Background: an optimization exercise with open tools, aiming at small area. Do not read the settings as production practice. Where RTL was checked, it was by simulation tests only, not by an equivalence proof against the original. Some runs may be left out. An edit can pass the tests and still lose a function that they never use. No functional check of the RTL was part of run 6. No activity file was given, so power comes from the tool's default toggle rates.

[design.v]
`timescale 1ns / 1ps
module freq_counter(
    input clk,
    input rst,
    input we,
    input start,
    input [9:0] addr,
    input [23:0] freq_mag,
    output reg [464:0] freq_cnts
    );
    reg [30:0] freq_bins [0:14];
    reg start_pipe;
    integer i;
    always @(posedge clk) begin
        if (rst) begin
            start_pipe <= 1'b0;
            freq_cnts <= 465'd0;
            for (i = 0; i < 15; i = i + 1) begin
                freq_bins[i] <= 31'd0;
            end
        end else begin
        start_pipe <= start;
        if (start_pipe) begin
            for (i = 0; i < 15; i = i + 1) begin
                freq_cnts[31 * i +: 31] <= freq_bins[i];
                freq_bins[i] <= 31'd0;
            end
        end else if (we) begin
            for (i = 0; i < 15; i = i + 1) begin
                if (addr >= 68 * i && addr < 68 * (i + 1)) begin
                    freq_bins[i] <= freq_bins[i] + freq_mag;
                end 
            end
            if (addr >= 68 * 15) begin
                freq_bins[14] <= freq_bins[14] + freq_mag;
            end
        end
        end
    end
endmodule
module spectrum_bins(
    input         clk,
    input         rst,
    input         in_valid,         
    input         in_last,          
    input  [23:0] in_re,            
    input  [23:0] in_im,            
    output [464:0] freq_cnts        
    );
    reg  [9:0]  freq_addr;  
    wire [22:0] freq_re_abs;
    wire [22:0] freq_im_abs;
    wire [23:0] freq_mag;
    always @(posedge clk) begin
        if (rst) begin
            freq_addr <= 10'b0;
        end else begin
            if (in_valid) begin
                freq_addr <= freq_addr + 1;
            end
            if (in_last) begin
                freq_addr <= 10'b0;
            end
        end
    end
    assign freq_re_abs = (in_re[23]) ? ~(in_re[22:0]) + 1 : in_re[22:0];
    assign freq_im_abs = (in_im[23]) ? ~(in_im[22:0]) + 1 : in_im[22:0];
    assign freq_mag = (freq_re_abs > freq_im_abs) ? freq_re_abs + (freq_im_abs[22:2]) : freq_im_abs + (freq_re_abs[22:2]);
    freq_counter fft_pt2 (clk, rst, in_valid, in_last, freq_addr, freq_mag, freq_cnts);
endmodule
[run.sh]
#!/bin/bash
# synth_recipe.tcl (not shown) runs the flow's synth.tcl, then flattens the netlist and writes it again
# the make line also repeats each setting of config.mk as NAME=value (left out here)
make -C /OpenROAD-flow-scripts/flow DESIGN_CONFIG=/design/flow/config.mk WORK_HOME=/design/flow/orfs CLKGATE_MAP_FILE= SYNTH_SCRIPT=/design/flow/synth_recipe.tcl finish
[config.mk]
export PLATFORM = sky130hd
export DESIGN_NAME = spectrum_bins
export DESIGN_NICKNAME = spectrum_bins
export VERILOG_FILES = /design/flow/design.v
export SDC_FILE = /design/flow/constraint.sdc
export NUM_CORES = 4
export LEC_CHECK = 0
export CAP_MARGIN = 20
export CORE_MARGIN = 2
export CORE_UTILIZATION = 40
export SLEW_MARGIN = 20
[constraint.sdc]
create_clock -name core_clock -period 12.0 [get_ports {clk}]
set_input_delay 2.4000 -clock core_clock [delete_from_list [all_inputs] [get_ports {clk}]]
set_output_delay 2.4000 -clock core_clock [all_outputs]
set_load 0.01 [all_outputs]
==> results.txt, run 1 <==
status timing/DRC/antenna clean; setup slack, reg-to-reg 7.92 ns; Sw Ratio 37.4%; WHS Path Cells 2; RR Endpoint fft_pt2.freq_bins[7][29]$_SDFFE_PP0P_; Synth Area in XOR/XNOR 6.49%; CP startpoint kind primary input; Wirelength per Cell 20.1 µm; grt ovf 0; antenna viol nets, final 0; leading cell type in the layout, fill and taps excluded dfxtp_1; mux contribution to synthesized area 9.06%; Power Density 162 nW/µm²; worst stage delay on the critical path 0.63 ns; combinational group power 0.00382 W; Worst Setup Path Type primary input to flip-flop; post-synthesis adder-cell area fraction 10.4%; first-pass GRT wire length 264000 µm; residual DRC count 0; Hold WS 0.477 ns; Slew Limit Fails 0; clock period minus worst slack 10.20 ns; post-synthesis area per instance 8.37 µm²; Gate power share 36.3%; Synth Area in Simple Gates 19.3%; Yosys cell types 84; setup_tns 0 ns; Die Y 372 µm; peak supply drop 0.113 mV; flops & latches, synth 941; capturing element type of the critical path flip-flop; antenna violations before repair 6; Design Power 0.0105 W; Site Rows 134; largest net degree at the start of global routing 183; crit path from in_im[0]; max capacitance violation total 0; R2R depth 12; GRT Resource Usage Total 24.5%; CP max FO 14; layout cells sized above 1 4.99%; Critical-path top delay cell mux2_2; Via density 5.47; Initial DRT Pass Iterations 5; WP data required 12.63 ns; # diodes 0; dpl cells 8531; yosys synthesis warning count 3; area leader, netlist dfxtp_1; relative slew slack 23.4%; Post-CTS Resized 0; Post-Place Worst Slack 1.14 ns; most area-consuming cells after synthesis dfxtp_1 (35%), ha_1 (9.7%), mux2i_1 (9.0%); Clk Latency, worst-skew pair 0.73 ns; H-tree lvl count 3; Cell Area, Synth 54000 µm²; CTS sink count 941; area of the die 138000 µm²; largest family of logic cells by synthesized area simple AND/OR/NAND/NOR gates; final net count 7362; Worst Skew 0.0327 ns; PortBufs 516; GP Congestion 0.889; 1st-iter DRT viols 3190; most frequent cells in the layout dfxtp_1 (940), nor2_1 (874), nand2_1 (674), a21oi_1 (573), clkdlybuf4s50_1 (515); register area share after synthesis 34.9%; Commonest cells post-synth dfxtp_1 (941), nor2_1 (877), nand2_1 (674), a21oi_1 (577), mux2i_1 (486); syn_nets 6948; IO Pins 517; crit-path most repeated cell a21oi_1; Seq pwr share 30.4%; clock share of power 33.3%; CTS tree yes; number of global-route vias before repair 43900; count of flip-flops with a built-in enable after synthesis 0; final hold vios 0; Hold Crit Endpoint fft_pt2.freq_bins[14][16]$_SDFFE_PP0P_; FFs w/ async S/R, synth 0%; Arr. time, crit path 10.83 ns; fmax 98.1 MHz; RR Startpoint fft_pt2.freq_bins[7][1]$_SDFFE_PP0P_; synth-to-layout area growth 20.3%; root buffer cell clkbuf_16; Hold Startpoint fft_pt2.freq_bins[14][16]$_SDFFE_PP0P_; top cell type's share of synthesized area 34.9%; Net Switching 0.00393 W; Non-Filler Instances 8727; unrepaired setup endpoints after global routing false; Post-CTS Repair Setup Buffers 0; Die W 372 µm; Top delay family on crit path compound AO/OA/AOI/OAI gates; Post-synth top flop dfxtp_1; Initial Util 40.4%; Post-DP Area 61200 µm²; post-layout util 48.6%; fin crit share 85.0%; core area 134000 µm²
## run 1: sequential cells by signal, summed over array words and instances (netlist names)
signal and cells:
fft_pt2.freq_bins 465, fft_pt2.freq_cnts 465, fft_pt2.start_pipe 1, freq_addr 10
## run 1: logic make-up (layout without fill, tap and decap cells)
kind of cell,count (synthesis),count (layout)
AO/OA/AOI/OAI,1452,1452
XOR/XNOR,399,399
adder cells (fa/ha/maj),438,438
buffers and inverters,427,926
flip-flops,941,941
multiplexers,489,489
AND/OR/NAND/NOR,2314,2314
## run 1: layout make-up
cell class | count | area (µm²) | share of cell area [%]
Clock buffer | 145 | 3110 | 4.78
Clock inverter | 51 | 639 | 0.984
Multi-Input combinational cell | 5092 | 33900 | 52.1
Tap cell | 1768 | 2210 | 3.40
Inverter | 136 | 510 | 0.785
Timing Repair Buffer | 594 | 5830 | 8.97
Sequential cell | 941 | 18800 | 29.0
## run 1: layer usage
metal  vias to the layer above  global-route usage (%)  wire (µm)
met2                      1281                    39.1      78300
met1                     22500                    33.7      81400
met5                         -                       0          0
met3                       209                    3.84      10200
li1                      23800                       -          -
met4                         0                    7.96       5290
==> run_1/m1.png <==
Bar = 100 µm.
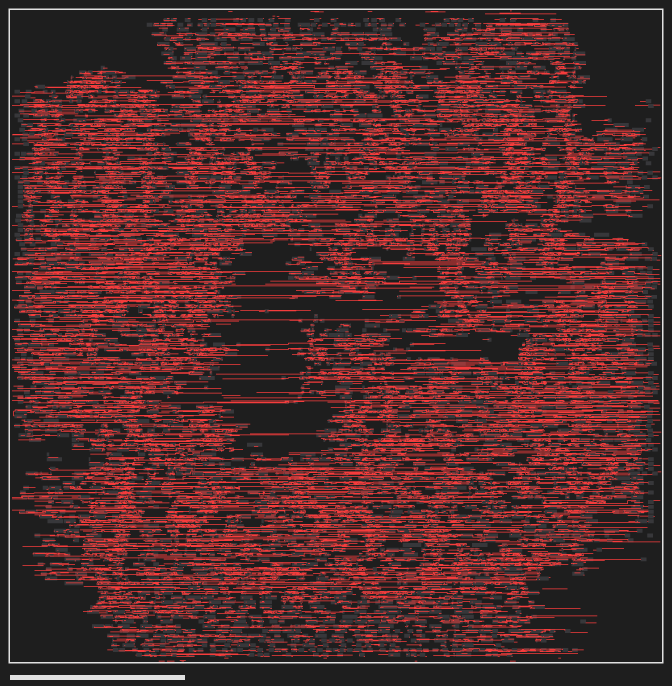
- share of all routed wire: 46%
- main direction: horizontal
- wire length on this layer: 81.4 mm
WL final: 175000 µm
met1 Usage GRT: 33.7%
via count: 47800

==> run_1/m2.png <==
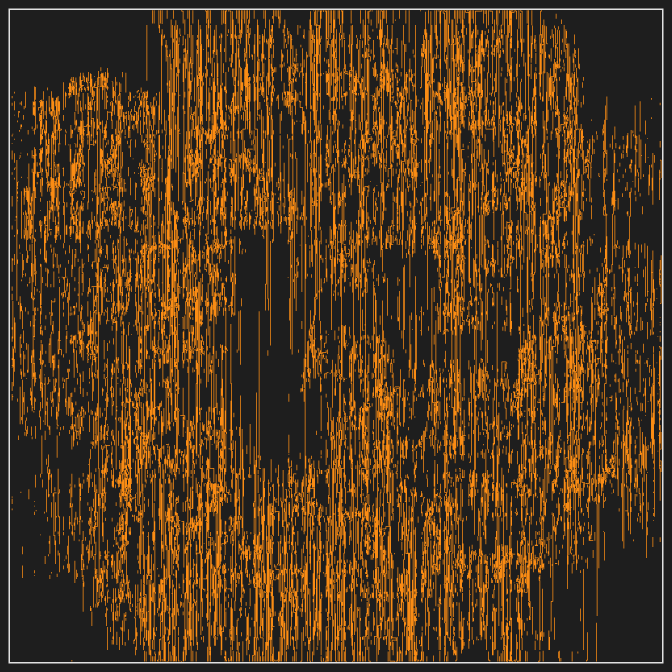
- main direction: vertical
- longest straight run: 236 µm
met2 Use GR: 39.1%

==> run_1/m3.png <==
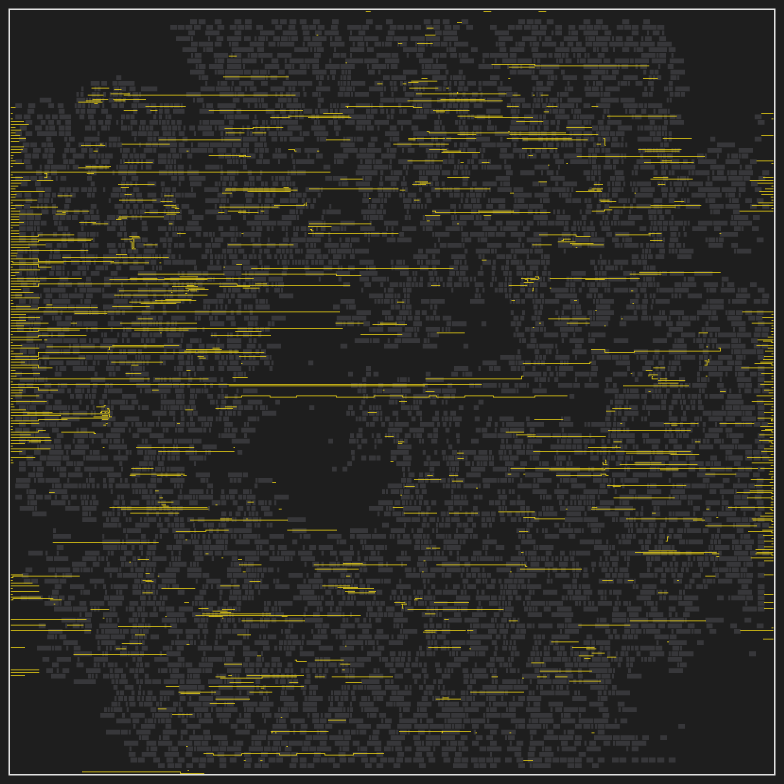
- nets with wire on the layer: 573
- longest straight run: 229 µm
met3 Use GR: 3.84%

==> run_1/critical_path.png <==
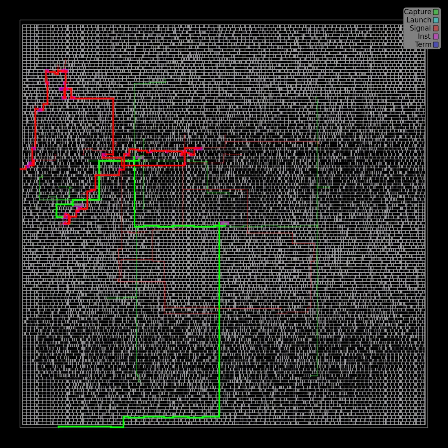

## Run 2: what changed since run 1
==> design.v (replaced) <==
module freq_counter(
    input clk,
    input rst,
    input we,
    input start_pipe,
    input start_pipe_n,         
    input [14:0] sel,           
    input [23:0] freq_mag,
    output reg [464:0] freq_cnts
    );
    reg  [30:0] freq_bins [0:14];
    reg  [30:0] cur;
    wire [30:0] sum = cur + {7'd0, freq_mag};
    integer i;
    wire        go   = we & ~start_pipe & ~rst;
    wire        keep = ~start_pipe & ~rst;
    wire [14:0] wr   = sel & {15{go}};
    wire [14:0] hold = ~(sel & {15{we}}) & {15{keep}};
    wire        load = start_pipe & ~rst;
    wire        stay = start_pipe_n & ~rst;
    always @(*) begin
        cur = 31'd0;
        for (i = 0; i < 15; i = i + 1)
            cur = cur | (freq_bins[i] & {31{sel[i]}});
    end
    always @(posedge clk) begin
        for (i = 0; i < 15; i = i + 1) begin
            freq_bins[i] <= (sum & {31{wr[i]}}) | (freq_bins[i] & {31{hold[i]}});
            freq_cnts[31 * i +: 31] <= (freq_bins[i] & {31{load}})
                                     | (freq_cnts[31 * i +: 31] & {31{stay}});
        end
    end
endmodule
module spectrum_bins(
    input         clk,
    input         rst,
    input         in_valid,         
    input         in_last,          
    input  [23:0] in_re,            
    input  [23:0] in_im,            
    output [464:0] freq_cnts        
    );
    reg  [3:0]  bin_no;
    reg  [6:0]  offset;
    reg         start_pipe;
    reg         start_pipe_n;
    wire [22:0] freq_re_abs;
    wire [22:0] freq_im_abs;
    wire [23:0] freq_mag;
    wire        bin_end = (bin_no == 4'd14) ? (offset == 7'd71) : (offset == 7'd67);
    wire [14:0] sel;
    always @(posedge clk) begin
        if (rst) begin
            bin_no <= 4'd0;
            offset <= 7'd0;
            start_pipe <= 1'b0;
            start_pipe_n <= 1'b1;
        end else begin
            start_pipe <= in_last;
            start_pipe_n <= ~in_last;
            if (in_last) begin
                bin_no <= 4'd0;
                offset <= 7'd0;
            end else if (in_valid) begin
                if (bin_end) begin
                    offset <= 7'd0;
                    bin_no <= (bin_no == 4'd14) ? 4'd0 : bin_no + 4'd1;
                end else begin
                    offset <= offset + 7'd1;
                end
            end
        end
    end
    genvar g;
    generate
        for (g = 0; g < 15; g = g + 1) begin : dec
            assign sel[g] = (bin_no == g);
        end
    endgenerate
    assign freq_re_abs = (in_re[23]) ? ~(in_re[22:0]) + 1 : in_re[22:0];
    assign freq_im_abs = (in_im[23]) ? ~(in_im[22:0]) + 1 : in_im[22:0];
    assign freq_mag = (freq_re_abs > freq_im_abs) ? freq_re_abs + (freq_im_abs[22:2]) : freq_im_abs + (freq_re_abs[22:2]);
    freq_counter fft_pt2 (clk, rst, in_valid, start_pipe, start_pipe_n, sel, freq_mag, freq_cnts);
endmodule
==> flow/run.sh (new file) <==
#!/bin/bash
# Standard ORFS layout (standard.sh), with the port buffers taken as
# the smallest buffer cell and clock tree synthesis without dummy loads.
set -euo pipefail
export BUFFER_PORTS_ARGS="-buffer_cell sky130_fd_sc_hd__buf_1"
export CTS_ARGS="-sink_clustering_enable -repair_clock_nets -dont_use_dummy_load"
bash standard.sh > standard_flow.log 2>&1
==> standard.sh (new file) <==
#!/bin/bash
# synth_recipe.tcl (not shown) runs the flow's synth.tcl, then flattens the netlist and writes it again
# the make line also repeats each setting of config.mk as NAME=value (left out here)
make -C /OpenROAD-flow-scripts/flow DESIGN_CONFIG=/design/flow/config.mk WORK_HOME=/design/flow/orfs CLKGATE_MAP_FILE= SYNTH_SCRIPT=/design/flow/synth_recipe.tcl "${@:-finish}"
removed: run.sh
==> run_2/critical_path.png <==
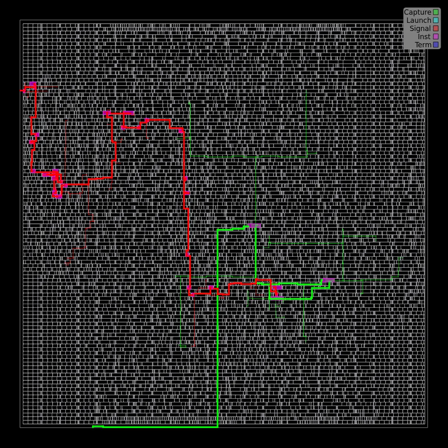
Non-Filler Instances: 4903
post-layout util: 46.5%
clock period minus worst slack: 10.36 ns
Worst Slack Setup Final: 1.64 ns
setup_tns: 0 ns

==> run_2/m4.png <==
Bar = 100 µm.
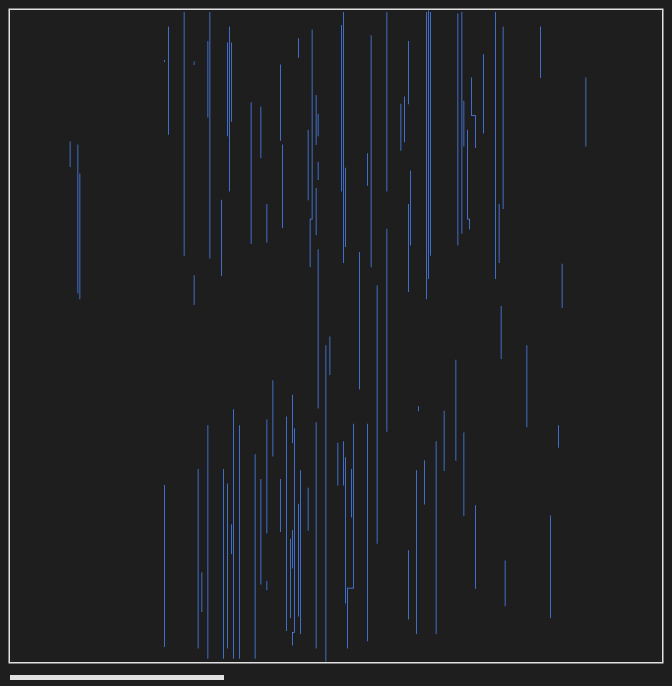
- longest straight run: 148 µm
- share of all routed wire: 3.7%
via count: 31000
WL final: 151000 µm

==> run 2 against run 1 <==
Effect of this change:
- synthesized area shrank 33%
- largest power group is now registers
- highest routed layer is now met5
- critical endpoint is now fft_pt2.freq_bins[14][30]$_DFF_P_
- fmax shrank 1.6%
- total power shrank 28%
- die area shrank 33%
- combinational power shrank about 50%
- routed wire length shrank 14%
- setup slack lost 0.16 ns
==> results.txt, run 2 <==
Arr. time, crit path 10.85 ns; Site Rows 110; Worst Skew 0.0576 ns; largest registers fft_pt2.freq_bins x465, fft_pt2.freq_cnts x465, offset x7; layout cells sized above 1 6.82%; residual DRC count 0; Yosys cell types 76; CP startpoint kind primary input; synth-to-layout area growth 15.6%; flops & latches, synth 943; grt ovf 0; FFs w/ async S/R, synth 0%; yosys synthesis warning count 3; Synth Area in XOR/XNOR 3.35%; capturing element type of the critical path flip-flop; Hold Crit Endpoint fft_pt2.freq_cnts[138]$_DFF_P_; met1 Usage GRT 43.4%; Wirelength per Cell 30.8 µm; R2R depth 18; leading cell type in the layout, fill and taps excluded dfxtp_1; Net Switching 0.00256 W; largest family of logic cells by synthesized area compound AO/OA/AOI/OAI gates; GRT Resource Usage Total 31.1%; met3 Use GR 11.7%; Die W 305 µm; fin crit share 86.3%; DR top layer met5; syn_nets 3471; Cell Area, Synth 36200 µm²; Power Density 182 nW/µm²; root buffer cell clkbuf_16; relative slew slack 20.3%; RR Startpoint bin_no[1]$_SDFFE_PP0P_; Critical-path top delay cell xor2_1; H-tree lvl count 3; clock share of power 32.7%; Sw Ratio 33.7%; number of global-route vias before repair 28400; Hold Startpoint fft_pt2.freq_bins[4][14]$_DFF_P_; most frequent cells in the layout dfxtp_1 (943), a22o_1 (882), buf_1 (515), nand2_1 (147), a22oi_1 (125); area leader, netlist dfxtp_1; final hold vios 0; status timing/DRC/antenna clean; worst stage delay on the critical path 0.82 ns; Die Y 305 µm; Seq pwr share 42.3%; GP Congestion 1.00; layer with the highest usage met2; register area share after synthesis 52.2%; Via density 6.32; Gate power share 25.0%
==> run_2/m2.png <==
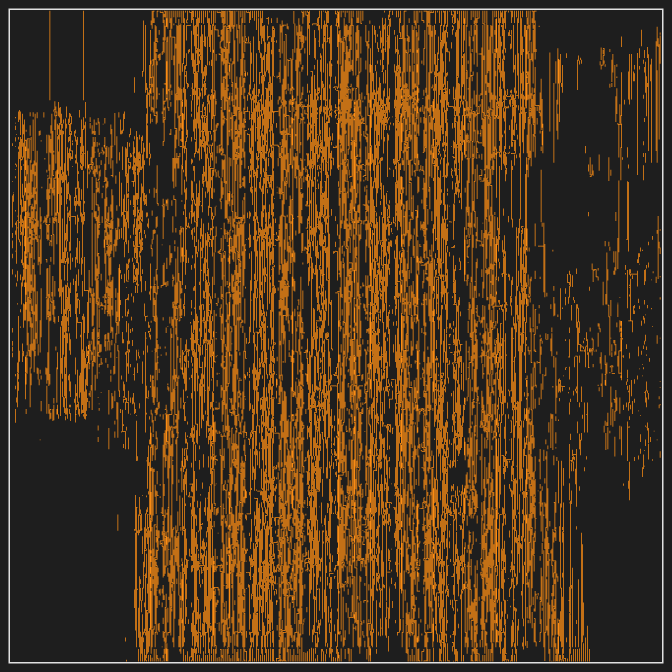
met2 Use GR: 43.8%

## run 2: power by group through the flow
stage / sequential (W) / clock [W] / combinational, W
2_1_floorplan: 0.00326 / 0 / 0.00114
3_3_place_gp: 0.00328 / 0 / 0.00181
3_5_place_dp: 0.00328 / 0 / 0.00181
4_1_cts: 0.00321 / 0.00251 / 0.00181
5_1_grt: 0.00321 / 0.00262 / 0.00199
6_report: 0.00321 / 0.00249 / 0.00190
## run 2: per-stage QoR
stage / area (µm²) / hold WS [ns] / std cells / worst slack [ns] / utilization (%)
finish: 41800 / 0.459 / 4903 / 1.64 / 46.5
global route: 41800 / 0.485 / 4903 / 1.10 / 46.5
CTS: 41700 / 0.449 / 4900 / 1.72 / 46.4
detailed placement: 39400 / 0.463 / 4808 / 1.07 / 43.9
global placement: 39400 / 0.462 / 4806 / 1.40 / 43.8
floorplan: 36200 / 0.440 / 3341 / 2.88 / -
## run 2: area by class of cell
cell class	instances	area (µm²)
Timing Repair Buffer	589	2570
Antenna cell	1	2.50
Inverter	51	191
Multi-Input combinational cell	2051	16400
Clock buffer	92	2300
Fill cell	8477	48100
Tap cell	1176	1470
Sequential cell	943	18900
==> run_2/m1.png <==
Bar = 100 µm.
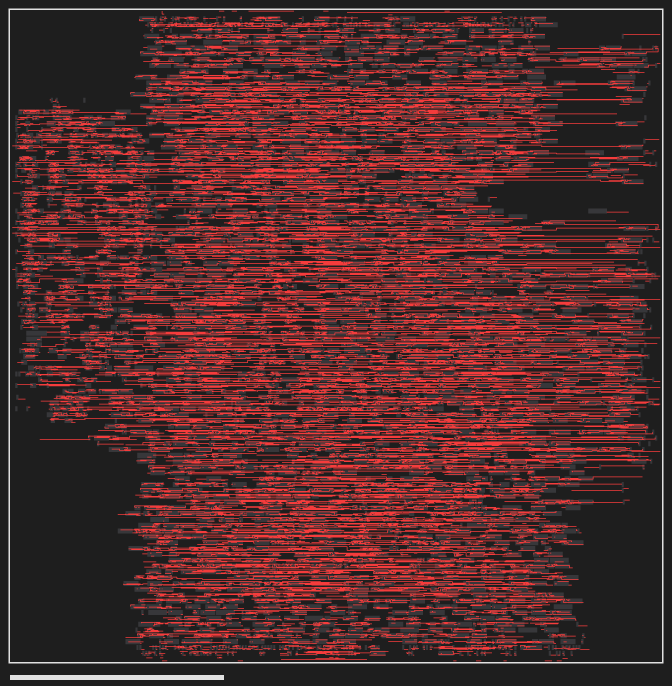

## Run 3: what changed since run 2
==> run.sh (new file) <==
#!/bin/bash
# synth_recipe.tcl (not shown) runs the flow's synth.tcl, then flattens the netlist and writes it again
# the make line also repeats each setting of config.mk as NAME=value (left out here)
make -C /OpenROAD-flow-scripts/flow DESIGN_CONFIG=/design/flow/config.mk WORK_HOME=/design/flow/orfs CLKGATE_MAP_FILE= SYNTH_SCRIPT=/design/flow/synth_recipe.tcl finish
removed: flow/run.sh
removed: standard.sh
==> run_3/m1.png <==
Bar = 100 µm.
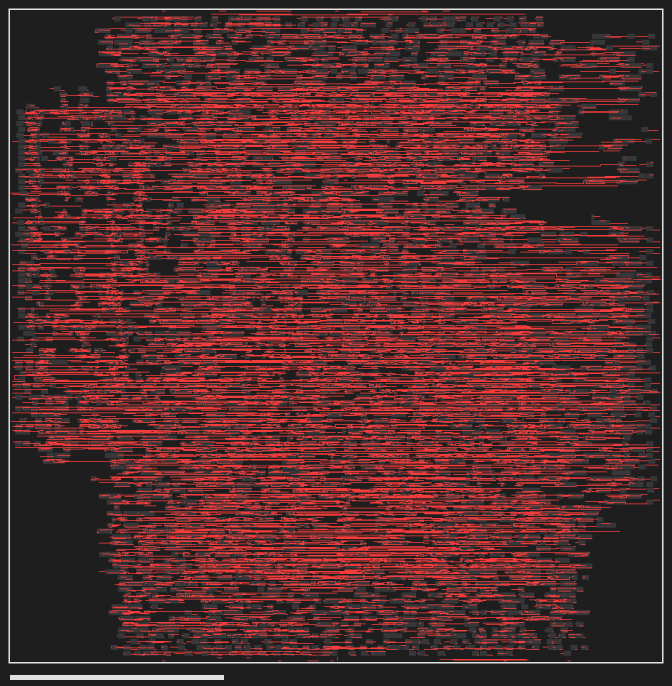
WL final: 158000 µm
met1 Usage GRT: 45.9%
via count: 31700

==> run_3/critical_path.png <==
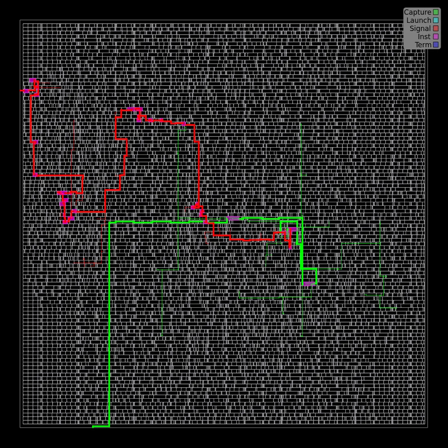
post-layout util: 51.1%
Worst Slack Setup Final: 1.82 ns

==> run_3/m4.png <==
Bar = 100 µm.
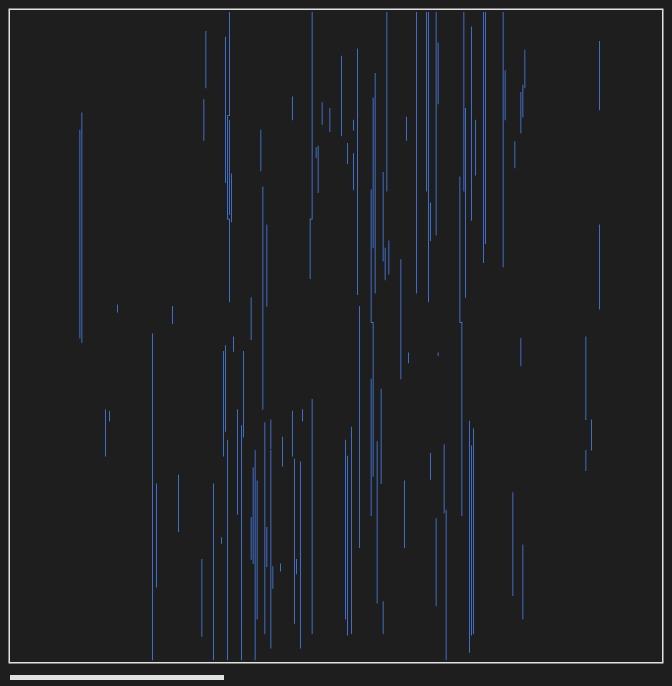
- longest straight run: 152 µm
- nets with wire on the layer: 80
- share of all routed wire: 3.7%

==> run 3 against run 2 <==
Effect of this change:
- sequential share of layout area decreased by 4.1 points
- setup slack improved by 0.18 ns
- routed wire length grew 4.3%
- combinational power is 4% higher
- non-clock buffer count rose by 2
- critical endpoint is now fft_pt2.freq_bins[12][15]$_DFF_P_
==> results.txt, run 3 <==
Hold WS 0.478 ns; Worst Skew 0.0402 ns; Die Y 305 µm; most area-consuming cells after synthesis dfxtp_1 (52%), a22o_1 (21%), clkbuf_1 (2.9%); clock period minus worst slack 10.18 ns; Arr. time, crit path 10.69 ns; Initial DRT Pass Iterations 6; Non-Filler Instances 4992; relative slew slack 18.9%; Register Area 18900 µm²; capturing element type of the critical path flip-flop; largest net degree at the start of global routing 177; register area share after synthesis 52.2%; DR top layer met5; top cell type's share of synthesized area 52.2%; grt ovf 0; residual DRC count 0; RR Endpoint fft_pt2.freq_bins[12][15]$_DFF_P_; met2 wire len 64600 µm; Post-Place Worst Slack 1.04 ns; Via density 6.35; Multi-input gate area 16400 µm²; number of global-route vias before repair 28700; flops & latches, synth 943; Design Power 0.00829 W; most frequent cells in the layout dfxtp_1 (943), a22o_1 (882), clkdlybuf4s50_1 (515), nand2_1 (147), a22oi_1 (125); unrepaired setup endpoints after global routing false; met3 Use GR 10.3%; largest registers fft_pt2.freq_bins x465, fft_pt2.freq_cnts x465, offset x7; setup_tns 0 ns; synth-to-layout area growth 27.0%; WL met3 19900 µm; Worst Setup Path Type primary input to flip-flop; status timing/DRC/antenna clean; layout cells sized above 1 8.27%; Hold Startpoint fft_pt2.freq_cnts[393]$_DFF_P_; WL met1 67300 µm; WP data required 12.51 ns; H-tree lvl count 3; GRT Resource Usage Total 32.3%; Post-DP Area 42600 µm²; max capacitance violation total 0; layer with the highest usage met1; Site Rows 110; core area 89900 µm²; antenna viol nets, final 0; Commonest cells post-synth dfxtp_1 (943), a22o_1 (882), clkbuf_1 (276), nand2_1 (147), a22oi_1 (125); area leader, netlist dfxtp_1; CTS tree yes
-- run 3: cell counts after synthesis --
No cell type changed its count.
-- run 3: cell families after synthesis --
group	after synthesis	share of synthesized area [%]
simple gates	405	5.76
compound gates	1398	31.3
flops	943	52.2
buf+inv	347	3.63
xor+xnor	136	3.35
fa+ha+maj	81	2.84
mux	31	0.955
-- run 3: final cells by class --
class / instances / share of cell area [%]
antenna: 5 / 0.0272
clock buffer: 139 / 6.14
clock inverter: 36 / 0.915
inverter: 51 / 0.417
multi-input combinational: 2051 / 35.7
sequential: 943 / 41.1
tap: 1176 / 3.20
timing repair buffer: 591 / 12.5
-- run 3: where the power goes --
part / total (W) / leakage, nW / internal (W) / switching, W
clock network: 0.00310 / 1.60 / 0.00179 / 0.00131
logic: 0.00198 / 8.01 / 0.000544 / 0.00144
registers: 0.00321 / 7.60 / 0.00317 / 0.0000466
total: 0.00829 / 17.2 / 0.00550 / 0.00280
-- run 3: worst reg2reg max path: cells and delay by family (launching register included) --
kind                       cells  cell delay [ns]
buffers and inverters          3             0.85
xor gates and xnor gates       1             0.82
adders and majority gates      1             0.48
AOI/OAI and AO/OA              9             2.99
DFF                            1             0.31
and+or+nand+nor                4             1.13
==> run_3/m3.png <==
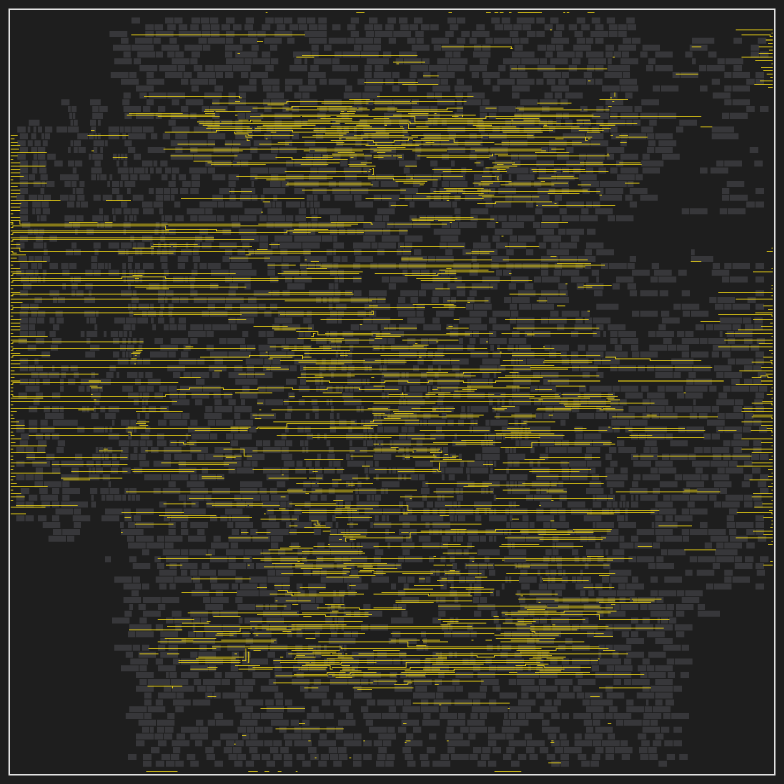

## Run 4: what changed since run 3
--- a/design.v
+++ b/design.v
@@ -5,13 +5,32 @@
     input start_pipe,
     input start_pipe_n,         
     input [14:0] sel,           
-    input [23:0] freq_mag,
+    input [22:0] maxp,
+    input [20:0] minq,          
+    input cmax,
+    input cmin,
     output reg [464:0] freq_cnts
     );
     reg  [30:0] freq_bins [0:14];
     reg  [30:0] cur;
-    wire [30:0] sum = cur + {7'd0, freq_mag};
     integer i;
+    wire [23:0] x = {1'b0, maxp};
+    wire [23:0] y = {3'd0, minq};
+    wire [23:0] s = cur[23:0] ^ x ^ y;
+    wire [23:0] c = {(cur[22:0] & x[22:0]) | (cur[22:0] & y[22:0]) | (x[22:0] & y[22:0]), cmin};
+    wire [24:0] w = {s, 1'b1} + {c, cmax};
+    wire        k24 = (s[23] & c[23]) | ((s[23] ^ c[23]) & (w[24] ^ s[23] ^ c[23]));
+    wire [30:0] sum;
+    wire [6:0]  pre;
+    genvar g;
+    assign sum[23:0] = w[24:1];
+    assign pre[0] = 1'b1;
+    generate
+        for (g = 1; g < 7; g = g + 1) begin : inc
+            assign pre[g] = pre[g-1] & cur[23+g];
+        end
+    endgenerate
+    assign sum[30:24] = cur[30:24] ^ ({7{k24}} & pre);
     wire        go   = we & ~start_pipe & ~rst;
     wire        keep = ~start_pipe & ~rst;
     wire [14:0] wr   = sel & {15{go}};
@@ -44,9 +63,6 @@
     reg  [6:0]  offset;
     reg         start_pipe;
     reg         start_pipe_n;
-    wire [22:0] freq_re_abs;
-    wire [22:0] freq_im_abs;
-    wire [23:0] freq_mag;
     wire        bin_end = (bin_no == 4'd14) ? (offset == 7'd71) : (offset == 7'd67);
     wire [14:0] sel;
     always @(posedge clk) begin
@@ -77,8 +93,16 @@
             assign sel[g] = (bin_no == g);
         end
     endgenerate
-    assign freq_re_abs = (in_re[23]) ? ~(in_re[22:0]) + 1 : in_re[22:0];
-    assign freq_im_abs = (in_im[23]) ? ~(in_im[22:0]) + 1 : in_im[22:0];
-    assign freq_mag = (freq_re_abs > freq_im_abs) ? freq_re_abs + (freq_im_abs[22:2]) : freq_im_abs + (freq_re_abs[22:2]);
-    freq_counter fft_pt2 (clk, rst, in_valid, start_pipe, start_pipe_n, sel, freq_mag, freq_cnts);
+    wire        sa = in_re[23] & |in_re[22:0];
+    wire        sb = in_im[23] & |in_im[22:0];
+    wire [22:0] ap = in_re[22:0] ^ {23{sa}};
+    wire [22:0] bp = in_im[22:0] ^ {23{sb}};
+    wire        a_big = sb ? (ap > bp) : (ap >= bp);
+    wire [22:0] maxp = a_big ? ap : bp;
+    wire [22:0] minp = a_big ? bp : ap;
+    wire        smax = a_big ? sa : sb;
+    wire        smin = a_big ? sb : sa;
+    wire        cmin = smin & minp[1] & minp[0];
+    freq_counter fft_pt2 (clk, rst, in_valid, start_pipe, start_pipe_n, sel,
+                          maxp, minp[22:2], smax, cmin, freq_cnts);
 endmodule
==> flow/run.sh (new file) <==
#!/bin/bash
# Standard ORFS layout (standard.sh), with the port buffers taken as
# the smallest buffer cell, and clock tree synthesis with clkbuf_8, sink clusters
# of at most 14 and no dummy loads.
set -euo pipefail
export BUFFER_PORTS_ARGS="-buffer_cell sky130_fd_sc_hd__buf_1"
export CTS_ARGS="-sink_clustering_enable -repair_clock_nets -dont_use_dummy_load -buf_list sky130_fd_sc_hd__clkbuf_8 -sink_clustering_size 14 -sink_clustering_max_diameter 60"
bash standard.sh > standard_flow.log 2>&1
==> standard.sh (new file) <==
#!/bin/bash
# synth_recipe.tcl (not shown) runs the flow's synth.tcl, then flattens the netlist and writes it again
# the make line also repeats each setting of config.mk as NAME=value (left out here)
make -C /OpenROAD-flow-scripts/flow DESIGN_CONFIG=/design/flow/config.mk WORK_HOME=/design/flow/orfs CLKGATE_MAP_FILE= SYNTH_SCRIPT=/design/flow/synth_recipe.tcl "${@:-finish}"
--- a/config.mk
+++ b/config.mk
@@ -7,5 +7,5 @@
 export LEC_CHECK = 0
 export CAP_MARGIN = 20
 export CORE_MARGIN = 2
-export CORE_UTILIZATION = 40
+export CORE_UTILIZATION = 50
 export SLEW_MARGIN = 20
removed: run.sh
==> run_4/m3.png <==
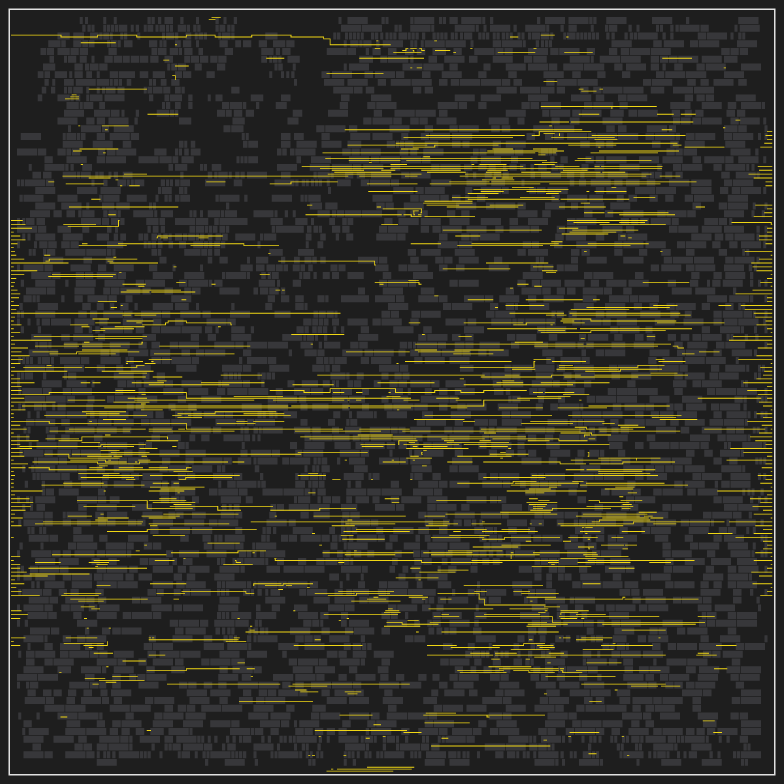
- wire length on this layer: 13300 µm
- share of all routed wire: 9.7%
- nets with wire on the layer: 609
- longest straight run: 116 µm
met3 Use GR: 7.57%
WL final: 137000 µm
via count: 29700

==> run_4/m4.png <==
Bar = 100 µm.
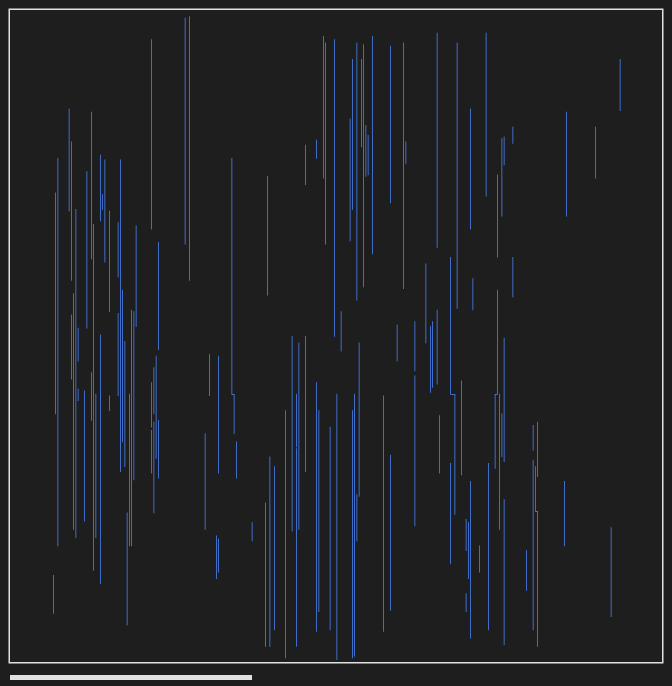
- nets with wire on the layer: 100
- wire length on this layer: 6750 µm
- share of all routed wire: 4.9%

==> run 4 against run 3 <==
Effect of this change:
- total power down 12%
- global-route usage rose by 4.1 points
- combinational power increased by 26%
==> results.txt, run 4 <==
Num CTS Buffers 80; flops & latches, synth 943; Synth Area in Simple Gates 5.20%; Setup-failing EPs final 0; antenna viol nets, final 0; clock share of power 22.3%; mux contribution to synthesized area 1.23%; synth-to-layout area growth 10.8%; worst stage delay on the critical path 0.85 ns; Hold WS 0.457 ns; most frequent cells in the layout dfxtp_1 (943), a22o_1 (916), buf_1 (515), a22oi_1 (132), nand2_1 (99); Die W 269 µm; layout cells sized above 1 6.24%; Seq pwr share 43.6%; CP max FO 40; P_int 0.00439 W; Buf/Inv on CP 4; Site Rows 97; post-synthesis adder-cell area fraction 3.07%; Net Switching 0.00292 W; fmax 99.1 MHz; Via density 6.67; yosys synthesis warning count 3; first-pass GRT wire length 195000 µm; CP startpoint kind primary input; met2 wire len 61200 µm; RR Endpoint fft_pt2.freq_bins[5][30]$_DFF_P_; syn_nets 3287; Hold Startpoint fft_pt2.freq_bins[12][8]$_DFF_P_; Post-synth top flop dfxtp_1; Post-CTS Repair Setup Buffers 0; Synth Area in XOR/XNOR 2.03%; Hold Crit Endpoint fft_pt2.freq_cnts[380]$_DFF_P_; WP data required 12.62 ns; setup_tns 0 ns; 1st-iter DRT viols 3751; Post-Place Worst Slack 1.42 ns; most area-consuming cells after synthesis dfxtp_1 (54%), a22o_1 (23%), a22oi_1 (2.8%); Wirelength per Cell 30.7 µm; WL met3 13300 µm; CTS sink count 943; post-synthesis area per instance 11.1 µm²; area leader, netlist dfxtp_1; Synth Area in Compound Gates 30.3%; Die Y 269 µm; top cell type's share of synthesized area 53.8%; GP Congestion 0.945; largest family of logic cells by synthesized area compound AO/OA/AOI/OAI gates; core area 69800 µm²; register area share after synthesis 53.8%; Yosys cell types 75; CTS tree yes; RR Startpoint bin_no[3]$_SDFFE_PP0P_; largest registers fft_pt2.freq_bins x465, fft_pt2.freq_cnts x465, offset x7; crit path from in_im[17]; unrepaired setup endpoints after global routing false; root buffer cell clkbuf_8; number of global-route vias before repair 28000; dpl cells 4371; Gate power share 34.1%; DR top layer met4; Commonest cells post-synth dfxtp_1 (943), a22o_1 (916), clkbuf_1 (240), a22oi_1 (132), nand2_1 (99); Post-DP Area 37800 µm²; setup slack, reg-to-reg 4.84 ns; Slew Limit Fails 0; Clk Latency, worst-skew pair 0.72 ns; grt ovf 0; max capacitance violation total 0; post-layout instance area 38900 µm²; antenna violations before repair 2; GRT Resource Usage Total 36.5%; IO Pins 517; residual DRC count 0; WHS Path Cells 1; Initial Util 50.3%; fin crit share 84.1%; Initial DRT Pass Iterations 6; Design Power 0.00731 W; Post-CTS Resized 0; peak supply drop 0.180 mV; leading cell type in the layout, fill and taps excluded dfxtp_1; Worst Skew 0.0566 ns; Power Density 188 nW/µm²; relative slew slack 20.7%; status timing/DRC/antenna clean; capturing element type of the critical path flip-flop; R2R depth 20; Cell Area, Synth 35100 µm²; FFs w/ async S/R, synth 0%
==> run_4/critical_path.png <==
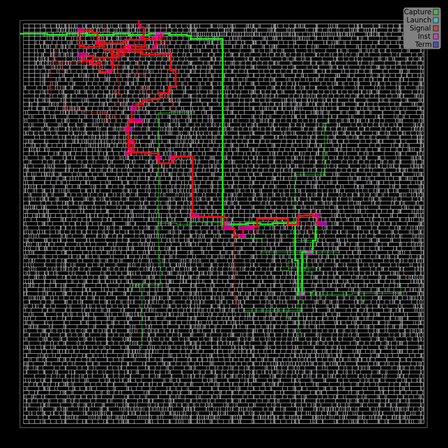
Non-Filler Instances: 4453
Worst Slack Setup Final: 1.91 ns
clock period minus worst slack: 10.09 ns
post-layout util: 55.7%

-- run 4: cell types whose count changed after synthesis, moves of 18 or more --
cell / previous run / this run
o21ai_0: 118 / 63
xnor2_1: 93 / 39
nand2_1: 147 / 99
clkbuf_1: 276 / 240
a22o_1: 882 / 916
nand3_1: 19 / 51
and3_1: 37 / 12
ha_1: 75 / 50
inv_1: 50 / 75
buf_1: 18 / 41
fa_1: 3 / 22
o31ai_1: 20 / 2
-- run 4: power groups by stage --
stage,logic (W),registers [W],clock network [W]
floorplan,0.00145,0.00325,0
global placement,0.00236,0.00326,0
detailed placement,0.00239,0.00326,0
CTS,0.00239,0.00319,0.00164
global route,0.00261,0.00319,0.00176
finish,0.00249,0.00319,0.00163
-- run 4: area by class of cell --
cell class / count / area [µm²]
sequential: 943 / 18900
multi-input combinational: 1836 / 15000
timing repair buffer: 577 / 2400
tap: 940 / 1180
antenna: 2 / 5.00
clock buffer: 80 / 1100
fill: 6149 / 30900
inverter: 75 / 282
-- run 4: metal layers --
| metal | GRT usage [%] | up-vias |
|---|---|---|
| met1 | 48.8 | 14800 |
| met2 | 55.9 | 1822 |
| met4 | 18.2 | 0 |
| li1 | - | 12800 |
| met5 | 0 | - |
| met3 | 7.57 | 293 |
==> run_4/m1.png <==
Bar = 100 µm.
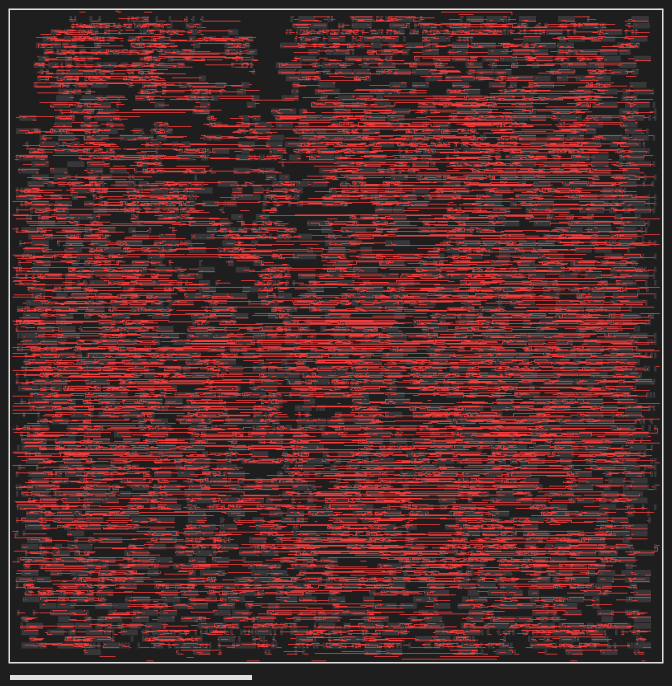

## Run 5: what changed since run 4
==> flow/run.sh (replaced) <==
#!/bin/bash
# Standard ORFS layout (standard.sh), with the port buffers taken as
# the smallest buffer cell, and clock tree synthesis with clkbuf_16, sink clusters
# of at most 30 and no dummy loads.
set -euo pipefail
export BUFFER_PORTS_ARGS="-buffer_cell sky130_fd_sc_hd__buf_1"
export CTS_ARGS="-sink_clustering_enable -repair_clock_nets -dont_use_dummy_load -buf_list sky130_fd_sc_hd__clkbuf_16 -sink_clustering_size 30 -sink_clustering_max_diameter 80"
bash standard.sh > standard_flow.log 2>&1
==> run_5/m1.png <==
Bar = 100 µm.
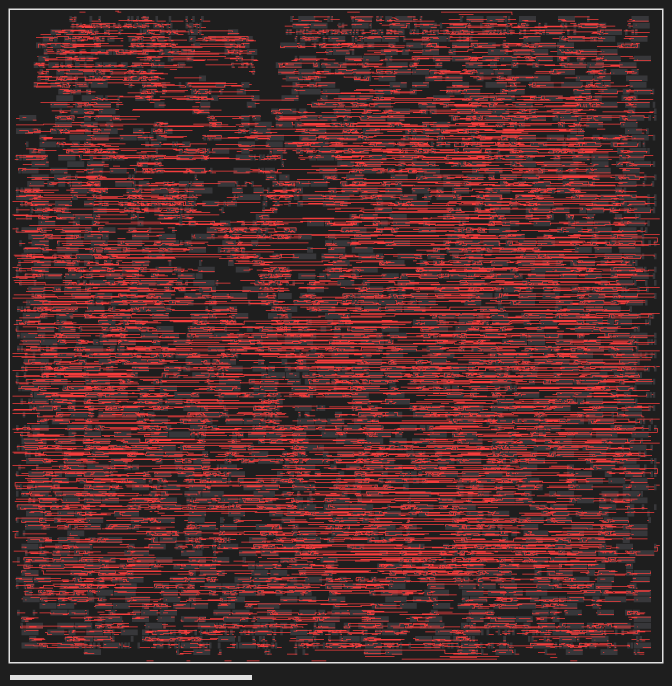
- share of all routed wire: 40%
- longest straight run: 61.6 µm
- main direction: horizontal
- nets with wire on the layer: 3309
- wire length on this layer: 54.8 mm
met1 Usage GRT: 48.7%
WL final: 136000 µm
via count: 29600

==> run_5/critical_path.png <==
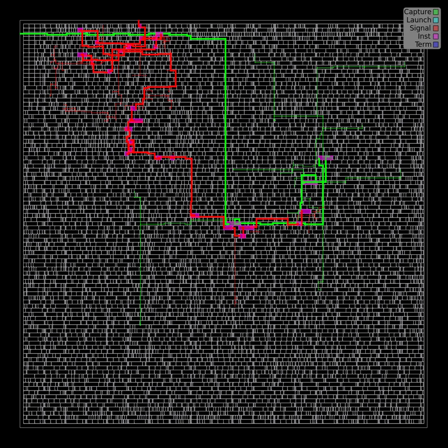
post-layout util: 55.6%
Worst Slack Setup Final: 1.88 ns

==> run 5 against run 4 <==
Effect of this change:
- still clean on timing, DRC and antenna
- cell area is 0.27% lower
- via count is 0.34% lower
- routed wire length is 0.74% lower
- total power is 0.75% lower
- setup slack worse by 0.030 ns
- largest cell class unchanged
- largest power group unchanged
==> results.txt, run 5 <==
status timing/DRC/antenna clean; WL met3 13300 µm; crit path from in_im[17]; setup_tns 0 ns; IO Pins 517; CP max FO 40; clock period minus worst slack 10.12 ns; # diodes 0; setup slack, reg-to-reg 4.97 ns; Seq pwr share 44.0%; Power Density 187 nW/µm²; PortBufs 516; flops & latches, synth 943; met2 wire len 60700 µm; area of the die 72300 µm²; CTS tree yes; peak supply drop 0.186 mV; Via density 6.71; largest family of logic cells by synthesized area compound AO/OA/AOI/OAI gates; layer with the highest usage met2; clock share of power 21.8%; Wirelength per Cell 30.8 µm; Net Switching 0.00285 W; GP Congestion 0.945; Slew Limit Fails 0; capturing element type of the critical path flip-flop; Hold Crit Endpoint fft_pt2.freq_cnts[236]$_DFF_P_; largest net degree at the start of global routing 107; CTS sink count 943; WHS Path Cells 1; P_seq 0.00319 W; Gate power share 34.2%; residual DRC count 0; Die Y 269 µm; Post-CTS Resized 0; post-synthesis adder-cell area fraction 3.07%; top cell type's share of synthesized area 53.8%; Design Power 0.00725 W; Worst Setup Path Type primary input to flip-flop; Commonest cells post-synth dfxtp_1 (943), a22o_1 (916), clkbuf_1 (240), a22oi_1 (132), nand2_1 (99); Post-Place Worst Slack 1.42 ns; WP data required 12.55 ns; final hold vios 0; Register Area 18900 µm²; Multi-input gate area 15000 µm²; fmax 98.8 MHz; Arr. time, crit path 10.67 ns; Post-CTS Repair Setup Buffers 0; register area share after synthesis 53.8%; post-synthesis area per instance 11.1 µm²; Cell Area, Synth 35100 µm²; fin crit share 84.3%; P_int 0.00440 W; FFs w/ async S/R, synth 0%; H-tree lvl count 2; Die W 269 µm; GRT Resource Usage Total 36.1%; Post-synth top flop dfxtp_1; antenna violations before repair 0; final net count 3597; most frequent cells in the layout dfxtp_1 (943), a22o_1 (916), buf_1 (515), a22oi_1 (132), nand2_1 (99); Worst Skew 0.106 ns; most area-consuming cells after synthesis dfxtp_1 (54%), a22o_1 (23%), a22oi_1 (2.8%); unrepaired setup endpoints after global routing false; area leader, netlist dfxtp_1; number of global-route vias before repair 27500; Num CTS Buffers 40; Sw Ratio 39.4%; synth-to-layout area growth 10.5%; relative slew slack 22.0%; max capacitance violation total 0; RR Startpoint bin_no[3]$_SDFFE_PP0P_; met3 Use GR 6.68%; grt ovf 0; antenna viol nets, final 0; Clk Latency, worst-skew pair 0.65 ns; largest registers fft_pt2.freq_bins x465, fft_pt2.freq_cnts x465, offset x7; Initial DRT Pass Iterations 6; combinational group power 0.00248 W; layout cells sized above 1 5.16%; Site Rows 97; count of flip-flops with a built-in enable after synthesis 0; R2R depth 20; Synth Area in XOR/XNOR 2.03%; yosys synthesis warning count 3; clock group power 0.00158 W; leading cell type in the layout, fill and taps excluded dfxtp_1; Synth Area in Compound Gates 30.3%; root buffer cell clkbuf_16; Yosys cell types 75; DR top layer met4; CP startpoint kind primary input; fill count 6135; RR Endpoint fft_pt2.freq_bins[2][30]$_DFF_P_; first-pass GRT wire length 193000 µm; core area 69800 µm²; Setup-failing EPs final 0; clock slew at reported path FFs 0.08 ns
==> run_5/m2.png <==
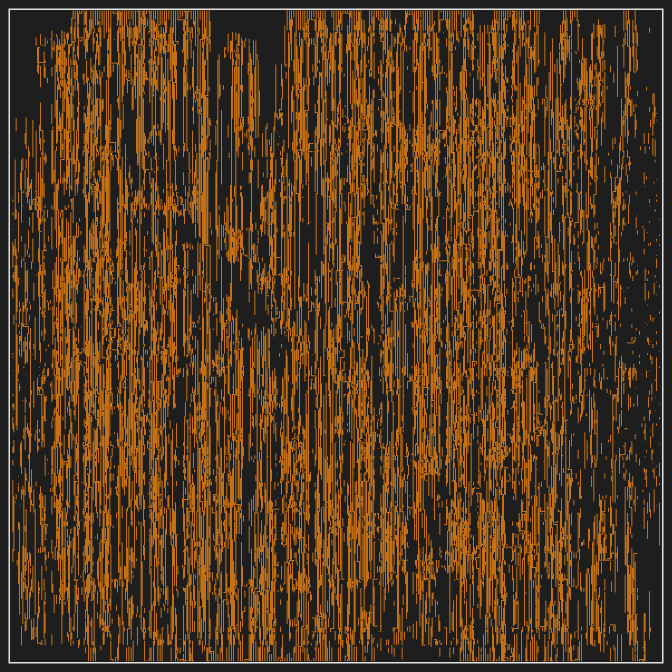
met2 Use GR: 56.1%

## run 5: cell counts after synthesis
No cell type changed its count.
## run 5: critical path, stage by stage
cell,delay (ns)
buf_1,0.11
nor4_1,0.42
nand4_1,0.20
o21ai_2,0.64
buf_4,0.32
xor2_1,0.27
ha_1,0.23
nand4_1,0.22
nor4_1,0.48
nand2_1,0.21
o21ai_4,0.86
buf_4,0.46
mux2i_1,0.16
fa_1,0.57
inv_1,0.05
ha_1,0.37
and2_1,0.19
and3_1,0.18
o21ai_1,0.11
a211o_1,0.29
a21o_1,0.24
a221oi_2,0.41
o21ai_4,0.15
or4_4,0.48
xor2_4,0.42
a22o_1,0.20
## run 5: metrics by stage
stage / cells / area (µm²) / util (%) / hold slack, ns
finish: 4411 / 38800 / 55.6 / 0.484
global route: 4411 / 38800 / 55.6 / 0.502
CTS: 4411 / 38800 / 55.5 / 0.479
detailed placement: 4371 / 37800 / 54.1 / 0.462
global placement: 4371 / 37700 / 54.1 / 0.459
floorplan: 3163 / 35100 / - / 0.438
## run 5: area by class of cell
cell class,instances,area share (%)
tap,940,3.03
inverter,75,0.726
sequential,943,48.7
clock buffer,40,2.58
multi-input combinational,1836,38.8
timing repair buffer,577,6.19
==> run_5/m3.png <==
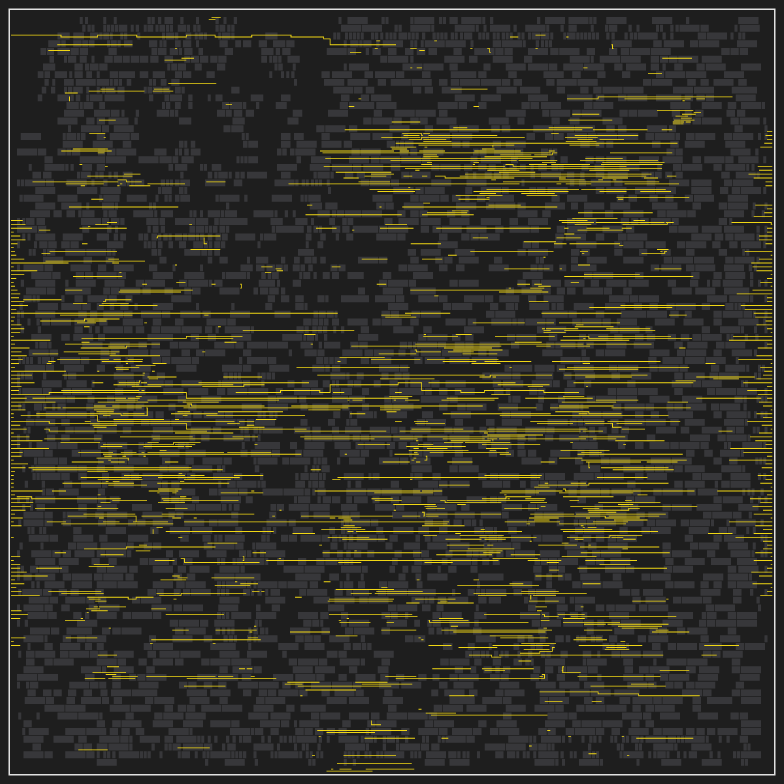

## Run 6: what changed since run 5
--- a/design.v
+++ b/design.v
@@ -18,19 +18,45 @@
     wire [23:0] y = {3'd0, minq};
     wire [23:0] s = cur[23:0] ^ x ^ y;
     wire [23:0] c = {(cur[22:0] & x[22:0]) | (cur[22:0] & y[22:0]) | (x[22:0] & y[22:0]), cmin};
-    wire [24:0] w = {s, 1'b1} + {c, cmax};
-    wire        k24 = (s[23] & c[23]) | ((s[23] ^ c[23]) & (w[24] ^ s[23] ^ c[23]));
     wire [30:0] sum;
-    wire [6:0]  pre;
+    wire [6:0]  ka;                  
+    wire [23:0] u;                   
+    wire [23:0] ucy;                 
+    wire [30:0] pre;                 
+    wire [4:0]  kb;                  
     genvar g;
-    assign sum[23:0] = w[24:1];
-    assign pre[0] = 1'b1;
+    assign ka[0] = cmax;
     generate
-        for (g = 1; g < 7; g = g + 1) begin : inc
-            assign pre[g] = pre[g-1] & cur[23+g];
+        for (g = 0; g < 6; g = g + 1) begin : b0
+            assign sum[g]  = s[g] ^ c[g] ^ ka[g];
+            assign ka[g+1] = (s[g] & c[g]) | (s[g] & ka[g]) | (c[g] & ka[g]);
+        end
+        for (g = 6; g < 24; g = g + 1) begin : b123
+            if (g % 6 == 0) begin : first
+                assign u[g]   = s[g] ^ c[g];
+                assign ucy[g] = s[g] & c[g];
+                assign pre[g] = 1'b1;
+            end else begin : rest
+                assign u[g]   = s[g] ^ c[g] ^ ucy[g-1];
+                assign ucy[g] = (s[g] & c[g]) | (s[g] & ucy[g-1]) | (c[g] & ucy[g-1]);
+                assign pre[g] = pre[g-1] & u[g-1];
+            end
+            assign sum[g] = u[g] ^ (kb[g / 6] & pre[g]);
+        end
+        for (g = 24; g < 31; g = g + 1) begin : b4
+            if (g == 24) begin : first
+                assign pre[g] = 1'b1;
+            end else begin : rest
+                assign pre[g] = pre[g-1] & cur[g-1];
+            end
+            assign sum[g] = cur[g] ^ (kb[4] & pre[g]);
         end
     endgenerate
-    assign sum[30:24] = cur[30:24] ^ ({7{k24}} & pre);
+    assign kb[0] = cmax;
+    assign kb[1] = ka[6];
+    assign kb[2] = ucy[11] | (kb[1] & pre[11] & u[11]);
+    assign kb[3] = ucy[17] | (kb[2] & pre[17] & u[17]);
+    assign kb[4] = ucy[23] | (kb[3] & pre[23] & u[23]);
     wire        go   = we & ~start_pipe & ~rst;
     wire        keep = ~start_pipe & ~rst;
     wire [14:0] wr   = sel & {15{go}};
@@ -93,15 +119,22 @@
             assign sel[g] = (bin_no == g);
         end
     endgenerate
-    wire        sa = in_re[23] & |in_re[22:0];
-    wire        sb = in_im[23] & |in_im[22:0];
-    wire [22:0] ap = in_re[22:0] ^ {23{sa}};
-    wire [22:0] bp = in_im[22:0] ^ {23{sb}};
-    wire        a_big = sb ? (ap > bp) : (ap >= bp);
-    wire [22:0] maxp = a_big ? ap : bp;
-    wire [22:0] minp = a_big ? bp : ap;
-    wire        smax = a_big ? sa : sb;
-    wire        smin = a_big ? sb : sa;
+    wire        na = in_re[23];
+    wire        nb = in_im[23];
+    wire        za = na & ~|in_re[22:0];
+    wire        zb = nb & ~|in_im[22:0];
+    wire [22:0] ap = in_re[22:0] ^ {23{na}};
+    wire [22:0] bp = in_im[22:0] ^ {23{nb}};
+    wire        a_ge = nb ? (ap > bp) : (ap >= bp);
+    wire        a_big = ~za & (zb | a_ge);
+    wire        ta = a_big;
+    wire        tb = ~a_big & ~zb;
+    wire        ua = a_big & ~zb;
+    wire        ub = ~a_big & ~za;
+    wire [22:0] maxp = ({23{ta}} & ap) | ({23{tb}} & bp);
+    wire [22:0] minp = ({23{ua}} & bp) | ({23{ub}} & ap);
+    wire        smax = (ta & na) | (tb & nb);
+    wire        smin = (ua & nb) | (ub & na);
     wire        cmin = smin & minp[1] & minp[0];
     freq_counter fft_pt2 (clk, rst, in_valid, start_pipe, start_pipe_n, sel,
                           maxp, minp[22:2], smax, cmin, freq_cnts);
==> flow/run.sh (replaced) <==
#!/bin/bash
# Standard ORFS layout (standard.sh), with the port buffers taken as
# the smallest buffer cell, and clock tree synthesis with clkbuf_8, sink clusters
# of at most 17 and no dummy loads.
set -euo pipefail
export BUFFER_PORTS_ARGS="-buffer_cell sky130_fd_sc_hd__buf_1"
export CTS_ARGS="-sink_clustering_enable -repair_clock_nets -dont_use_dummy_load -buf_list sky130_fd_sc_hd__clkbuf_8 -sink_clustering_size 17 -sink_clustering_max_diameter 70"
bash standard.sh > standard_flow.log 2>&1
==> run_6/m3.png <==
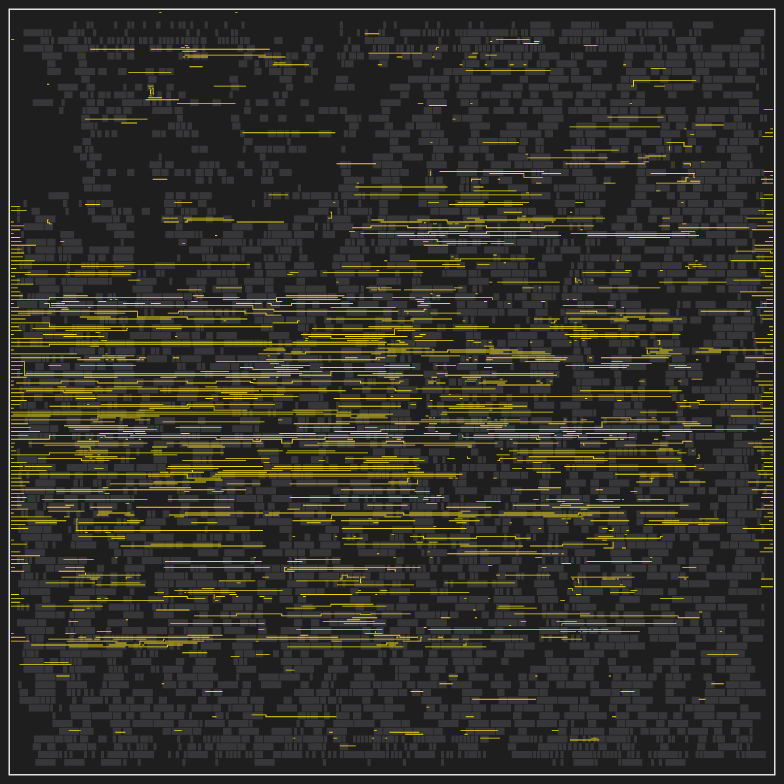
- main direction: horizontal
- nets with wire on the layer: 612
via count: 29900
WL final: 145000 µm
met3 Use GR: 7.72%

==> run_6/m1.png <==
Bar = 100 µm.
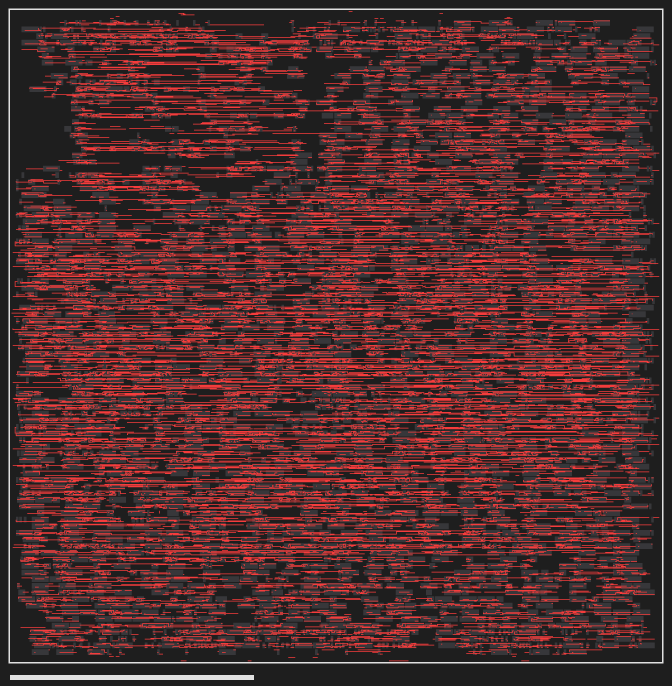
- longest straight run: 86.5 µm
- share of all routed wire: 36%
- wire length on this layer: 51.6 mm
met1 Usage GRT: 45.6%

==> run_6/m2.png <==
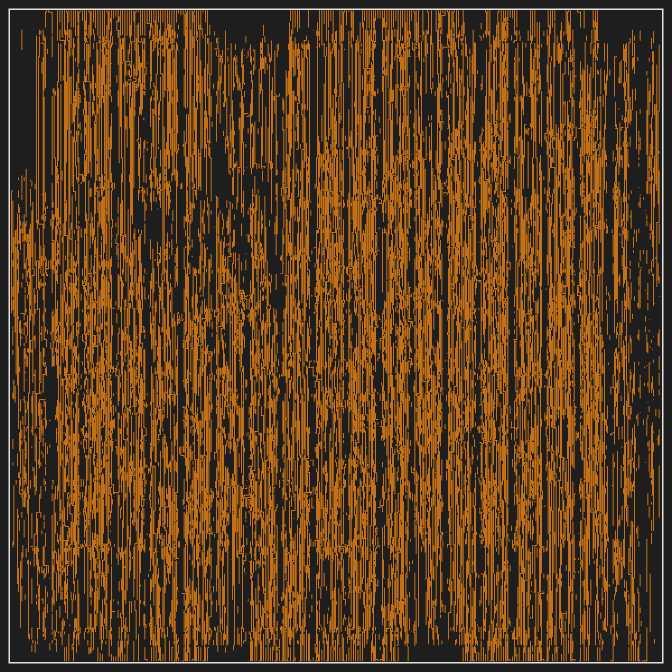
- longest straight run: 134 µm
- share of all routed wire: 48%
met2 Use GR: 66.2%

==> run 6 against run 5 <==
Effect of this change:
- still clean on timing, DRC and antenna
- total power fell by 7.2%
- routed wire length grew 6.8%
- non-clock buffer count up 20
- combinational power is 18% lower
- critical path type unchanged
- critical endpoint is now fft_pt2.freq_bins[6][29]$_DFF_P_
==> results.txt, run 6 <==
status timing/DRC/antenna clean; CP max FO 15; fmax 88.2 MHz; dpl cells 4493; Post-CTS Resized 0; Worst Setup Path Type primary input to flip-flop; number of global-route vias before repair 28700; Site Rows 96; crit-path most repeated cell fa_1; Initial DRT Pass Iterations 6; Num CTS Buffers 67; Setup-failing EPs final 0; WP data required 12.65 ns; Worst Skew 0.0973 ns; Post-CTS Repair Setup Buffers 0; R2R depth 33; relative slew slack 16.8%; worst stage delay on the critical path 0.58 ns; capturing element type of the critical path flip-flop; Crit. path cell count 38; Net Switching 0.00257 W; PortBufs 516; yosys synthesis warning count 3; P_int 0.00416 W; synth-to-layout area growth 10.2%; leading cell type in the layout, fill and taps excluded dfxtp_1; Non-Filler Instances 4563; root buffer cell clkbuf_8; RR Startpoint bin_no[3]$_SDFFE_PP0P_; Wirelength per Cell 31.8 µm; residual DRC count 0; largest registers fft_pt2.freq_bins x465, fft_pt2.freq_cnts x465, offset x7; Die Y 268 µm; Initial Util 50.6%; combinational group power 0.00204 W; GRT Resource Usage Total 39.1%; Post-DP Area 37400 µm²; H-tree lvl count 3; Die W 268 µm; core area 68700 µm²; Hold WS 0.436 ns; Design Power 0.00673 W; most area-consuming cells after synthesis dfxtp_1 (54%), a22o_1 (17%), o21ai_0 (3.8%); WHS Path Cells 1; clock period minus worst slack 11.33 ns; Post-Place Worst Slack 0.0238 ns; Buf/Inv on CP 4; count of flip-flops with a built-in enable after synthesis 0; syn_nets 3396; IO Pins 517; max capacitance violation total 0; Clk Latency, worst-skew pair 0.73 ns; clock share of power 22.4%; clock slew at reported path FFs 0.10 ns; peak supply drop 0.216 mV; final net count 3760; area leader, netlist dfxtp_1; crit path from in_re[23]; antenna viol nets, final 0; top cell type's share of synthesized area 54.3%; Via density 6.55; final hold vios 0; CTS tree yes
==> run 6: cells by family (layout without fill, tap and decap cells) <==
kind of cell,count (synthesis),in the layout,share of synthesized area [%]
DFF,943,943,54.3
xor gates and xnor gates,75,75,1.93
other,0,2,0
muxes,19,19,0.666
AOI/OAI and AO/OA,1241,1241,27.8
buffers and inverters,371,733,4.37
and+or+nand+nor,542,542,7.32
adders and majority gates,77,77,3.67
==> run 6: layout make-up <==
class / instances / area, µm²
well taps: 931 / 1160
repair buffers: 597 / 2580
multi-input cells: 1954 / 14500
inverters: 69 / 259
diodes: 2 / 5.00
flip-flops and latches: 943 / 18900
clock buffers: 67 / 922
fillers: 6193 / 30400
==> run 6: worst paths after layout <==
| kind | endpoint | slack (ns) |
|---|---|---|
| worst max-delay path | fft_pt2.freq_bins[6][29]$_DFF_P_ | 0.67 |
| worst min-delay path | fft_pt2.freq_cnts[420]$_DFF_P_ | 0.44 |
| worst max register to register | fft_pt2.freq_bins[6][29]$_DFF_P_ | 2.27 |
| worst min register to register | fft_pt2.freq_cnts[420]$_DFF_P_ | 0.44 |
==> run_6/critical_path.png <==
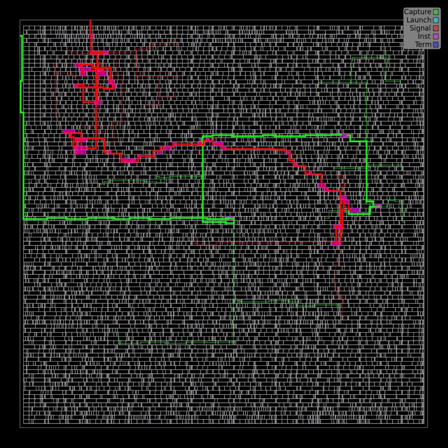

## Run 7: what changed since run 6
--- a/design.v
+++ b/design.v
@@ -18,45 +18,89 @@
     wire [23:0] y = {3'd0, minq};
     wire [23:0] s = cur[23:0] ^ x ^ y;
     wire [23:0] c = {(cur[22:0] & x[22:0]) | (cur[22:0] & y[22:0]) | (x[22:0] & y[22:0]), cmin};
-    wire [30:0] sum;
-    wire [6:0]  ka;                  
-    wire [23:0] u;                   
-    wire [23:0] ucy;                 
-    wire [30:0] pre;                 
-    wire [4:0]  kb;                  
-    genvar g;
-    assign ka[0] = cmax;
+    wire [23:0] gg = s & c;
+    wire [23:0] pp = s ^ c;
+    wire [23:0] G0 = {gg[23:1], gg[0] | (pp[0] & cmax)}, P0 = pp;
+    wire [23:0] G1, P1, G2, P2, G3, P3, G4, P4, G5, P5;
+    genvar t;
     generate
-        for (g = 0; g < 6; g = g + 1) begin : b0
-            assign sum[g]  = s[g] ^ c[g] ^ ka[g];
-            assign ka[g+1] = (s[g] & c[g]) | (s[g] & ka[g]) | (c[g] & ka[g]);
+        for (t = 0; t < 24; t = t + 1) begin : up1
+            if (t % 2 == 1) begin : n
+                assign G1[t] = G0[t] | (P0[t] & G0[t-1]);
+                assign P1[t] = P0[t] & P0[t-1];
+            end else begin : k
+                assign G1[t] = G0[t];
+                assign P1[t] = P0[t];
+            end
         end
-        for (g = 6; g < 24; g = g + 1) begin : b123
-            if (g % 6 == 0) begin : first
-                assign u[g]   = s[g] ^ c[g];
-                assign ucy[g] = s[g] & c[g];
-                assign pre[g] = 1'b1;
-            end else begin : rest
-                assign u[g]   = s[g] ^ c[g] ^ ucy[g-1];
-                assign ucy[g] = (s[g] & c[g]) | (s[g] & ucy[g-1]) | (c[g] & ucy[g-1]);
-                assign pre[g] = pre[g-1] & u[g-1];
+        for (t = 0; t < 24; t = t + 1) begin : up2
+            if (t % 4 == 3) begin : n
+                assign G2[t] = G1[t] | (P1[t] & G1[t-2]);
+                assign P2[t] = P1[t] & P1[t-2];
+            end else begin : k
+                assign G2[t] = G1[t];
+                assign P2[t] = P1[t];
             end
-            assign sum[g] = u[g] ^ (kb[g / 6] & pre[g]);
         end
-        for (g = 24; g < 31; g = g + 1) begin : b4
-            if (g == 24) begin : first
-                assign pre[g] = 1'b1;
-            end else begin : rest
-                assign pre[g] = pre[g-1] & cur[g-1];
+        for (t = 0; t < 24; t = t + 1) begin : up3
+            if (t % 8 == 7) begin : n
+                assign G3[t] = G2[t] | (P2[t] & G2[t-4]);
+                assign P3[t] = P2[t] & P2[t-4];
+            end else begin : k
+                assign G3[t] = G2[t];
+                assign P3[t] = P2[t];
             end
-            assign sum[g] = cur[g] ^ (kb[4] & pre[g]);
+        end
+        for (t = 0; t < 24; t = t + 1) begin : up4
+            if (t == 15) begin : n
+                assign G4[t] = G3[t] | (P3[t] & G3[t-8]);
+                assign P4[t] = P3[t] & P3[t-8];
+            end else if (t == 23) begin : m
+                assign G4[t] = G3[t] | (P3[t] & G3[t-8]);
+                assign P4[t] = P3[t] & P3[t-8];
+            end else begin : k
+                assign G4[t] = G3[t];
+                assign P4[t] = P3[t];
+            end
         end
     endgenerate
-    assign kb[0] = cmax;
-    assign kb[1] = ka[6];
-    assign kb[2] = ucy[11] | (kb[1] & pre[11] & u[11]);
-    assign kb[3] = ucy[17] | (kb[2] & pre[17] & u[17]);
-    assign kb[4] = ucy[23] | (kb[3] & pre[23] & u[23]);
+    wire [23:0] GP, PP;
+    generate
+        for (t = 0; t < 24; t = t + 1) begin : dn
+            if (t == 0 || t == 1 || t == 3 || t == 7 || t == 15) begin : root
+                assign GP[t] = (t == 0) ? G0[0] : (t == 1) ? G1[1] : (t == 3) ? G2[3] : (t == 7) ? G3[7] : G4[15];
+                assign PP[t] = (t == 0) ? P0[0] : (t == 1) ? P1[1] : (t == 3) ? P2[3] : (t == 7) ? P3[7] : P4[15];
+            end else if (t == 23) begin : top
+                assign GP[t] = G4[23] | (P4[23] & GP[15]);
+                assign PP[t] = P4[23] & PP[15];
+            end else if (t % 8 == 7) begin : s8
+                assign GP[t] = G3[t] | (P3[t] & GP[t-8]);
+                assign PP[t] = P3[t] & PP[t-8];
+            end else if (t % 4 == 3) begin : s4
+                assign GP[t] = G2[t] | (P2[t] & GP[t-4]);
+                assign PP[t] = P2[t] & PP[t-4];
+            end else if (t % 2 == 1) begin : s2
+                assign GP[t] = G1[t] | (P1[t] & GP[t-2]);
+                assign PP[t] = P1[t] & PP[t-2];
+            end else begin : s1
+                assign GP[t] = G0[t] | (P0[t] & GP[t-1]);
+                assign PP[t] = P0[t] & PP[t-1];
+            end
+        end
+    endgenerate
+    wire [24:0] kk = {GP, cmax};
+    wire        k24 = kk[24];
+    wire [30:0] sum;
+    wire [6:0]  pre;
+    genvar g;
+    assign sum[23:0] = pp ^ kk[23:0];
+    assign pre[0] = 1'b1;
+    generate
+        for (g = 1; g < 7; g = g + 1) begin : inc
+            assign pre[g] = pre[g-1] & cur[23+g];
+        end
+    endgenerate
+    assign sum[30:24] = cur[30:24] ^ ({7{k24}} & pre);
     wire        go   = we & ~start_pipe & ~rst;
     wire        keep = ~start_pipe & ~rst;
     wire [14:0] wr   = sel & {15{go}};
==> run_7/critical_path.png <==
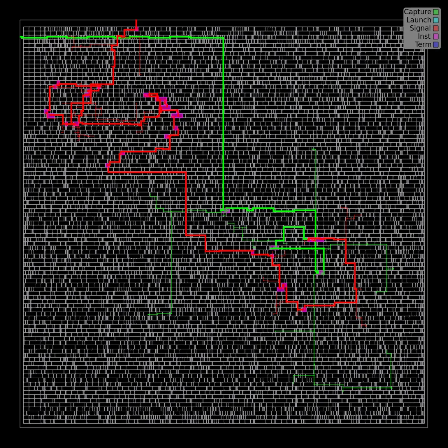
Worst Slack Setup Final: 2.62 ns
clock period minus worst slack: 9.38 ns
post-layout util: 55.7%

==> run_7/m2.png <==
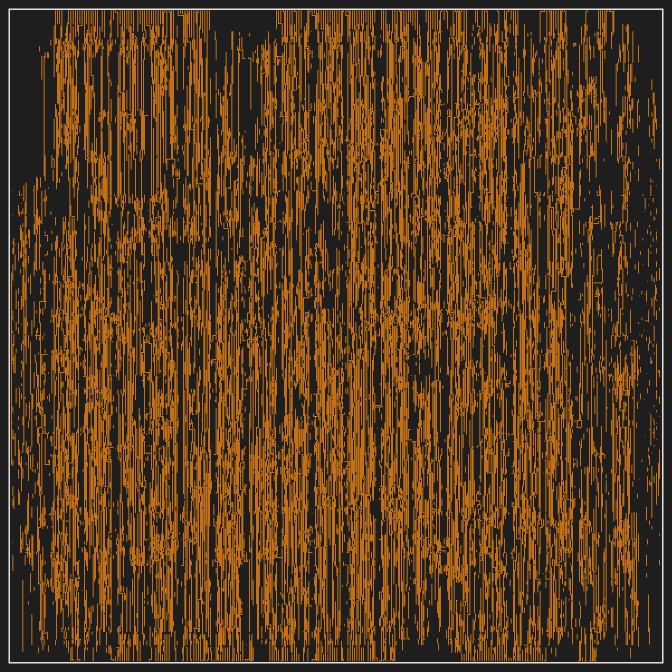
- nets with wire on the layer: 3229
- share of all routed wire: 45%
- longest straight run: 113 µm
met2 Use GR: 60.2%
via count: 30000
WL final: 143000 µm

==> run 7 against run 6 <==
Effect of this change:
- global-route usage is 0.90 points lower
- non-clock buffer count fell by 17
- utilization fell by 0.13 points
- register-to-register slack better by 2.3 ns
- synthesized area up 0.52%
- via count increased by 0.51%
- worst hold slack lost 0.0035 ns
- combinational power decreased by 8%
- sequential power about the same
- clock power is 5% lower
- sequential cell count unchanged
==> results.txt, run 7 <==
peak supply drop 0.245 mV; Commonest cells post-synth dfxtp_1 (943), a22o_1 (701), nand2_1 (281), clkbuf_1 (265), o21ai_0 (201); crit path from in_re[23]; WP data required 12.62 ns; Site Rows 96; yosys synthesis warning count 3; Num CTS Buffers 61; GRT Resource Usage Total 38.2%; Via density 6.67; Design Power 0.00650 W; grt ovf 0; post-synthesis area per instance 10.8 µm²; GP Congestion 0.936; core area 68900 µm²; met1 Usage GRT 50.5%; Hold WS 0.433 ns; Post-DP Area 37500 µm²; Hold Startpoint fft_pt2.freq_bins[11][13]$_DFF_P_; dpl cells 4436; P_int 0.00407 W; number of global-route vias before repair 28300; fin crit share 78.2%; Non-Filler Instances 4499; status timing/DRC/antenna clean; IO Pins 517; Slew Limit Fails 0; Buf/Inv on CP 7; largest net degree at the start of global routing 219; most area-consuming cells after synthesis dfxtp_1 (54%), a22o_1 (18%), nand2_1 (3.0%); leading cell type in the layout, fill and taps excluded dfxtp_1; RR Endpoint fft_pt2.freq_bins[11][25]$_DFF_P_; root buffer cell clkbuf_8; unrepaired setup endpoints after global routing false; fmax 107 MHz; count of flip-flops with a built-in enable after synthesis 0; setup slack, reg-to-reg 4.53 ns; antenna viol nets, final 0; max capacitance violation total 0; most frequent cells in the layout dfxtp_1 (943), a22o_1 (701), buf_1 (514), nand2_1 (277), o21ai_0 (201); clock share of power 22.1%; WL met3 14800 µm; Worst Skew 0.135 ns; syn_nets 3379; Post-synth top flop dfxtp_1; FFs w/ async S/R, synth 0%; register area share after synthesis 54.0%; P_seq 0.00319 W; CP startpoint kind primary input; CTS tree yes; Die W 268 µm; R2R depth 21; area of the die 72100 µm²; H-tree lvl count 2; Gate power share 28.8%; clock slew at reported path FFs 0.11 ns; Multi-input gate area 14900 µm²; PortBufs 516; first-pass GRT wire length 201000 µm; Die Y 268 µm; CTS sink count 943; final net count 3701; Post-CTS Repair Setup Buffers 0; Hold Crit Endpoint fft_pt2.freq_cnts[354]$_DFF_P_; Critical-path top delay cell a21oi_1; largest registers fft_pt2.freq_bins x465, fft_pt2.freq_cnts x465, offset x7; layer with the highest usage met2; combinational group power 0.00187 W; Initial DRT Pass Iterations 6
==> run_7/m3.png <==
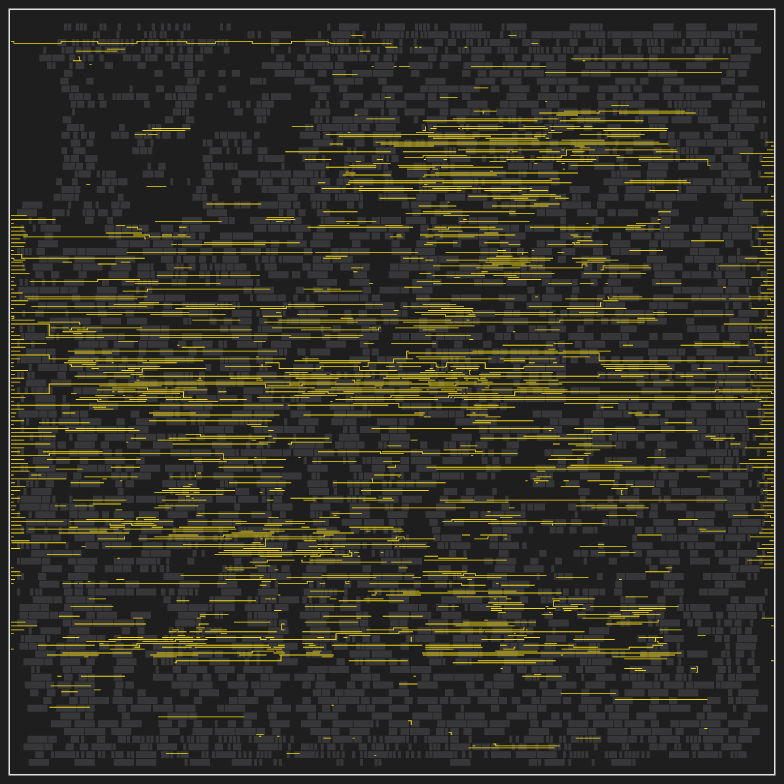
- main direction: horizontal
- longest straight run: 109 µm
- share of all routed wire: 10%
- nets with wire on the layer: 585
met3 Use GR: 7.91%

run 7: cell count changes in the layout (fill, tap and decap cells not counted), moves of 17 or more:
cell / previous run / this run
and3_1: 13 / 30
nor2_1: 44 / 16
o211ai_1: 22 / 4
inv_1: 68 / 32
o31ai_1: 5 / 36
a22o_1: 677 / 701
nand2_1: 304 / 277
a32oi_1: 26 / 7
nand3_1: 60 / 17
xnor2_1: 36 / 53
o22ai_1: 0 / 23
xor2_1: 36 / 8
mux2i_1: 7 / 29
o21ai_0: 267 / 201
run 7: cells by family (layout without fill, tap and decap cells):
group	after synthesis	in the layout	share of synthesized area, %
buffers and inverters	355	675	4.07
other	0	2	0
XOR/XNOR	67	67	1.68
flip-flops	943	943	54.0
multiplexers	38	38	1.12
AO/OA/AOI/OAI	1267	1267	28.6
adder cells (fa/ha/maj)	82	82	3.66
AND/OR/NAND/NOR	494	494	6.92
run 7: final cells by class:
class,instances,area share [%]
antenna,2,0.0130
clock buffer,61,2.19
tap,931,3.03
sequential,943,49.2
inverter,34,0.332
multi-input combinational,1948,38.9
timing repair buffer,580,6.37
==> run_7/m4.png <==
Bar = 100 µm.
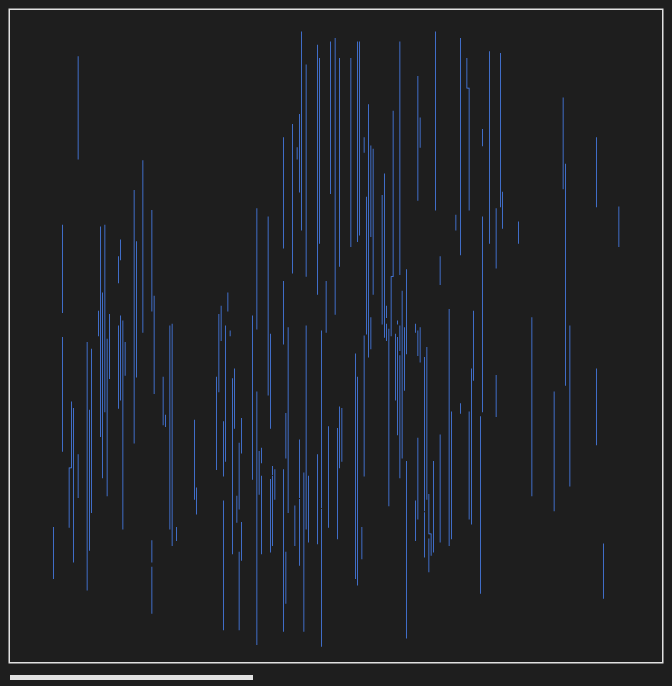

## Run 8: what changed since run 7
==> flow/run.sh (replaced) <==
#!/bin/bash
# Standard ORFS layout (standard.sh), with the port buffers taken as
# the smallest buffer cell, and clock tree synthesis with clkbuf_8, sink clusters
# of at most 14 and no dummy loads.
set -euo pipefail
export BUFFER_PORTS_ARGS="-buffer_cell sky130_fd_sc_hd__buf_1"
export CTS_ARGS="-sink_clustering_enable -repair_clock_nets -dont_use_dummy_load -buf_list sky130_fd_sc_hd__clkbuf_8 -sink_clustering_size 14 -sink_clustering_max_diameter 60"
bash standard.sh > standard_flow.log 2>&1
--- a/config.mk
+++ b/config.mk
@@ -7,5 +7,5 @@
 export LEC_CHECK = 0
 export CAP_MARGIN = 20
 export CORE_MARGIN = 2
-export CORE_UTILIZATION = 50
+export CORE_UTILIZATION = 60
 export SLEW_MARGIN = 20
==> run_8/m4.png <==
Bar = 50 µm.
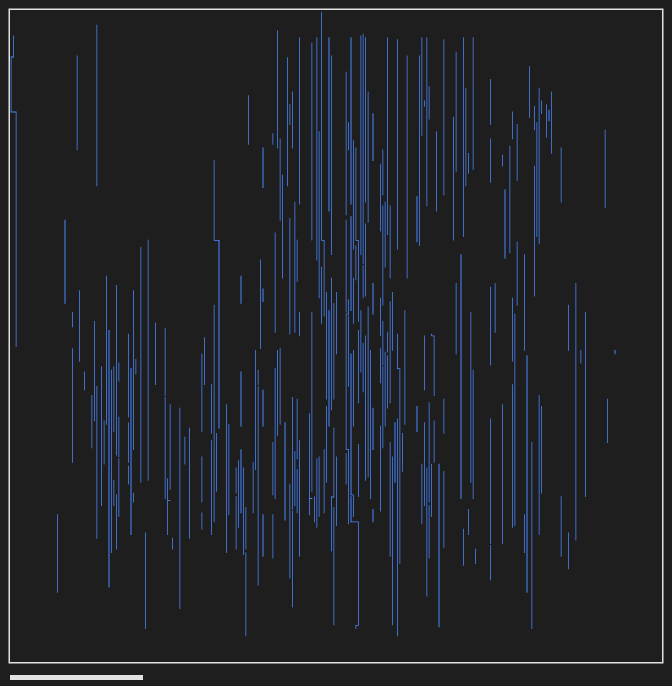
- longest straight run: 96.6 µm
- wire length on this layer: 8900 µm
WL final: 136000 µm
via count: 30700

==> run_8/m1.png <==
Bar = 50 µm.
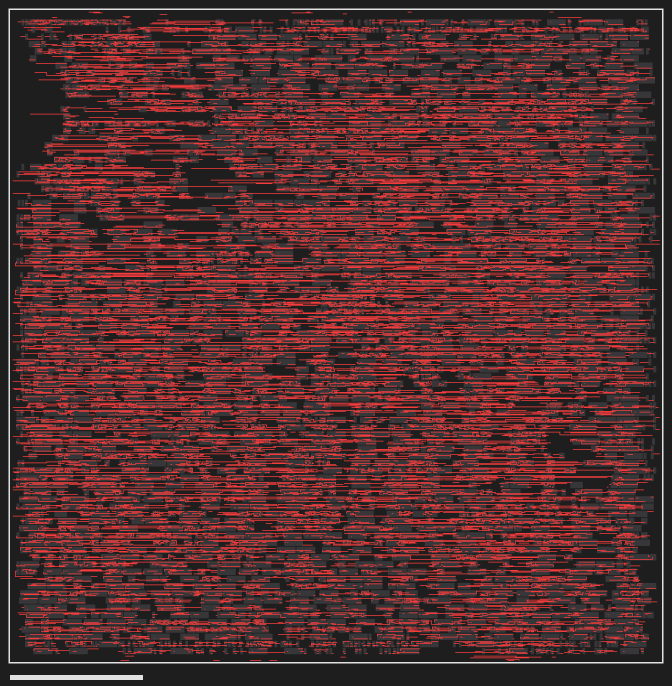
met1 Usage GRT: 55.4%

==> run 8 against run 7 <==
Effect of this change:
- still clean on timing, DRC and antenna
- die area decreased by 16%
- sequential power about the same
- fmax rose by 0.64%
- cell area grew 0.18%
- utilization up 11 points
- total power is 1.9% higher
- largest power group unchanged
==> results.txt, run 8 <==
Design Power 0.00662 W; Crit. path cell count 23; clock slew at reported path FFs 0.09 ns; crit path from in_im[23]; most frequent cells in the layout dfxtp_1 (943), a22o_1 (701), buf_1 (513), nand2_1 (281), o21ai_0 (201); clk tree area frac 2.79%; P_seq 0.00319 W; capturing element type of the critical path flip-flop; clkbuf count 78; antenna violations before repair 3; worst setup path endpoint fft_pt2.freq_bins[7][23]$_DFF_P_; RR Endpoint fft_pt2.freq_bins[5][15]$_DFF_P_; Post-CTS Repair Setup Buffers 0; Slew Limit Fails 0; 1st-iter DRT viols 4358; Wirelength per Cell 31.3 µm; Seq/total area 49.1%; CP startpoint kind primary input; FFs w/ async S/R, synth 0%; Die W 245 µm; syn_nets 3379; Commonest cells post-synth dfxtp_1 (943), a22o_1 (701), nand2_1 (281), clkbuf_1 (265), o21ai_0 (201); Top delay family on crit path compound AO/OA/AOI/OAI gates; fin crit share 77.7%; Gate Count Post-Synth 3246; top cell type's share of synthesized area 54.0%; Worst Setup Path Type primary input to flip-flop; Site Rows 88; Biggest consumer registers; layout cells sized above 1 5.67%; Die Y 245 µm; Clk Latency, worst-skew pair 0.70 ns; clock share of power 23.9%; synth-to-layout area growth 9.99%; RR Startpoint bin_no[0]$_SDFFE_PP0P_; Gate power share 28.0%; count of flip-flops with a built-in enable after synthesis 0; clock period minus worst slack 9.32 ns; Worst Skew 0.0729 ns; largest registers fft_pt2.freq_bins x465, fft_pt2.freq_cnts x465, offset x7; PortBufs 516; CP max FO 26; Multi-input gate area 15000 µm²; GRT Resource Usage Total 43.6%; setup_tns 0 ns; Net Switching 0.00241 W; Via density 7.06; leading cell type in the layout, fill and taps excluded dfxtp_1; root buffer cell clkbuf_8; peak supply drop 0.160 mV; multi-input combinational area share 38.9%; core area 57700 µm²; flops & latches, synth 943; register area share after synthesis 54.0%; first-pass GRT wire length 194000 µm; tapcell count 765; fmax 107 MHz; area of the die 60200 µm²; R2R depth 17; unrepaired setup endpoints after global routing false; most area-consuming cells after synthesis dfxtp_1 (54%), a22o_1 (18%), nand2_1 (3.0%); relative slew slack 15.1%; buffers outside the clock class 578; combinational group power 0.00185 W; Arr. time, crit path 9.84 ns; fill count 4547; post-synthesis area per instance 10.8 µm²; largest net degree at the start of global routing 115; CTS tree yes; status timing/DRC/antenna clean; multi-input gates 1948; Buf/Inv on CP 4; final hold vios 0; residual DRC count 0; Signal buf overhead 6.37%; Hold WS 0.477 ns; Post-Place Worst Slack 2.07 ns; Critical-path top delay cell a31oi_1; Post-CTS Resized 0; ordered cell list for the critical path clkbuf_2 -> nor4b_1 -> nand4_1 -> or2_1 -> and3_1 -> and4_1 -> o21ai_1 -> buf_4 -> o22ai_1 -> fa_1 -> inv_1 -> fa_1 -> inv_1 -> fa_1 -> a211oi_1 -> o21bai_1 -> o211ai_1 -> a31oi_1 -> a21o_1 -> a21oi_1 -> fa_1 -> xor2_1 -> o21ai_0; IO Pins 517; Hold Startpoint fft_pt2.freq_bins[6][5]$_DFF_P_; GP Congestion 0.979; Max clock buf depth 3; Initial Util 60.6%; grt ovf 0; Inverters 34; clock group power 0.00158 W; WHS Path Cells 1; number of global-route vias before repair 29000; Tightest Pin Transition 1.27 ns; post-layout instance area 38500 µm²; dpl cells 4268; antenna viol nets, final 0; Num CTS Buffers 78; yosys synthesis warning count 3; # diodes 4; max capacitance violation total 0; Hold Crit Endpoint fft_pt2.freq_cnts[191]$_DFF_P_; Post-DP Area 37400 µm²; crit-path most repeated cell fa_1; Seq Cell Count 943; Post-synth top flop dfxtp_1; final net count 3716; Initial DRT Pass Iterations 8
==> run_8/critical_path.png <==
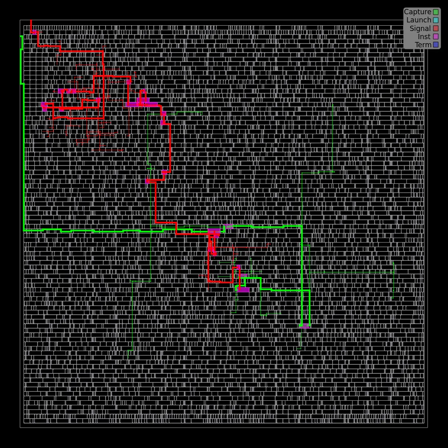
Worst Slack Setup Final: 2.68 ns
Non-Filler Instances: 4350

==> run 8: changes by cell type in the layout (fill, tap and decap cells not counted), moves of 3 or more <==
| cell | change |
|---|---|
| a21oi_2 | -12 |
| a21oi_4 | +12 |
| buf_4 | -3 |
| clkbuf_8 | +17 |
| nand2_1 | +4 |
| nand2_2 | -4 |
| xnor2_1 | +4 |
| xnor2_2 | -4 |
==> run 8: kinds of logic (layout without fill, tap and decap cells) <==
| logic type | Yosys count | in the layout | share of synthesized area [%] |
|---|---|---|---|
| compound gates | 1267 | 1267 | 28.6 |
| flops | 943 | 943 | 54.0 |
| simple gates | 494 | 494 | 6.92 |
| buf+inv | 355 | 690 | 4.07 |
| fa+ha+maj | 82 | 82 | 3.66 |
| xor+xnor | 67 | 67 | 1.68 |
| mux | 38 | 38 | 1.12 |
| other cells | 0 | 4 | 0 |
==> run 8: layer usage <==
| metal | vias to the layer above | wire length, µm | track usage (%) |
|---|---|---|---|
| li1 | 12900 | - | - |
| met1 | 14900 | 49300 | 55.4 |
| met2 | 2400 | 59900 | 66.0 |
| met3 | 572 | 18300 | 12.4 |
| met4 | 2 | 8900 | 25.8 |
| met5 | - | 12 | 0 |
==> run_8/m2.png <==
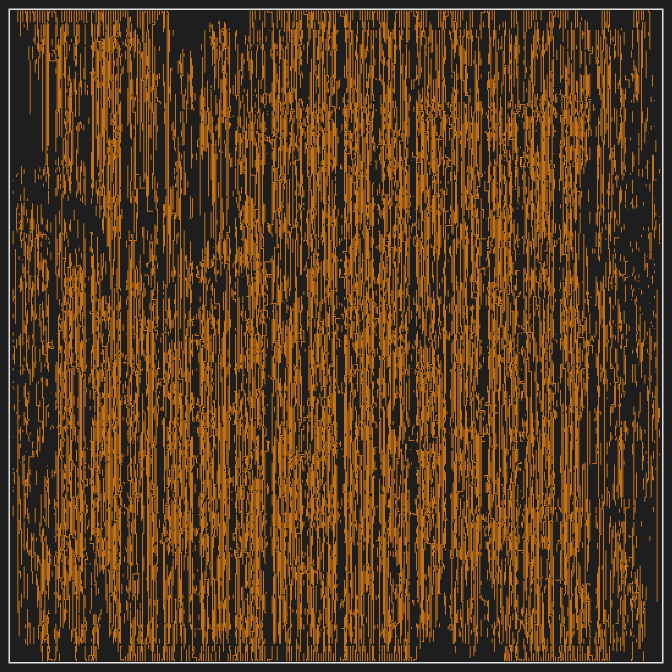

## Run 9: what changed since run 8
--- a/config.mk
+++ b/config.mk
@@ -7,5 +7,5 @@
 export LEC_CHECK = 0
 export CAP_MARGIN = 20
 export CORE_MARGIN = 2
-export CORE_UTILIZATION = 60
+export CORE_UTILIZATION = 50
 export SLEW_MARGIN = 20
==> run_9/m2.png <==
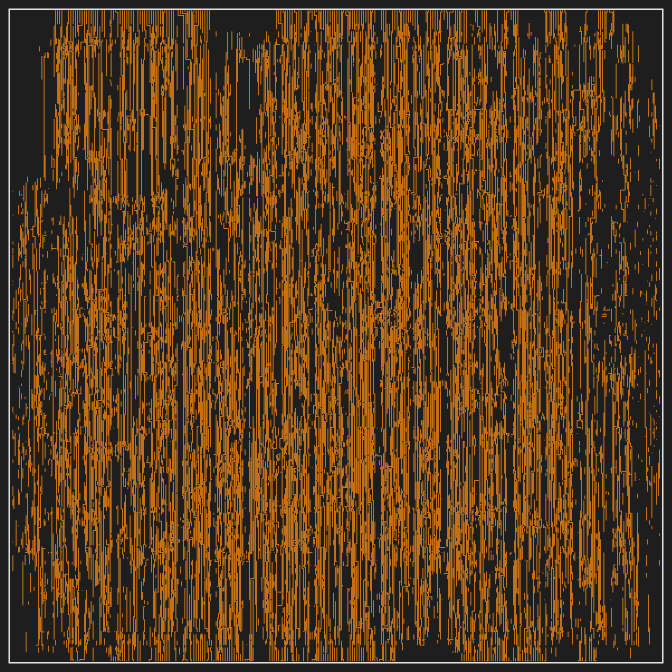
WL final: 143000 µm
via count: 30200

==> run_9/m1.png <==
Bar = 100 µm.
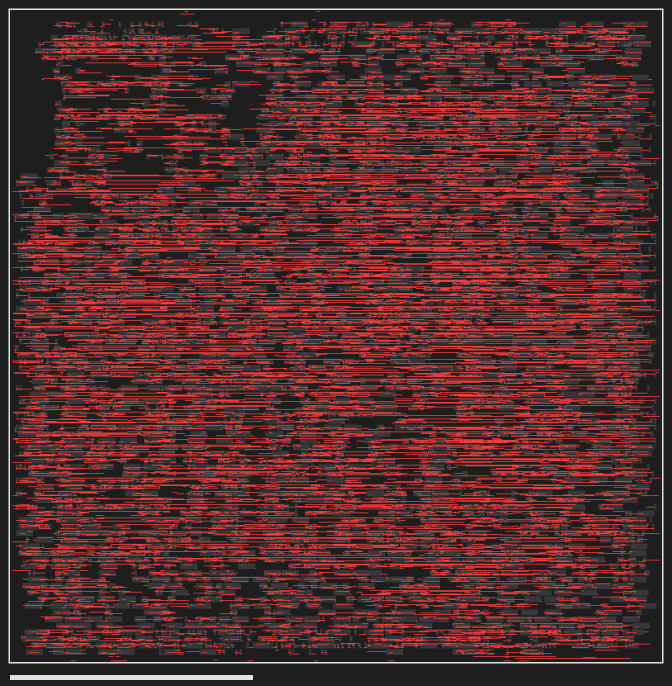
- longest straight run: 101 µm
- wire length on this layer: 56.3 mm
met1 Usage GRT: 50.9%

==> run 9 against run 8 <==
Effect of this change:
- global-route usage shrank 5.2 points
- synthesized area is the same
- largest power group unchanged
- worst hold slack lost 0.020 ns
- routed wire length grew 4.9%
- still clean
- combinational power is essentially flat
- non-clock buffer count grew 3
- first-iteration DRC count shrank 8.1%
- clock skew grew 0.0019 ns
- critical path depth grew 3
==> results.txt, run 9 <==
area of the die 72100 µm²; clock share of power 24.0%; Worst Slack Setup Final 2.61 ns; Site Rows 96; Cell Area, Synth 35000 µm²; CP startpoint kind primary input; Net Switching 0.00245 W; GP Congestion 0.936; CTS tree yes; fmax 106 MHz; Synth Area in Simple Gates 6.92%; GRT Resource Usage Total 38.4%; Setup-failing EPs final 0; count of flip-flops with a built-in enable after synthesis 0; most frequent cells in the layout dfxtp_1 (943), a22o_1 (701), buf_1 (514), nand2_1 (277), o21ai_0 (201); post-layout util 56.1%; Via density 6.68; Post-DP Area 37500 µm²; Power Density 172 nW/µm²; P_int 0.00420 W; H-tree lvl count 3; worst stage delay on the critical path 0.62 ns; fin crit share 78.3%; core area 68900 µm²; max capacitance violation total 0; largest registers fft_pt2.freq_bins x465, fft_pt2.freq_cnts x465, offset x7; Worst Skew 0.0748 ns; WHS Path Cells 1; antenna violations before repair 3; first-pass GRT wire length 202000 µm; layer with the highest usage met2; yosys synthesis warning count 3; combinational group power 0.00187 W; Post-CTS Resized 0; status timing/DRC/antenna clean; number of global-route vias before repair 28600; unrepaired setup endpoints after global routing false; met2 Use GR 60.6%; PortBufs 516; 1st-iter DRT viols 4007; Post-synth top flop dfxtp_1; post-layout instance area 38700 µm²; Non-Filler Instances 4520; Post-CTS Repair Setup Buffers 0; largest net degree at the start of global routing 219; Design Power 0.00666 W; Yosys cell types 74; R2R depth 21; Seq pwr share 47.8%; Tightest Pin Transition 1.27 ns; final net count 3719; largest family of logic cells by synthesized area compound AO/OA/AOI/OAI gates; mux contribution to synthesized area 1.12%; flops & latches, synth 943; Gate Count Post-Synth 3246; register area share after synthesis 54.0%
==> run_9/m3.png <==
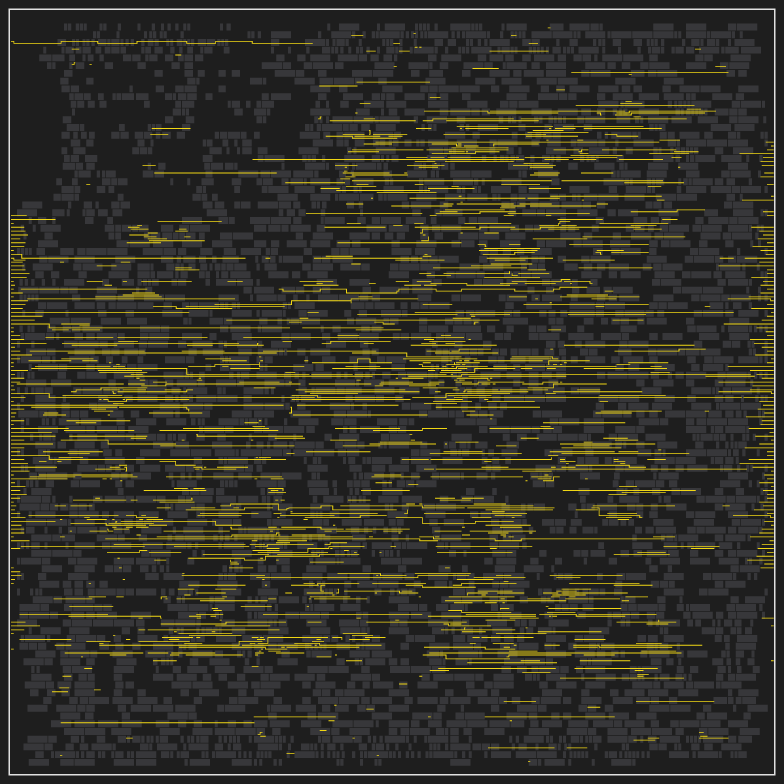
- share of all routed wire: 10%
- longest straight run: 112 µm
- main direction: horizontal
met3 Use GR: 7.75%

## run 9: critical path: cells and delay by family
| kind | cells | cell delay [ns] |
|---|---|---|
| and+or+nand+nor | 4 | 0.92 |
| AOI/OAI and AO/OA | 7 | 2.14 |
| adders and majority gates | 5 | 1.65 |
| buffers and inverters | 7 | 1.61 |
| muxes | 1 | 0.31 |
| xor gates and xnor gates | 2 | 0.92 |
## run 9: path summary, 6_finish.rpt
check / start / end
worst max-delay path: in_re[23] / fft_pt2.freq_bins[9][25]$_DFF_P_
worst min-delay path: fft_pt2.freq_bins[11][17]$_DFF_P_ / fft_pt2.freq_cnts[358]$_DFF_P_
worst max register to register: bin_no[0]$_SDFFE_PP0P_ / fft_pt2.freq_bins[9][25]$_DFF_P_
worst min register to register: fft_pt2.freq_bins[11][17]$_DFF_P_ / fft_pt2.freq_cnts[358]$_DFF_P_
## run 9: final cells by class
class	instances	area [µm²]	area share [%]
Antenna cell	5	12.5	0.0324
Multi-Input combinational cell	1948	14900	38.6
Tap cell	931	1160	3.01
Inverter	34	128	0.330
Timing Repair Buffer	581	2470	6.40
Sequential cell	943	18900	48.8
Clock buffer	78	1070	2.78
==> run_9/m4.png <==
Bar = 100 µm.
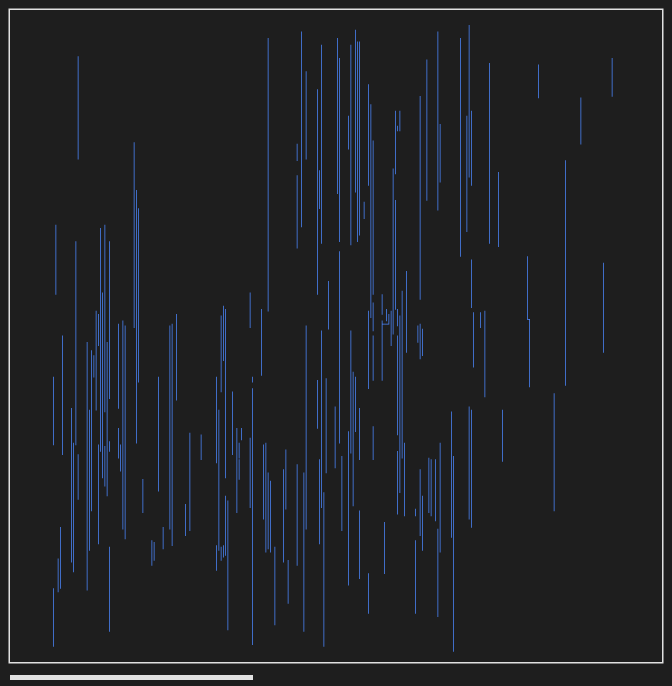

## Run 10: what changed since run 9
--- a/design.v
+++ b/design.v
@@ -21,7 +21,7 @@
     wire [23:0] gg = s & c;
     wire [23:0] pp = s ^ c;
     wire [23:0] G0 = {gg[23:1], gg[0] | (pp[0] & cmax)}, P0 = pp;
-    wire [23:0] G1, P1, G2, P2, G3, P3, G4, P4, G5, P5;
+    wire [23:0] G1, P1, G2, P2, G3, P3, G4, P4;
     genvar t;
     generate
         for (t = 0; t < 24; t = t + 1) begin : up1
@@ -52,10 +52,7 @@
             end
         end
         for (t = 0; t < 24; t = t + 1) begin : up4
-            if (t == 15) begin : n
-                assign G4[t] = G3[t] | (P3[t] & G3[t-8]);
-                assign P4[t] = P3[t] & P3[t-8];
-            end else if (t == 23) begin : m
+            if (t == 15 || t == 23) begin : n
                 assign G4[t] = G3[t] | (P3[t] & G3[t-8]);
                 assign P4[t] = P3[t] & P3[t-8];
             end else begin : k
@@ -64,27 +61,21 @@
             end
         end
     endgenerate
-    wire [23:0] GP, PP;
+    wire [23:0] GP;
     generate
         for (t = 0; t < 24; t = t + 1) begin : dn
             if (t == 0 || t == 1 || t == 3 || t == 7 || t == 15) begin : root
                 assign GP[t] = (t == 0) ? G0[0] : (t == 1) ? G1[1] : (t == 3) ? G2[3] : (t == 7) ? G3[7] : G4[15];
-                assign PP[t] = (t == 0) ? P0[0] : (t == 1) ? P1[1] : (t == 3) ? P2[3] : (t == 7) ? P3[7] : P4[15];
             end else if (t == 23) begin : top
                 assign GP[t] = G4[23] | (P4[23] & GP[15]);
-                assign PP[t] = P4[23] & PP[15];
             end else if (t % 8 == 7) begin : s8
                 assign GP[t] = G3[t] | (P3[t] & GP[t-8]);
-                assign PP[t] = P3[t] & PP[t-8];
             end else if (t % 4 == 3) begin : s4
                 assign GP[t] = G2[t] | (P2[t] & GP[t-4]);
-                assign PP[t] = P2[t] & PP[t-4];
             end else if (t % 2 == 1) begin : s2
                 assign GP[t] = G1[t] | (P1[t] & GP[t-2]);
-                assign PP[t] = P1[t] & PP[t-2];
             end else begin : s1
                 assign GP[t] = G0[t] | (P0[t] & GP[t-1]);
-                assign PP[t] = P0[t] & PP[t-1];
             end
         end
     endgenerate
==> flow/run.sh (replaced) <==
#!/bin/bash
# Standard ORFS layout (standard.sh), with the port buffers taken as
# the smallest buffer cell, and clock tree synthesis with clkbuf_8, sink clusters
# of at most 16 and no dummy loads.
set -euo pipefail
export BUFFER_PORTS_ARGS="-buffer_cell sky130_fd_sc_hd__buf_1"
export CTS_ARGS="-sink_clustering_enable -repair_clock_nets -dont_use_dummy_load -buf_list sky130_fd_sc_hd__clkbuf_8 -sink_clustering_size 16 -sink_clustering_max_diameter 60"
bash standard.sh > standard_flow.log 2>&1
==> run_10/m4.png <==
Bar = 100 µm.
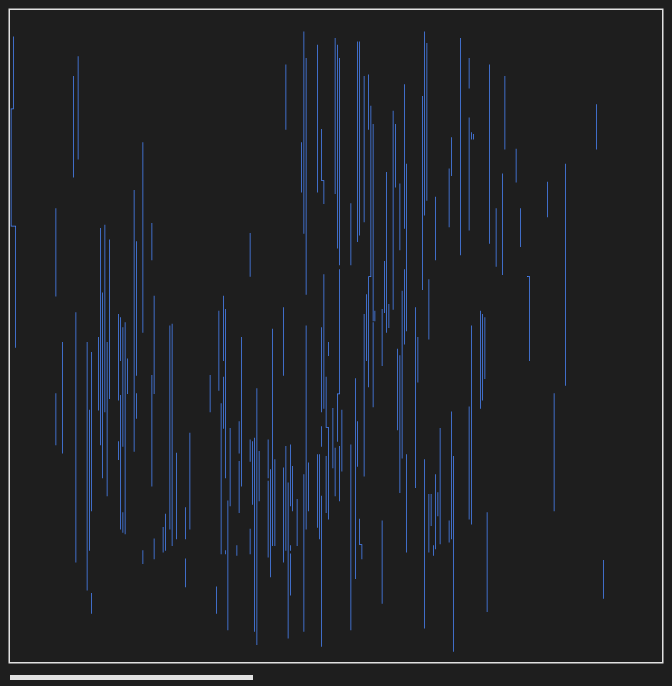
- longest straight run: 107 µm
- share of all routed wire: 5.1%
- main direction: vertical
- nets with wire on the layer: 120
via count: 30100
WL final: 143000 µm

==> run_10/m1.png <==
Bar = 100 µm.
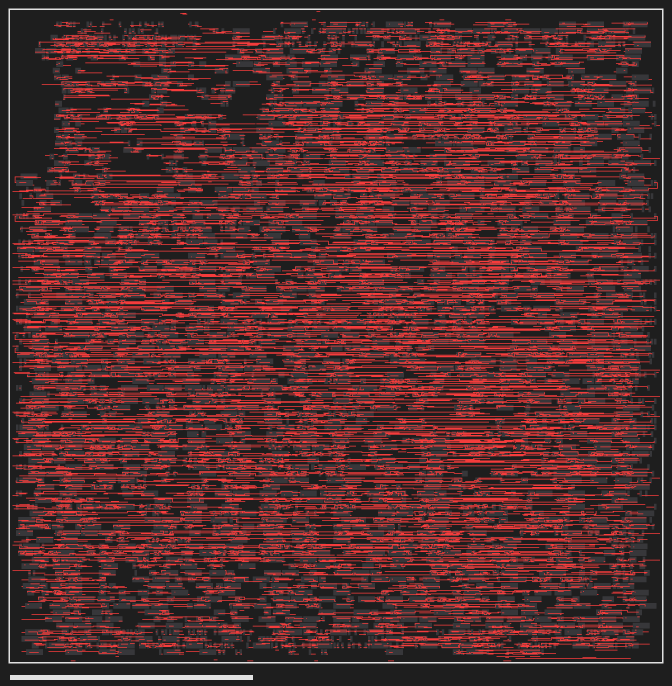
- longest straight run: 104 µm
- main direction: horizontal
met1 Usage GRT: 50.3%

==> run_10/m3.png <==
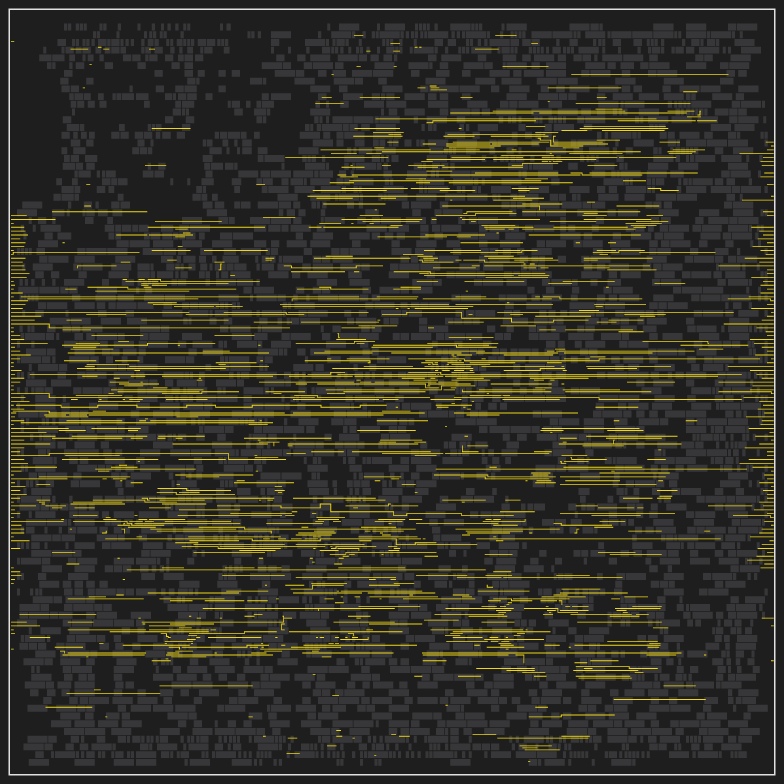
- share of all routed wire: 11%
- nets with wire on the layer: 602
- longest straight run: 126 µm
- wire length on this layer: 15200 µm
met3 Use GR: 8.33%

==> run 10 against run 9 <==
Effect of this change:
- total power decreased by 0.83%
- sequential share of layout area increased by 0.16 points
- setup slack got worse by 0.041 ns
- non-clock buffer count down 1
- global-route usage is 0.11 points lower
- synthesized area did not move
- sequential cell count is the same
- critical path type unchanged
==> results.txt, run 10 <==
layout cells sized above 1 5.73%; 1st-iter DRT viols 3957; Yosys cell types 74; Synth Area in Compound Gates 28.6%; R2R depth 19; H-tree lvl count 3; FFs w/ async S/R, synth 0%; CP startpoint kind primary input; Top delay family on crit path compound AO/OA/AOI/OAI gates; Power Density 171 nW/µm²; Wirelength per Cell 31.7 µm; grt ovf 0; WP data required 12.48 ns; Hold Startpoint fft_pt2.freq_bins[0][8]$_DFF_P_; Die W 268 µm; RR Endpoint fft_pt2.freq_bins[10][28]$_DFF_P_; yosys synthesis warning count 3; met2 Use GR 60.2%; Tightest Pin Transition 1.28 ns; Critical-path top delay cell xor2_1; Hold WS 0.464 ns; fmax 106 MHz; Register Area 18900 µm²; first-pass GRT wire length 202000 µm; CP max FO 32; RR Startpoint bin_no[0]$_SDFFE_PP0P_; largest family of logic cells by synthesized area compound AO/OA/AOI/OAI gates; top cell type's share of synthesized area 54.0%; Synth Area in Simple Gates 6.92%; Slew Limit Fails 0; Post-CTS Repair Setup Buffers 0; clock slew at reported path FFs 0.10 ns; area leader, netlist dfxtp_1; final net count 3711; Design Power 0.00660 W; Setup-failing EPs final 0; Multi-input gate area 14900 µm²; root buffer cell clkbuf_8; Num CTS Buffers 71; core area 68900 µm²; Post-DP Area 37500 µm²; post-synthesis area per instance 10.8 µm²; Initial Util 50.7%; GP Congestion 0.936; Initial DRT Pass Iterations 6; PortBufs 516; area of the die 72100 µm²; relative slew slack 14.5%; met2 wire len 64700 µm; register area share after synthesis 54.0%; post-layout util 55.9%; fill count 6157; dpl cells 4436; residual DRC count 0; Max clock buf depth 3; CTS sink count 943; setup slack, reg-to-reg 4.51 ns; capturing element type of the critical path flip-flop; status timing/DRC/antenna clean; number of global-route vias before repair 28500; Hold Crit Endpoint fft_pt2.freq_cnts[8]$_DFF_P_; CTS tree yes; max capacitance violation total 0; largest registers fft_pt2.freq_bins x465, fft_pt2.freq_cnts x465, offset x7
[run 10: how the worst max path moves through the flow]
stage | start | endpoint | slack [ns] | cells past startpoint
after global placement | in_re[23] | fft_pt2.freq_bins[1][26]$_DFF_P_ | 2.16 | 22
final | in_re[23] | fft_pt2.freq_bins[8][23]$_DFF_P_ | 2.57 | 25
after floorplan | in_re[23] | fft_pt2.freq_bins[1][15]$_DFF_P_ | 3.24 | 29
after global routing | in_re[23] | fft_pt2.freq_bins[1][23]$_DFF_P_ | 2.08 | 25
after detailed placement | in_re[23] | fft_pt2.freq_bins[7][29]$_DFF_P_ | 1.99 | 24
after CTS | in_re[23] | fft_pt2.freq_bins[12][29]$_DFF_P_ | 2.68 | 24
[run 10: report_power, final]
group	total [W]	internal, W	switching, W	leakage [nW]
Combinational	0.00188	0.000463	0.00142	5.99
Clock	0.00154	0.000534	0.00100	0.511
Sequential	0.00319	0.00316	0.0000288	7.60
[run 10: layout make-up]
type / instances / share of cell area (%)
multi-input combinational: 1948 / 38.7
tap: 931 / 3.02
clock buffer: 71 / 2.54
inverter: 34 / 0.331
sequential: 943 / 49.0
timing repair buffer: 580 / 6.35
antenna: 5 / 0.0325
==> run_10/m2.png <==
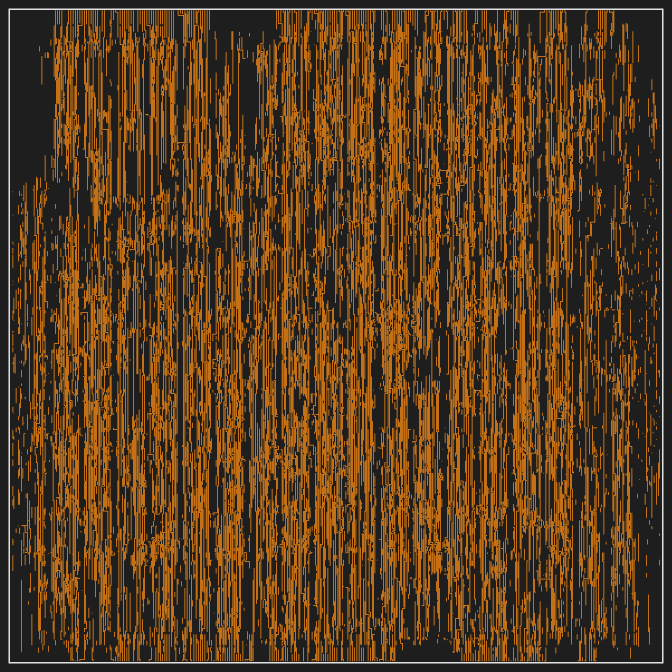

## Run 11: what changed since run 10
==> flow/run.sh (replaced) <==
#!/bin/bash
# Standard ORFS layout (standard.sh), with the port buffers taken as
# the smallest buffer cell, and clock tree synthesis with clkbuf_8, sink clusters
# of at most 16 and no dummy loads.
set -euo pipefail
export BUFFER_PORTS_ARGS="-buffer_cell sky130_fd_sc_hd__buf_1"
export CTS_ARGS="-sink_clustering_enable -repair_clock_nets -dont_use_dummy_load -buf_list sky130_fd_sc_hd__clkbuf_8 -sink_clustering_size 16 -sink_clustering_max_diameter 45"
bash standard.sh > standard_flow.log 2>&1
==> run_11/m2.png <==
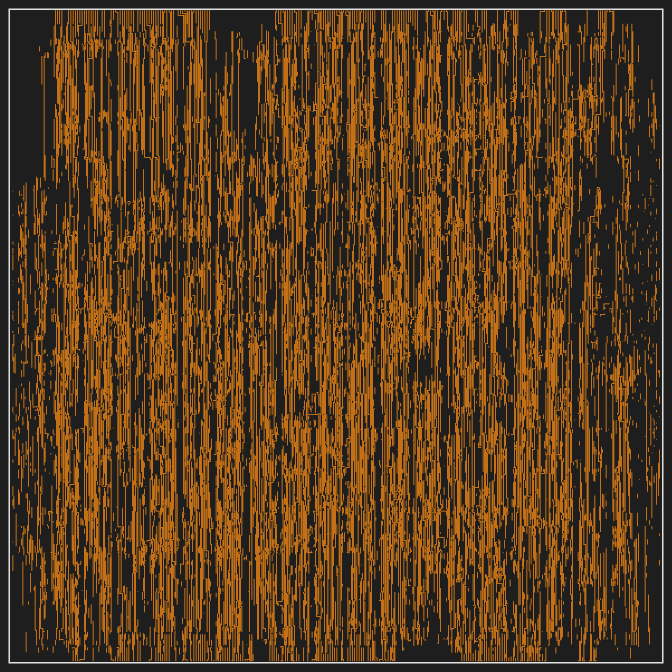
- longest straight run: 94.9 µm
- main direction: vertical
- share of all routed wire: 45%
met2 Use GR: 60.2%
via count: 30200
WL final: 143000 µm

==> run_11/m1.png <==
Bar = 100 µm.
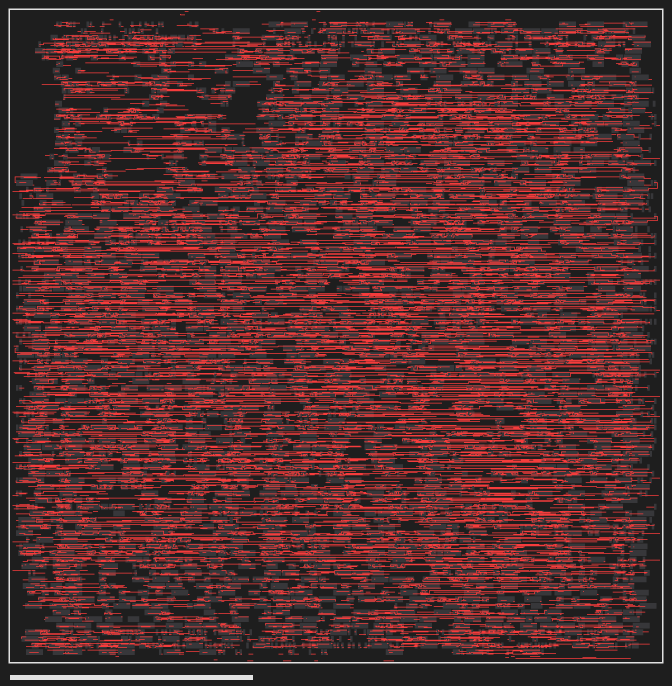
- main direction: horizontal
- longest straight run: 83.3 µm
met1 Usage GRT: 49.9%

==> run 11 against run 10 <==
Effect of this change:
- still clean on timing, DRC and antenna
- clock skew is 0.051 ns higher
- sequential power hardly changed
- critical path depth stayed put
- sequential cell count unchanged
- clock power rose by about 20%
- combinational power about the same
- global-route usage rose by 0.10 points
- die area did not move
- clock-buffer cell count up 37
- synthesized area unchanged
- worst hold slack worse by 0.018 ns
- cell area grew 1.3%
- highest routed layer unchanged
==> results.txt, run 11 <==
most frequent cells in the layout dfxtp_1 (943), a22o_1 (701), buf_1 (514), nand2_1 (277), o21ai_0 (201); tapcell count 931; residual DRC count 0; Initial Util 50.7%; Post-DP Area 37500 µm²; Hold Startpoint fft_pt2.freq_bins[10][27]$_DFF_P_; clkbuf count 108; layer with the highest usage met2; Initial DRT Pass Iterations 8; relative slew slack 14.9%; area of the die 72100 µm²; count of flip-flops with a built-in enable after synthesis 0; Power Density 177 nW/µm²; Post-CTS Repair Setup Buffers 0; Net Switching 0.00250 W; Biggest consumer registers; grt ovf 0; Multi-input gate area 14900 µm²; flops & latches, synth 943; WL met3 15200 µm; Seq/total area 48.4%; Sw Ratio 36.1%; Num CTS Buffers 108; RR Endpoint fft_pt2.freq_bins[7][25]$_DFF_P_; Non-Filler Instances 4547; WHS Path Cells 1; unrepaired setup endpoints after global routing false; Clk Latency, worst-skew pair 0.77 ns; Gate Count Post-Synth 3246; met3 Use GR 8.77%; buffers outside the clock class 580; Die W 268 µm; leading cell type in the layout, fill and taps excluded dfxtp_1; Die Y 268 µm; Post-Place Worst Slack 1.99 ns; dpl cells 4436; yosys synthesis warning count 3; combinational group power 0.00187 W; final hold vios 0; post-synthesis area per instance 10.8 µm²; syn_nets 3379; Top delay family on crit path compound AO/OA/AOI/OAI gates; layout cells sized above 1 6.73%; WP data required 12.53 ns; Seq pwr share 46.1%; Post-synth top flop dfxtp_1; Worst Setup Path Type primary input to flip-flop; first-pass GRT wire length 202000 µm; most area-consuming cells after synthesis dfxtp_1 (54%), a22o_1 (18%), nand2_1 (3.0%); register area share after synthesis 54.0%; Worst Slack Setup Final 2.61 ns; R2R depth 21; P_seq 0.00319 W; CTS tree yes; clock slew at reported path FFs 0.08 ns; max capacitance violation total 0; Design Power 0.00691 W; peak supply drop 0.261 mV; root buffer cell clkbuf_8; Max clock buf depth 3; Yosys cell types 74; CP startpoint kind primary input; Commonest cells post-synth dfxtp_1 (943), a22o_1 (701), nand2_1 (281), clkbuf_1 (265), o21ai_0 (201); fmax 107 MHz; post-layout instance area 39000 µm²; Cell Area, Synth 35000 µm²; CTS sink count 943; clock group power 0.00185 W; Signal buf overhead 6.26%; Critical-path top delay cell xor2_1; clk tree area frac 3.81%; crit-path most repeated cell fa_1; synth-to-layout area growth 11.6%; FFs w/ async S/R, synth 0%; Tightest Pin Transition 1.28 ns; Slew Limit Fails 0; # diodes 3; Wirelength per Cell 31.5 µm; status timing/DRC/antenna clean; fill count 6108; top cell type's share of synthesized area 54.0%; number of global-route vias before repair 28800; Arr. time, crit path 9.91 ns; core area 68900 µm²; Register Area 18900 µm²; worst stage delay on the critical path 0.80 ns; Gate power share 27.1%; final net count 3748; largest net degree at the start of global routing 219; largest class flip-flops and latches; clock period minus worst slack 9.39 ns; Post-CTS Resized 0; GRT Resource Usage Total 38.4%
==> run_11/m4.png <==
Bar = 100 µm.
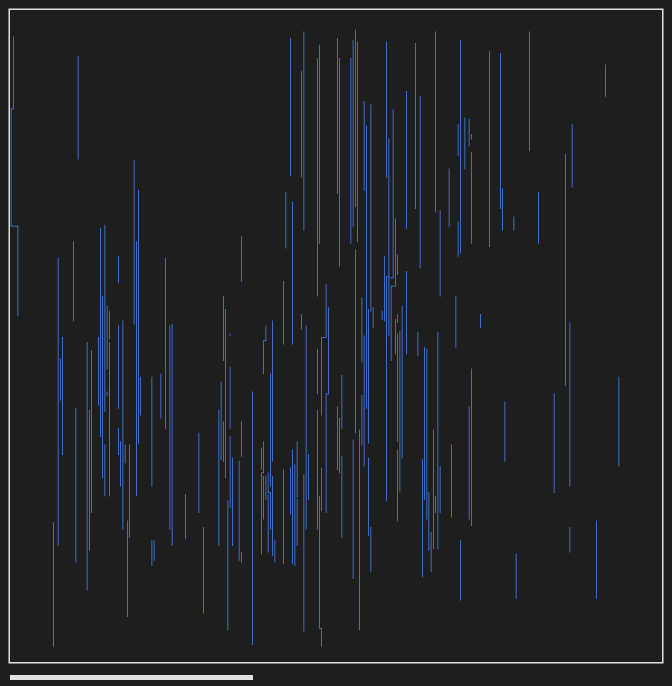
- share of all routed wire: 5.3%
- main direction: vertical

-- run 11: worst max path at each step --
stage | start | endpoint | slack, ns | depth (start not counted)
after floorplan | in_re[23] | fft_pt2.freq_bins[1][15]$_DFF_P_ | 3.24 | 29
after global placement | in_re[23] | fft_pt2.freq_bins[1][26]$_DFF_P_ | 2.16 | 22
after detailed placement | in_re[23] | fft_pt2.freq_bins[7][29]$_DFF_P_ | 1.99 | 24
after CTS | in_re[23] | fft_pt2.freq_bins[9][29]$_DFF_P_ | 2.73 | 24
after global routing | in_re[23] | fft_pt2.freq_bins[12][23]$_DFF_P_ | 2.15 | 25
final | in_re[23] | fft_pt2.freq_bins[12][23]$_DFF_P_ | 2.61 | 25
-- run 11: cells by family (layout without fill, tap and decap cells) --
group           count (synthesis)  in the layout  share of synthesized area (%)
simple gates                  494            494                           6.92
compound gates               1267           1267                           28.6
fa+ha+maj                      82             82                           3.66
buf+inv                       355            722                           4.07
other cells                     0              3                              0
mux                            38             38                           1.12
flops                         943            943                           54.0
xor+xnor                       67             67                           1.68
==> run_11/critical_path.png <==
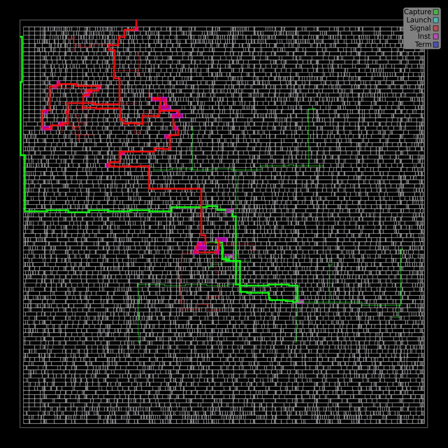

## Run 12: what changed since run 11
==> flow/run.sh (replaced) <==
#!/bin/bash
# Standard ORFS layout (standard.sh), with the port buffers taken as
# the smallest buffer cell, and clock tree synthesis with clkbuf_16, sink clusters
# of at most 24 and no dummy loads.
set -euo pipefail
export BUFFER_PORTS_ARGS="-buffer_cell sky130_fd_sc_hd__buf_1"
export CTS_ARGS="-sink_clustering_enable -repair_clock_nets -dont_use_dummy_load -buf_list sky130_fd_sc_hd__clkbuf_16 -sink_clustering_size 24 -sink_clustering_max_diameter 60"
bash standard.sh > standard_flow.log 2>&1
==> run_12/critical_path.png <==
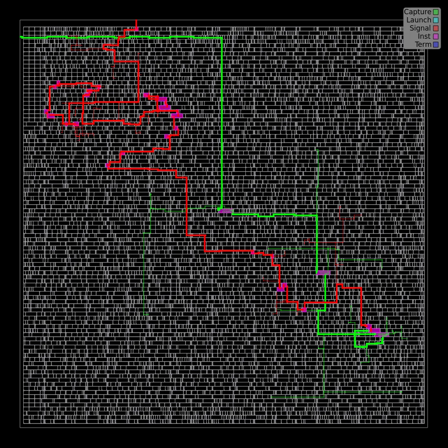
clock period minus worst slack: 9.44 ns
post-layout util: 56.4%
Worst Slack Setup Final: 2.56 ns

==> run_12/m2.png <==
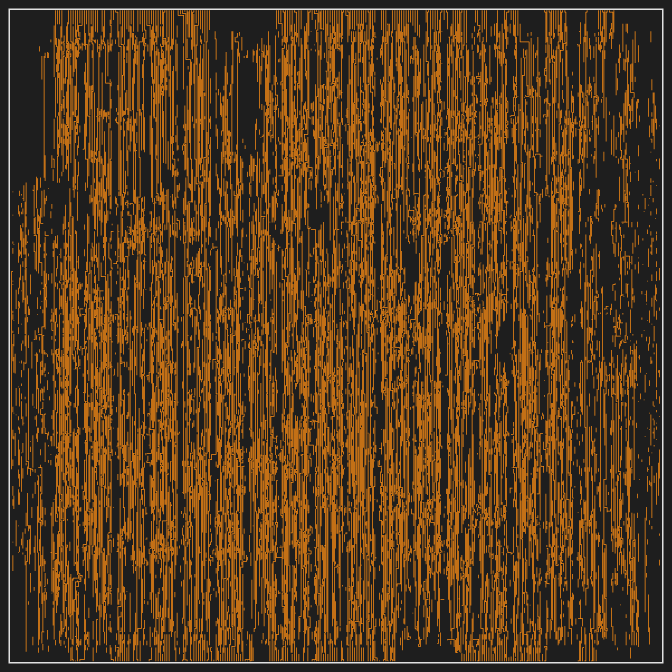
via count: 30100
met2 Use GR: 59.7%

==> run 12 against run 11 <==
Effect of this change:
- critical path depth grew 1
- final cell count shrank 1.2%
- synthesized area is the same
==> results.txt, run 12 <==
Slew Limit Fails 0; capturing element type of the critical path flip-flop; area leader, netlist dfxtp_1; largest registers fft_pt2.freq_bins x465, fft_pt2.freq_cnts x465, offset x7; syn_nets 3379; clock slew at reported path FFs 0.08 ns; setup slack, reg-to-reg 4.56 ns; crit path from in_re[23]; top cell type's share of synthesized area 54.0%; unrepaired setup endpoints after global routing false; flops & latches, synth 943; Arr. time, crit path 9.98 ns; IO Pins 517; fin crit share 78.7%; H-tree lvl count 2; Gate Count Post-Synth 3246; register area share after synthesis 54.0%; Post-CTS Resized 0; root buffer cell clkbuf_16; Hold Startpoint fft_pt2.freq_bins[13][22]$_DFF_P_; fmax 106 MHz; post-synthesis adder-cell area fraction 3.66%; Power Density 176 nW/µm²; 1st-iter DRT viols 3988; CTS sink count 943; Register Area 18900 µm²; Setup-failing EPs final 0; Initial DRT Pass Iterations 8; peak supply drop 0.246 mV; fill count 6111; R2R depth 21; RR Startpoint bin_no[0]$_SDFFE_PP0P_; Yosys cell types 74; Die W 268 µm; Buf/Inv on CP 7; Top delay family on crit path compound AO/OA/AOI/OAI gates; leading cell type in the layout, fill and taps excluded dfxtp_1; synth-to-layout area growth 11.2%; Cell Area, Synth 35000 µm²; RR Endpoint fft_pt2.freq_bins[8][25]$_DFF_P_; area of the die 72100 µm²; status timing/DRC/antenna clean; Crit. path cell count 26; relative slew slack 15.2%; layout cells sized above 1 5.31%; antenna violations before repair 5; CTS tree yes; final net count 3694; core area 68900 µm²; GP Congestion 0.936; Synth Area in XOR/XNOR 1.68%; yosys synthesis warning count 3; DR top layer met5; WL met1 56500 µm; GRT Resource Usage Total 38.1%; worst setup path endpoint fft_pt2.freq_bins[8][25]$_DFF_P_
==> run_12/m4.png <==
Bar = 100 µm.
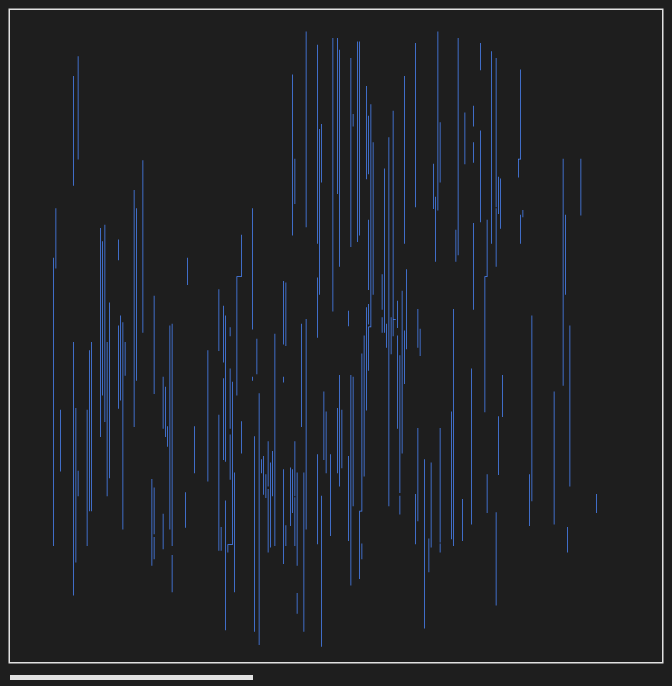
- wire length on this layer: 7450 µm
- longest straight run: 152 µm
- main direction: vertical
- share of all routed wire: 5.2%
WL final: 143000 µm

[run 12: cell counts after synthesis]
No cell type changed its count.
[run 12: through the flow]
step | power (W) | setup WS, ns | instances | cell area [µm²] | util [%]
2_1_floorplan | 0.00434 | 3.24 | 3246 | 35000 | -
5_1_grt | 0.00705 | 2.08 | 4490 | 38900 | 56.4
3_3_place_gp | 0.00500 | 2.16 | 4436 | 37500 | 54.4
4_1_cts | 0.00679 | 2.58 | 4489 | 38800 | 56.3
6_report | 0.00685 | 2.56 | 4493 | 38900 | 56.4
3_5_place_dp | 0.00506 | 1.99 | 4436 | 37500 | 54.4
[run 12: layout make-up]
cell class,count,share of cell area (%)
Inverter,34,0.328
Tap cell,931,3.00
Clock buffer,53,3.41
Antenna cell,3,0.0193
Sequential cell,943,48.6
Timing Repair Buffer,581,6.32
Multi-Input combinational cell,1948,38.4
[run 12: report_power, final]
group          leakage (nW)  internal (W)  switching (W)
combinational          6.00      0.000463        0.00141
clock                 0.653      0.000783        0.00101
sequential             7.60       0.00316      0.0000284
total                  14.2       0.00440        0.00245
[run 12: cell families after synthesis]
logic type | after synthesis
simple gates | 494
compound gates | 1267
flops | 943
buf+inv | 355
fa+ha+maj | 82
xor+xnor | 67
mux | 38

[static timing again, ports no longer ideal]
Ports are ideal in the flow. The routed layouts listed here were re-timed in OpenROAD.
Step 1, drivers: a clkbuf_16 drives clk and a buf_2 each remaining input, both assumed.
Step 2 times the ports against the registers' clock, not the clock port: input delays grow and output delays shrink by t, the midpoint of the rising clock arrivals with the driver on.
Slacks: ideal ports / drivers / drivers and shift; pairs: ideal ports / drivers.
run	t, ns	setup slack, ns
run 1	0.788	1.803 / 1.856 / 1.069
run 2	0.698	1.639 / 1.683 / 0.985
run 3	0.726	1.820 / 1.869 / 1.144
run 4	0.756	1.911 / 1.957 / 1.200
run 5	0.662	1.881 / 1.931 / 1.269
run 6	0.746	0.667 / 0.705 / -0.040
run 7	0.801	2.621 / 2.663 / 1.861
run 8	0.734	2.680 / 2.719 / 1.985
run 9	0.756	2.607 / 2.653 / 1.897
run 10	0.734	2.567 / 2.609 / 1.875
run 11	0.767	2.614 / 2.658 / 1.891
run 12	0.687	2.556 / 2.602 / 1.915
Met with ideal ports but missed after step 2: setup timing in run 6.
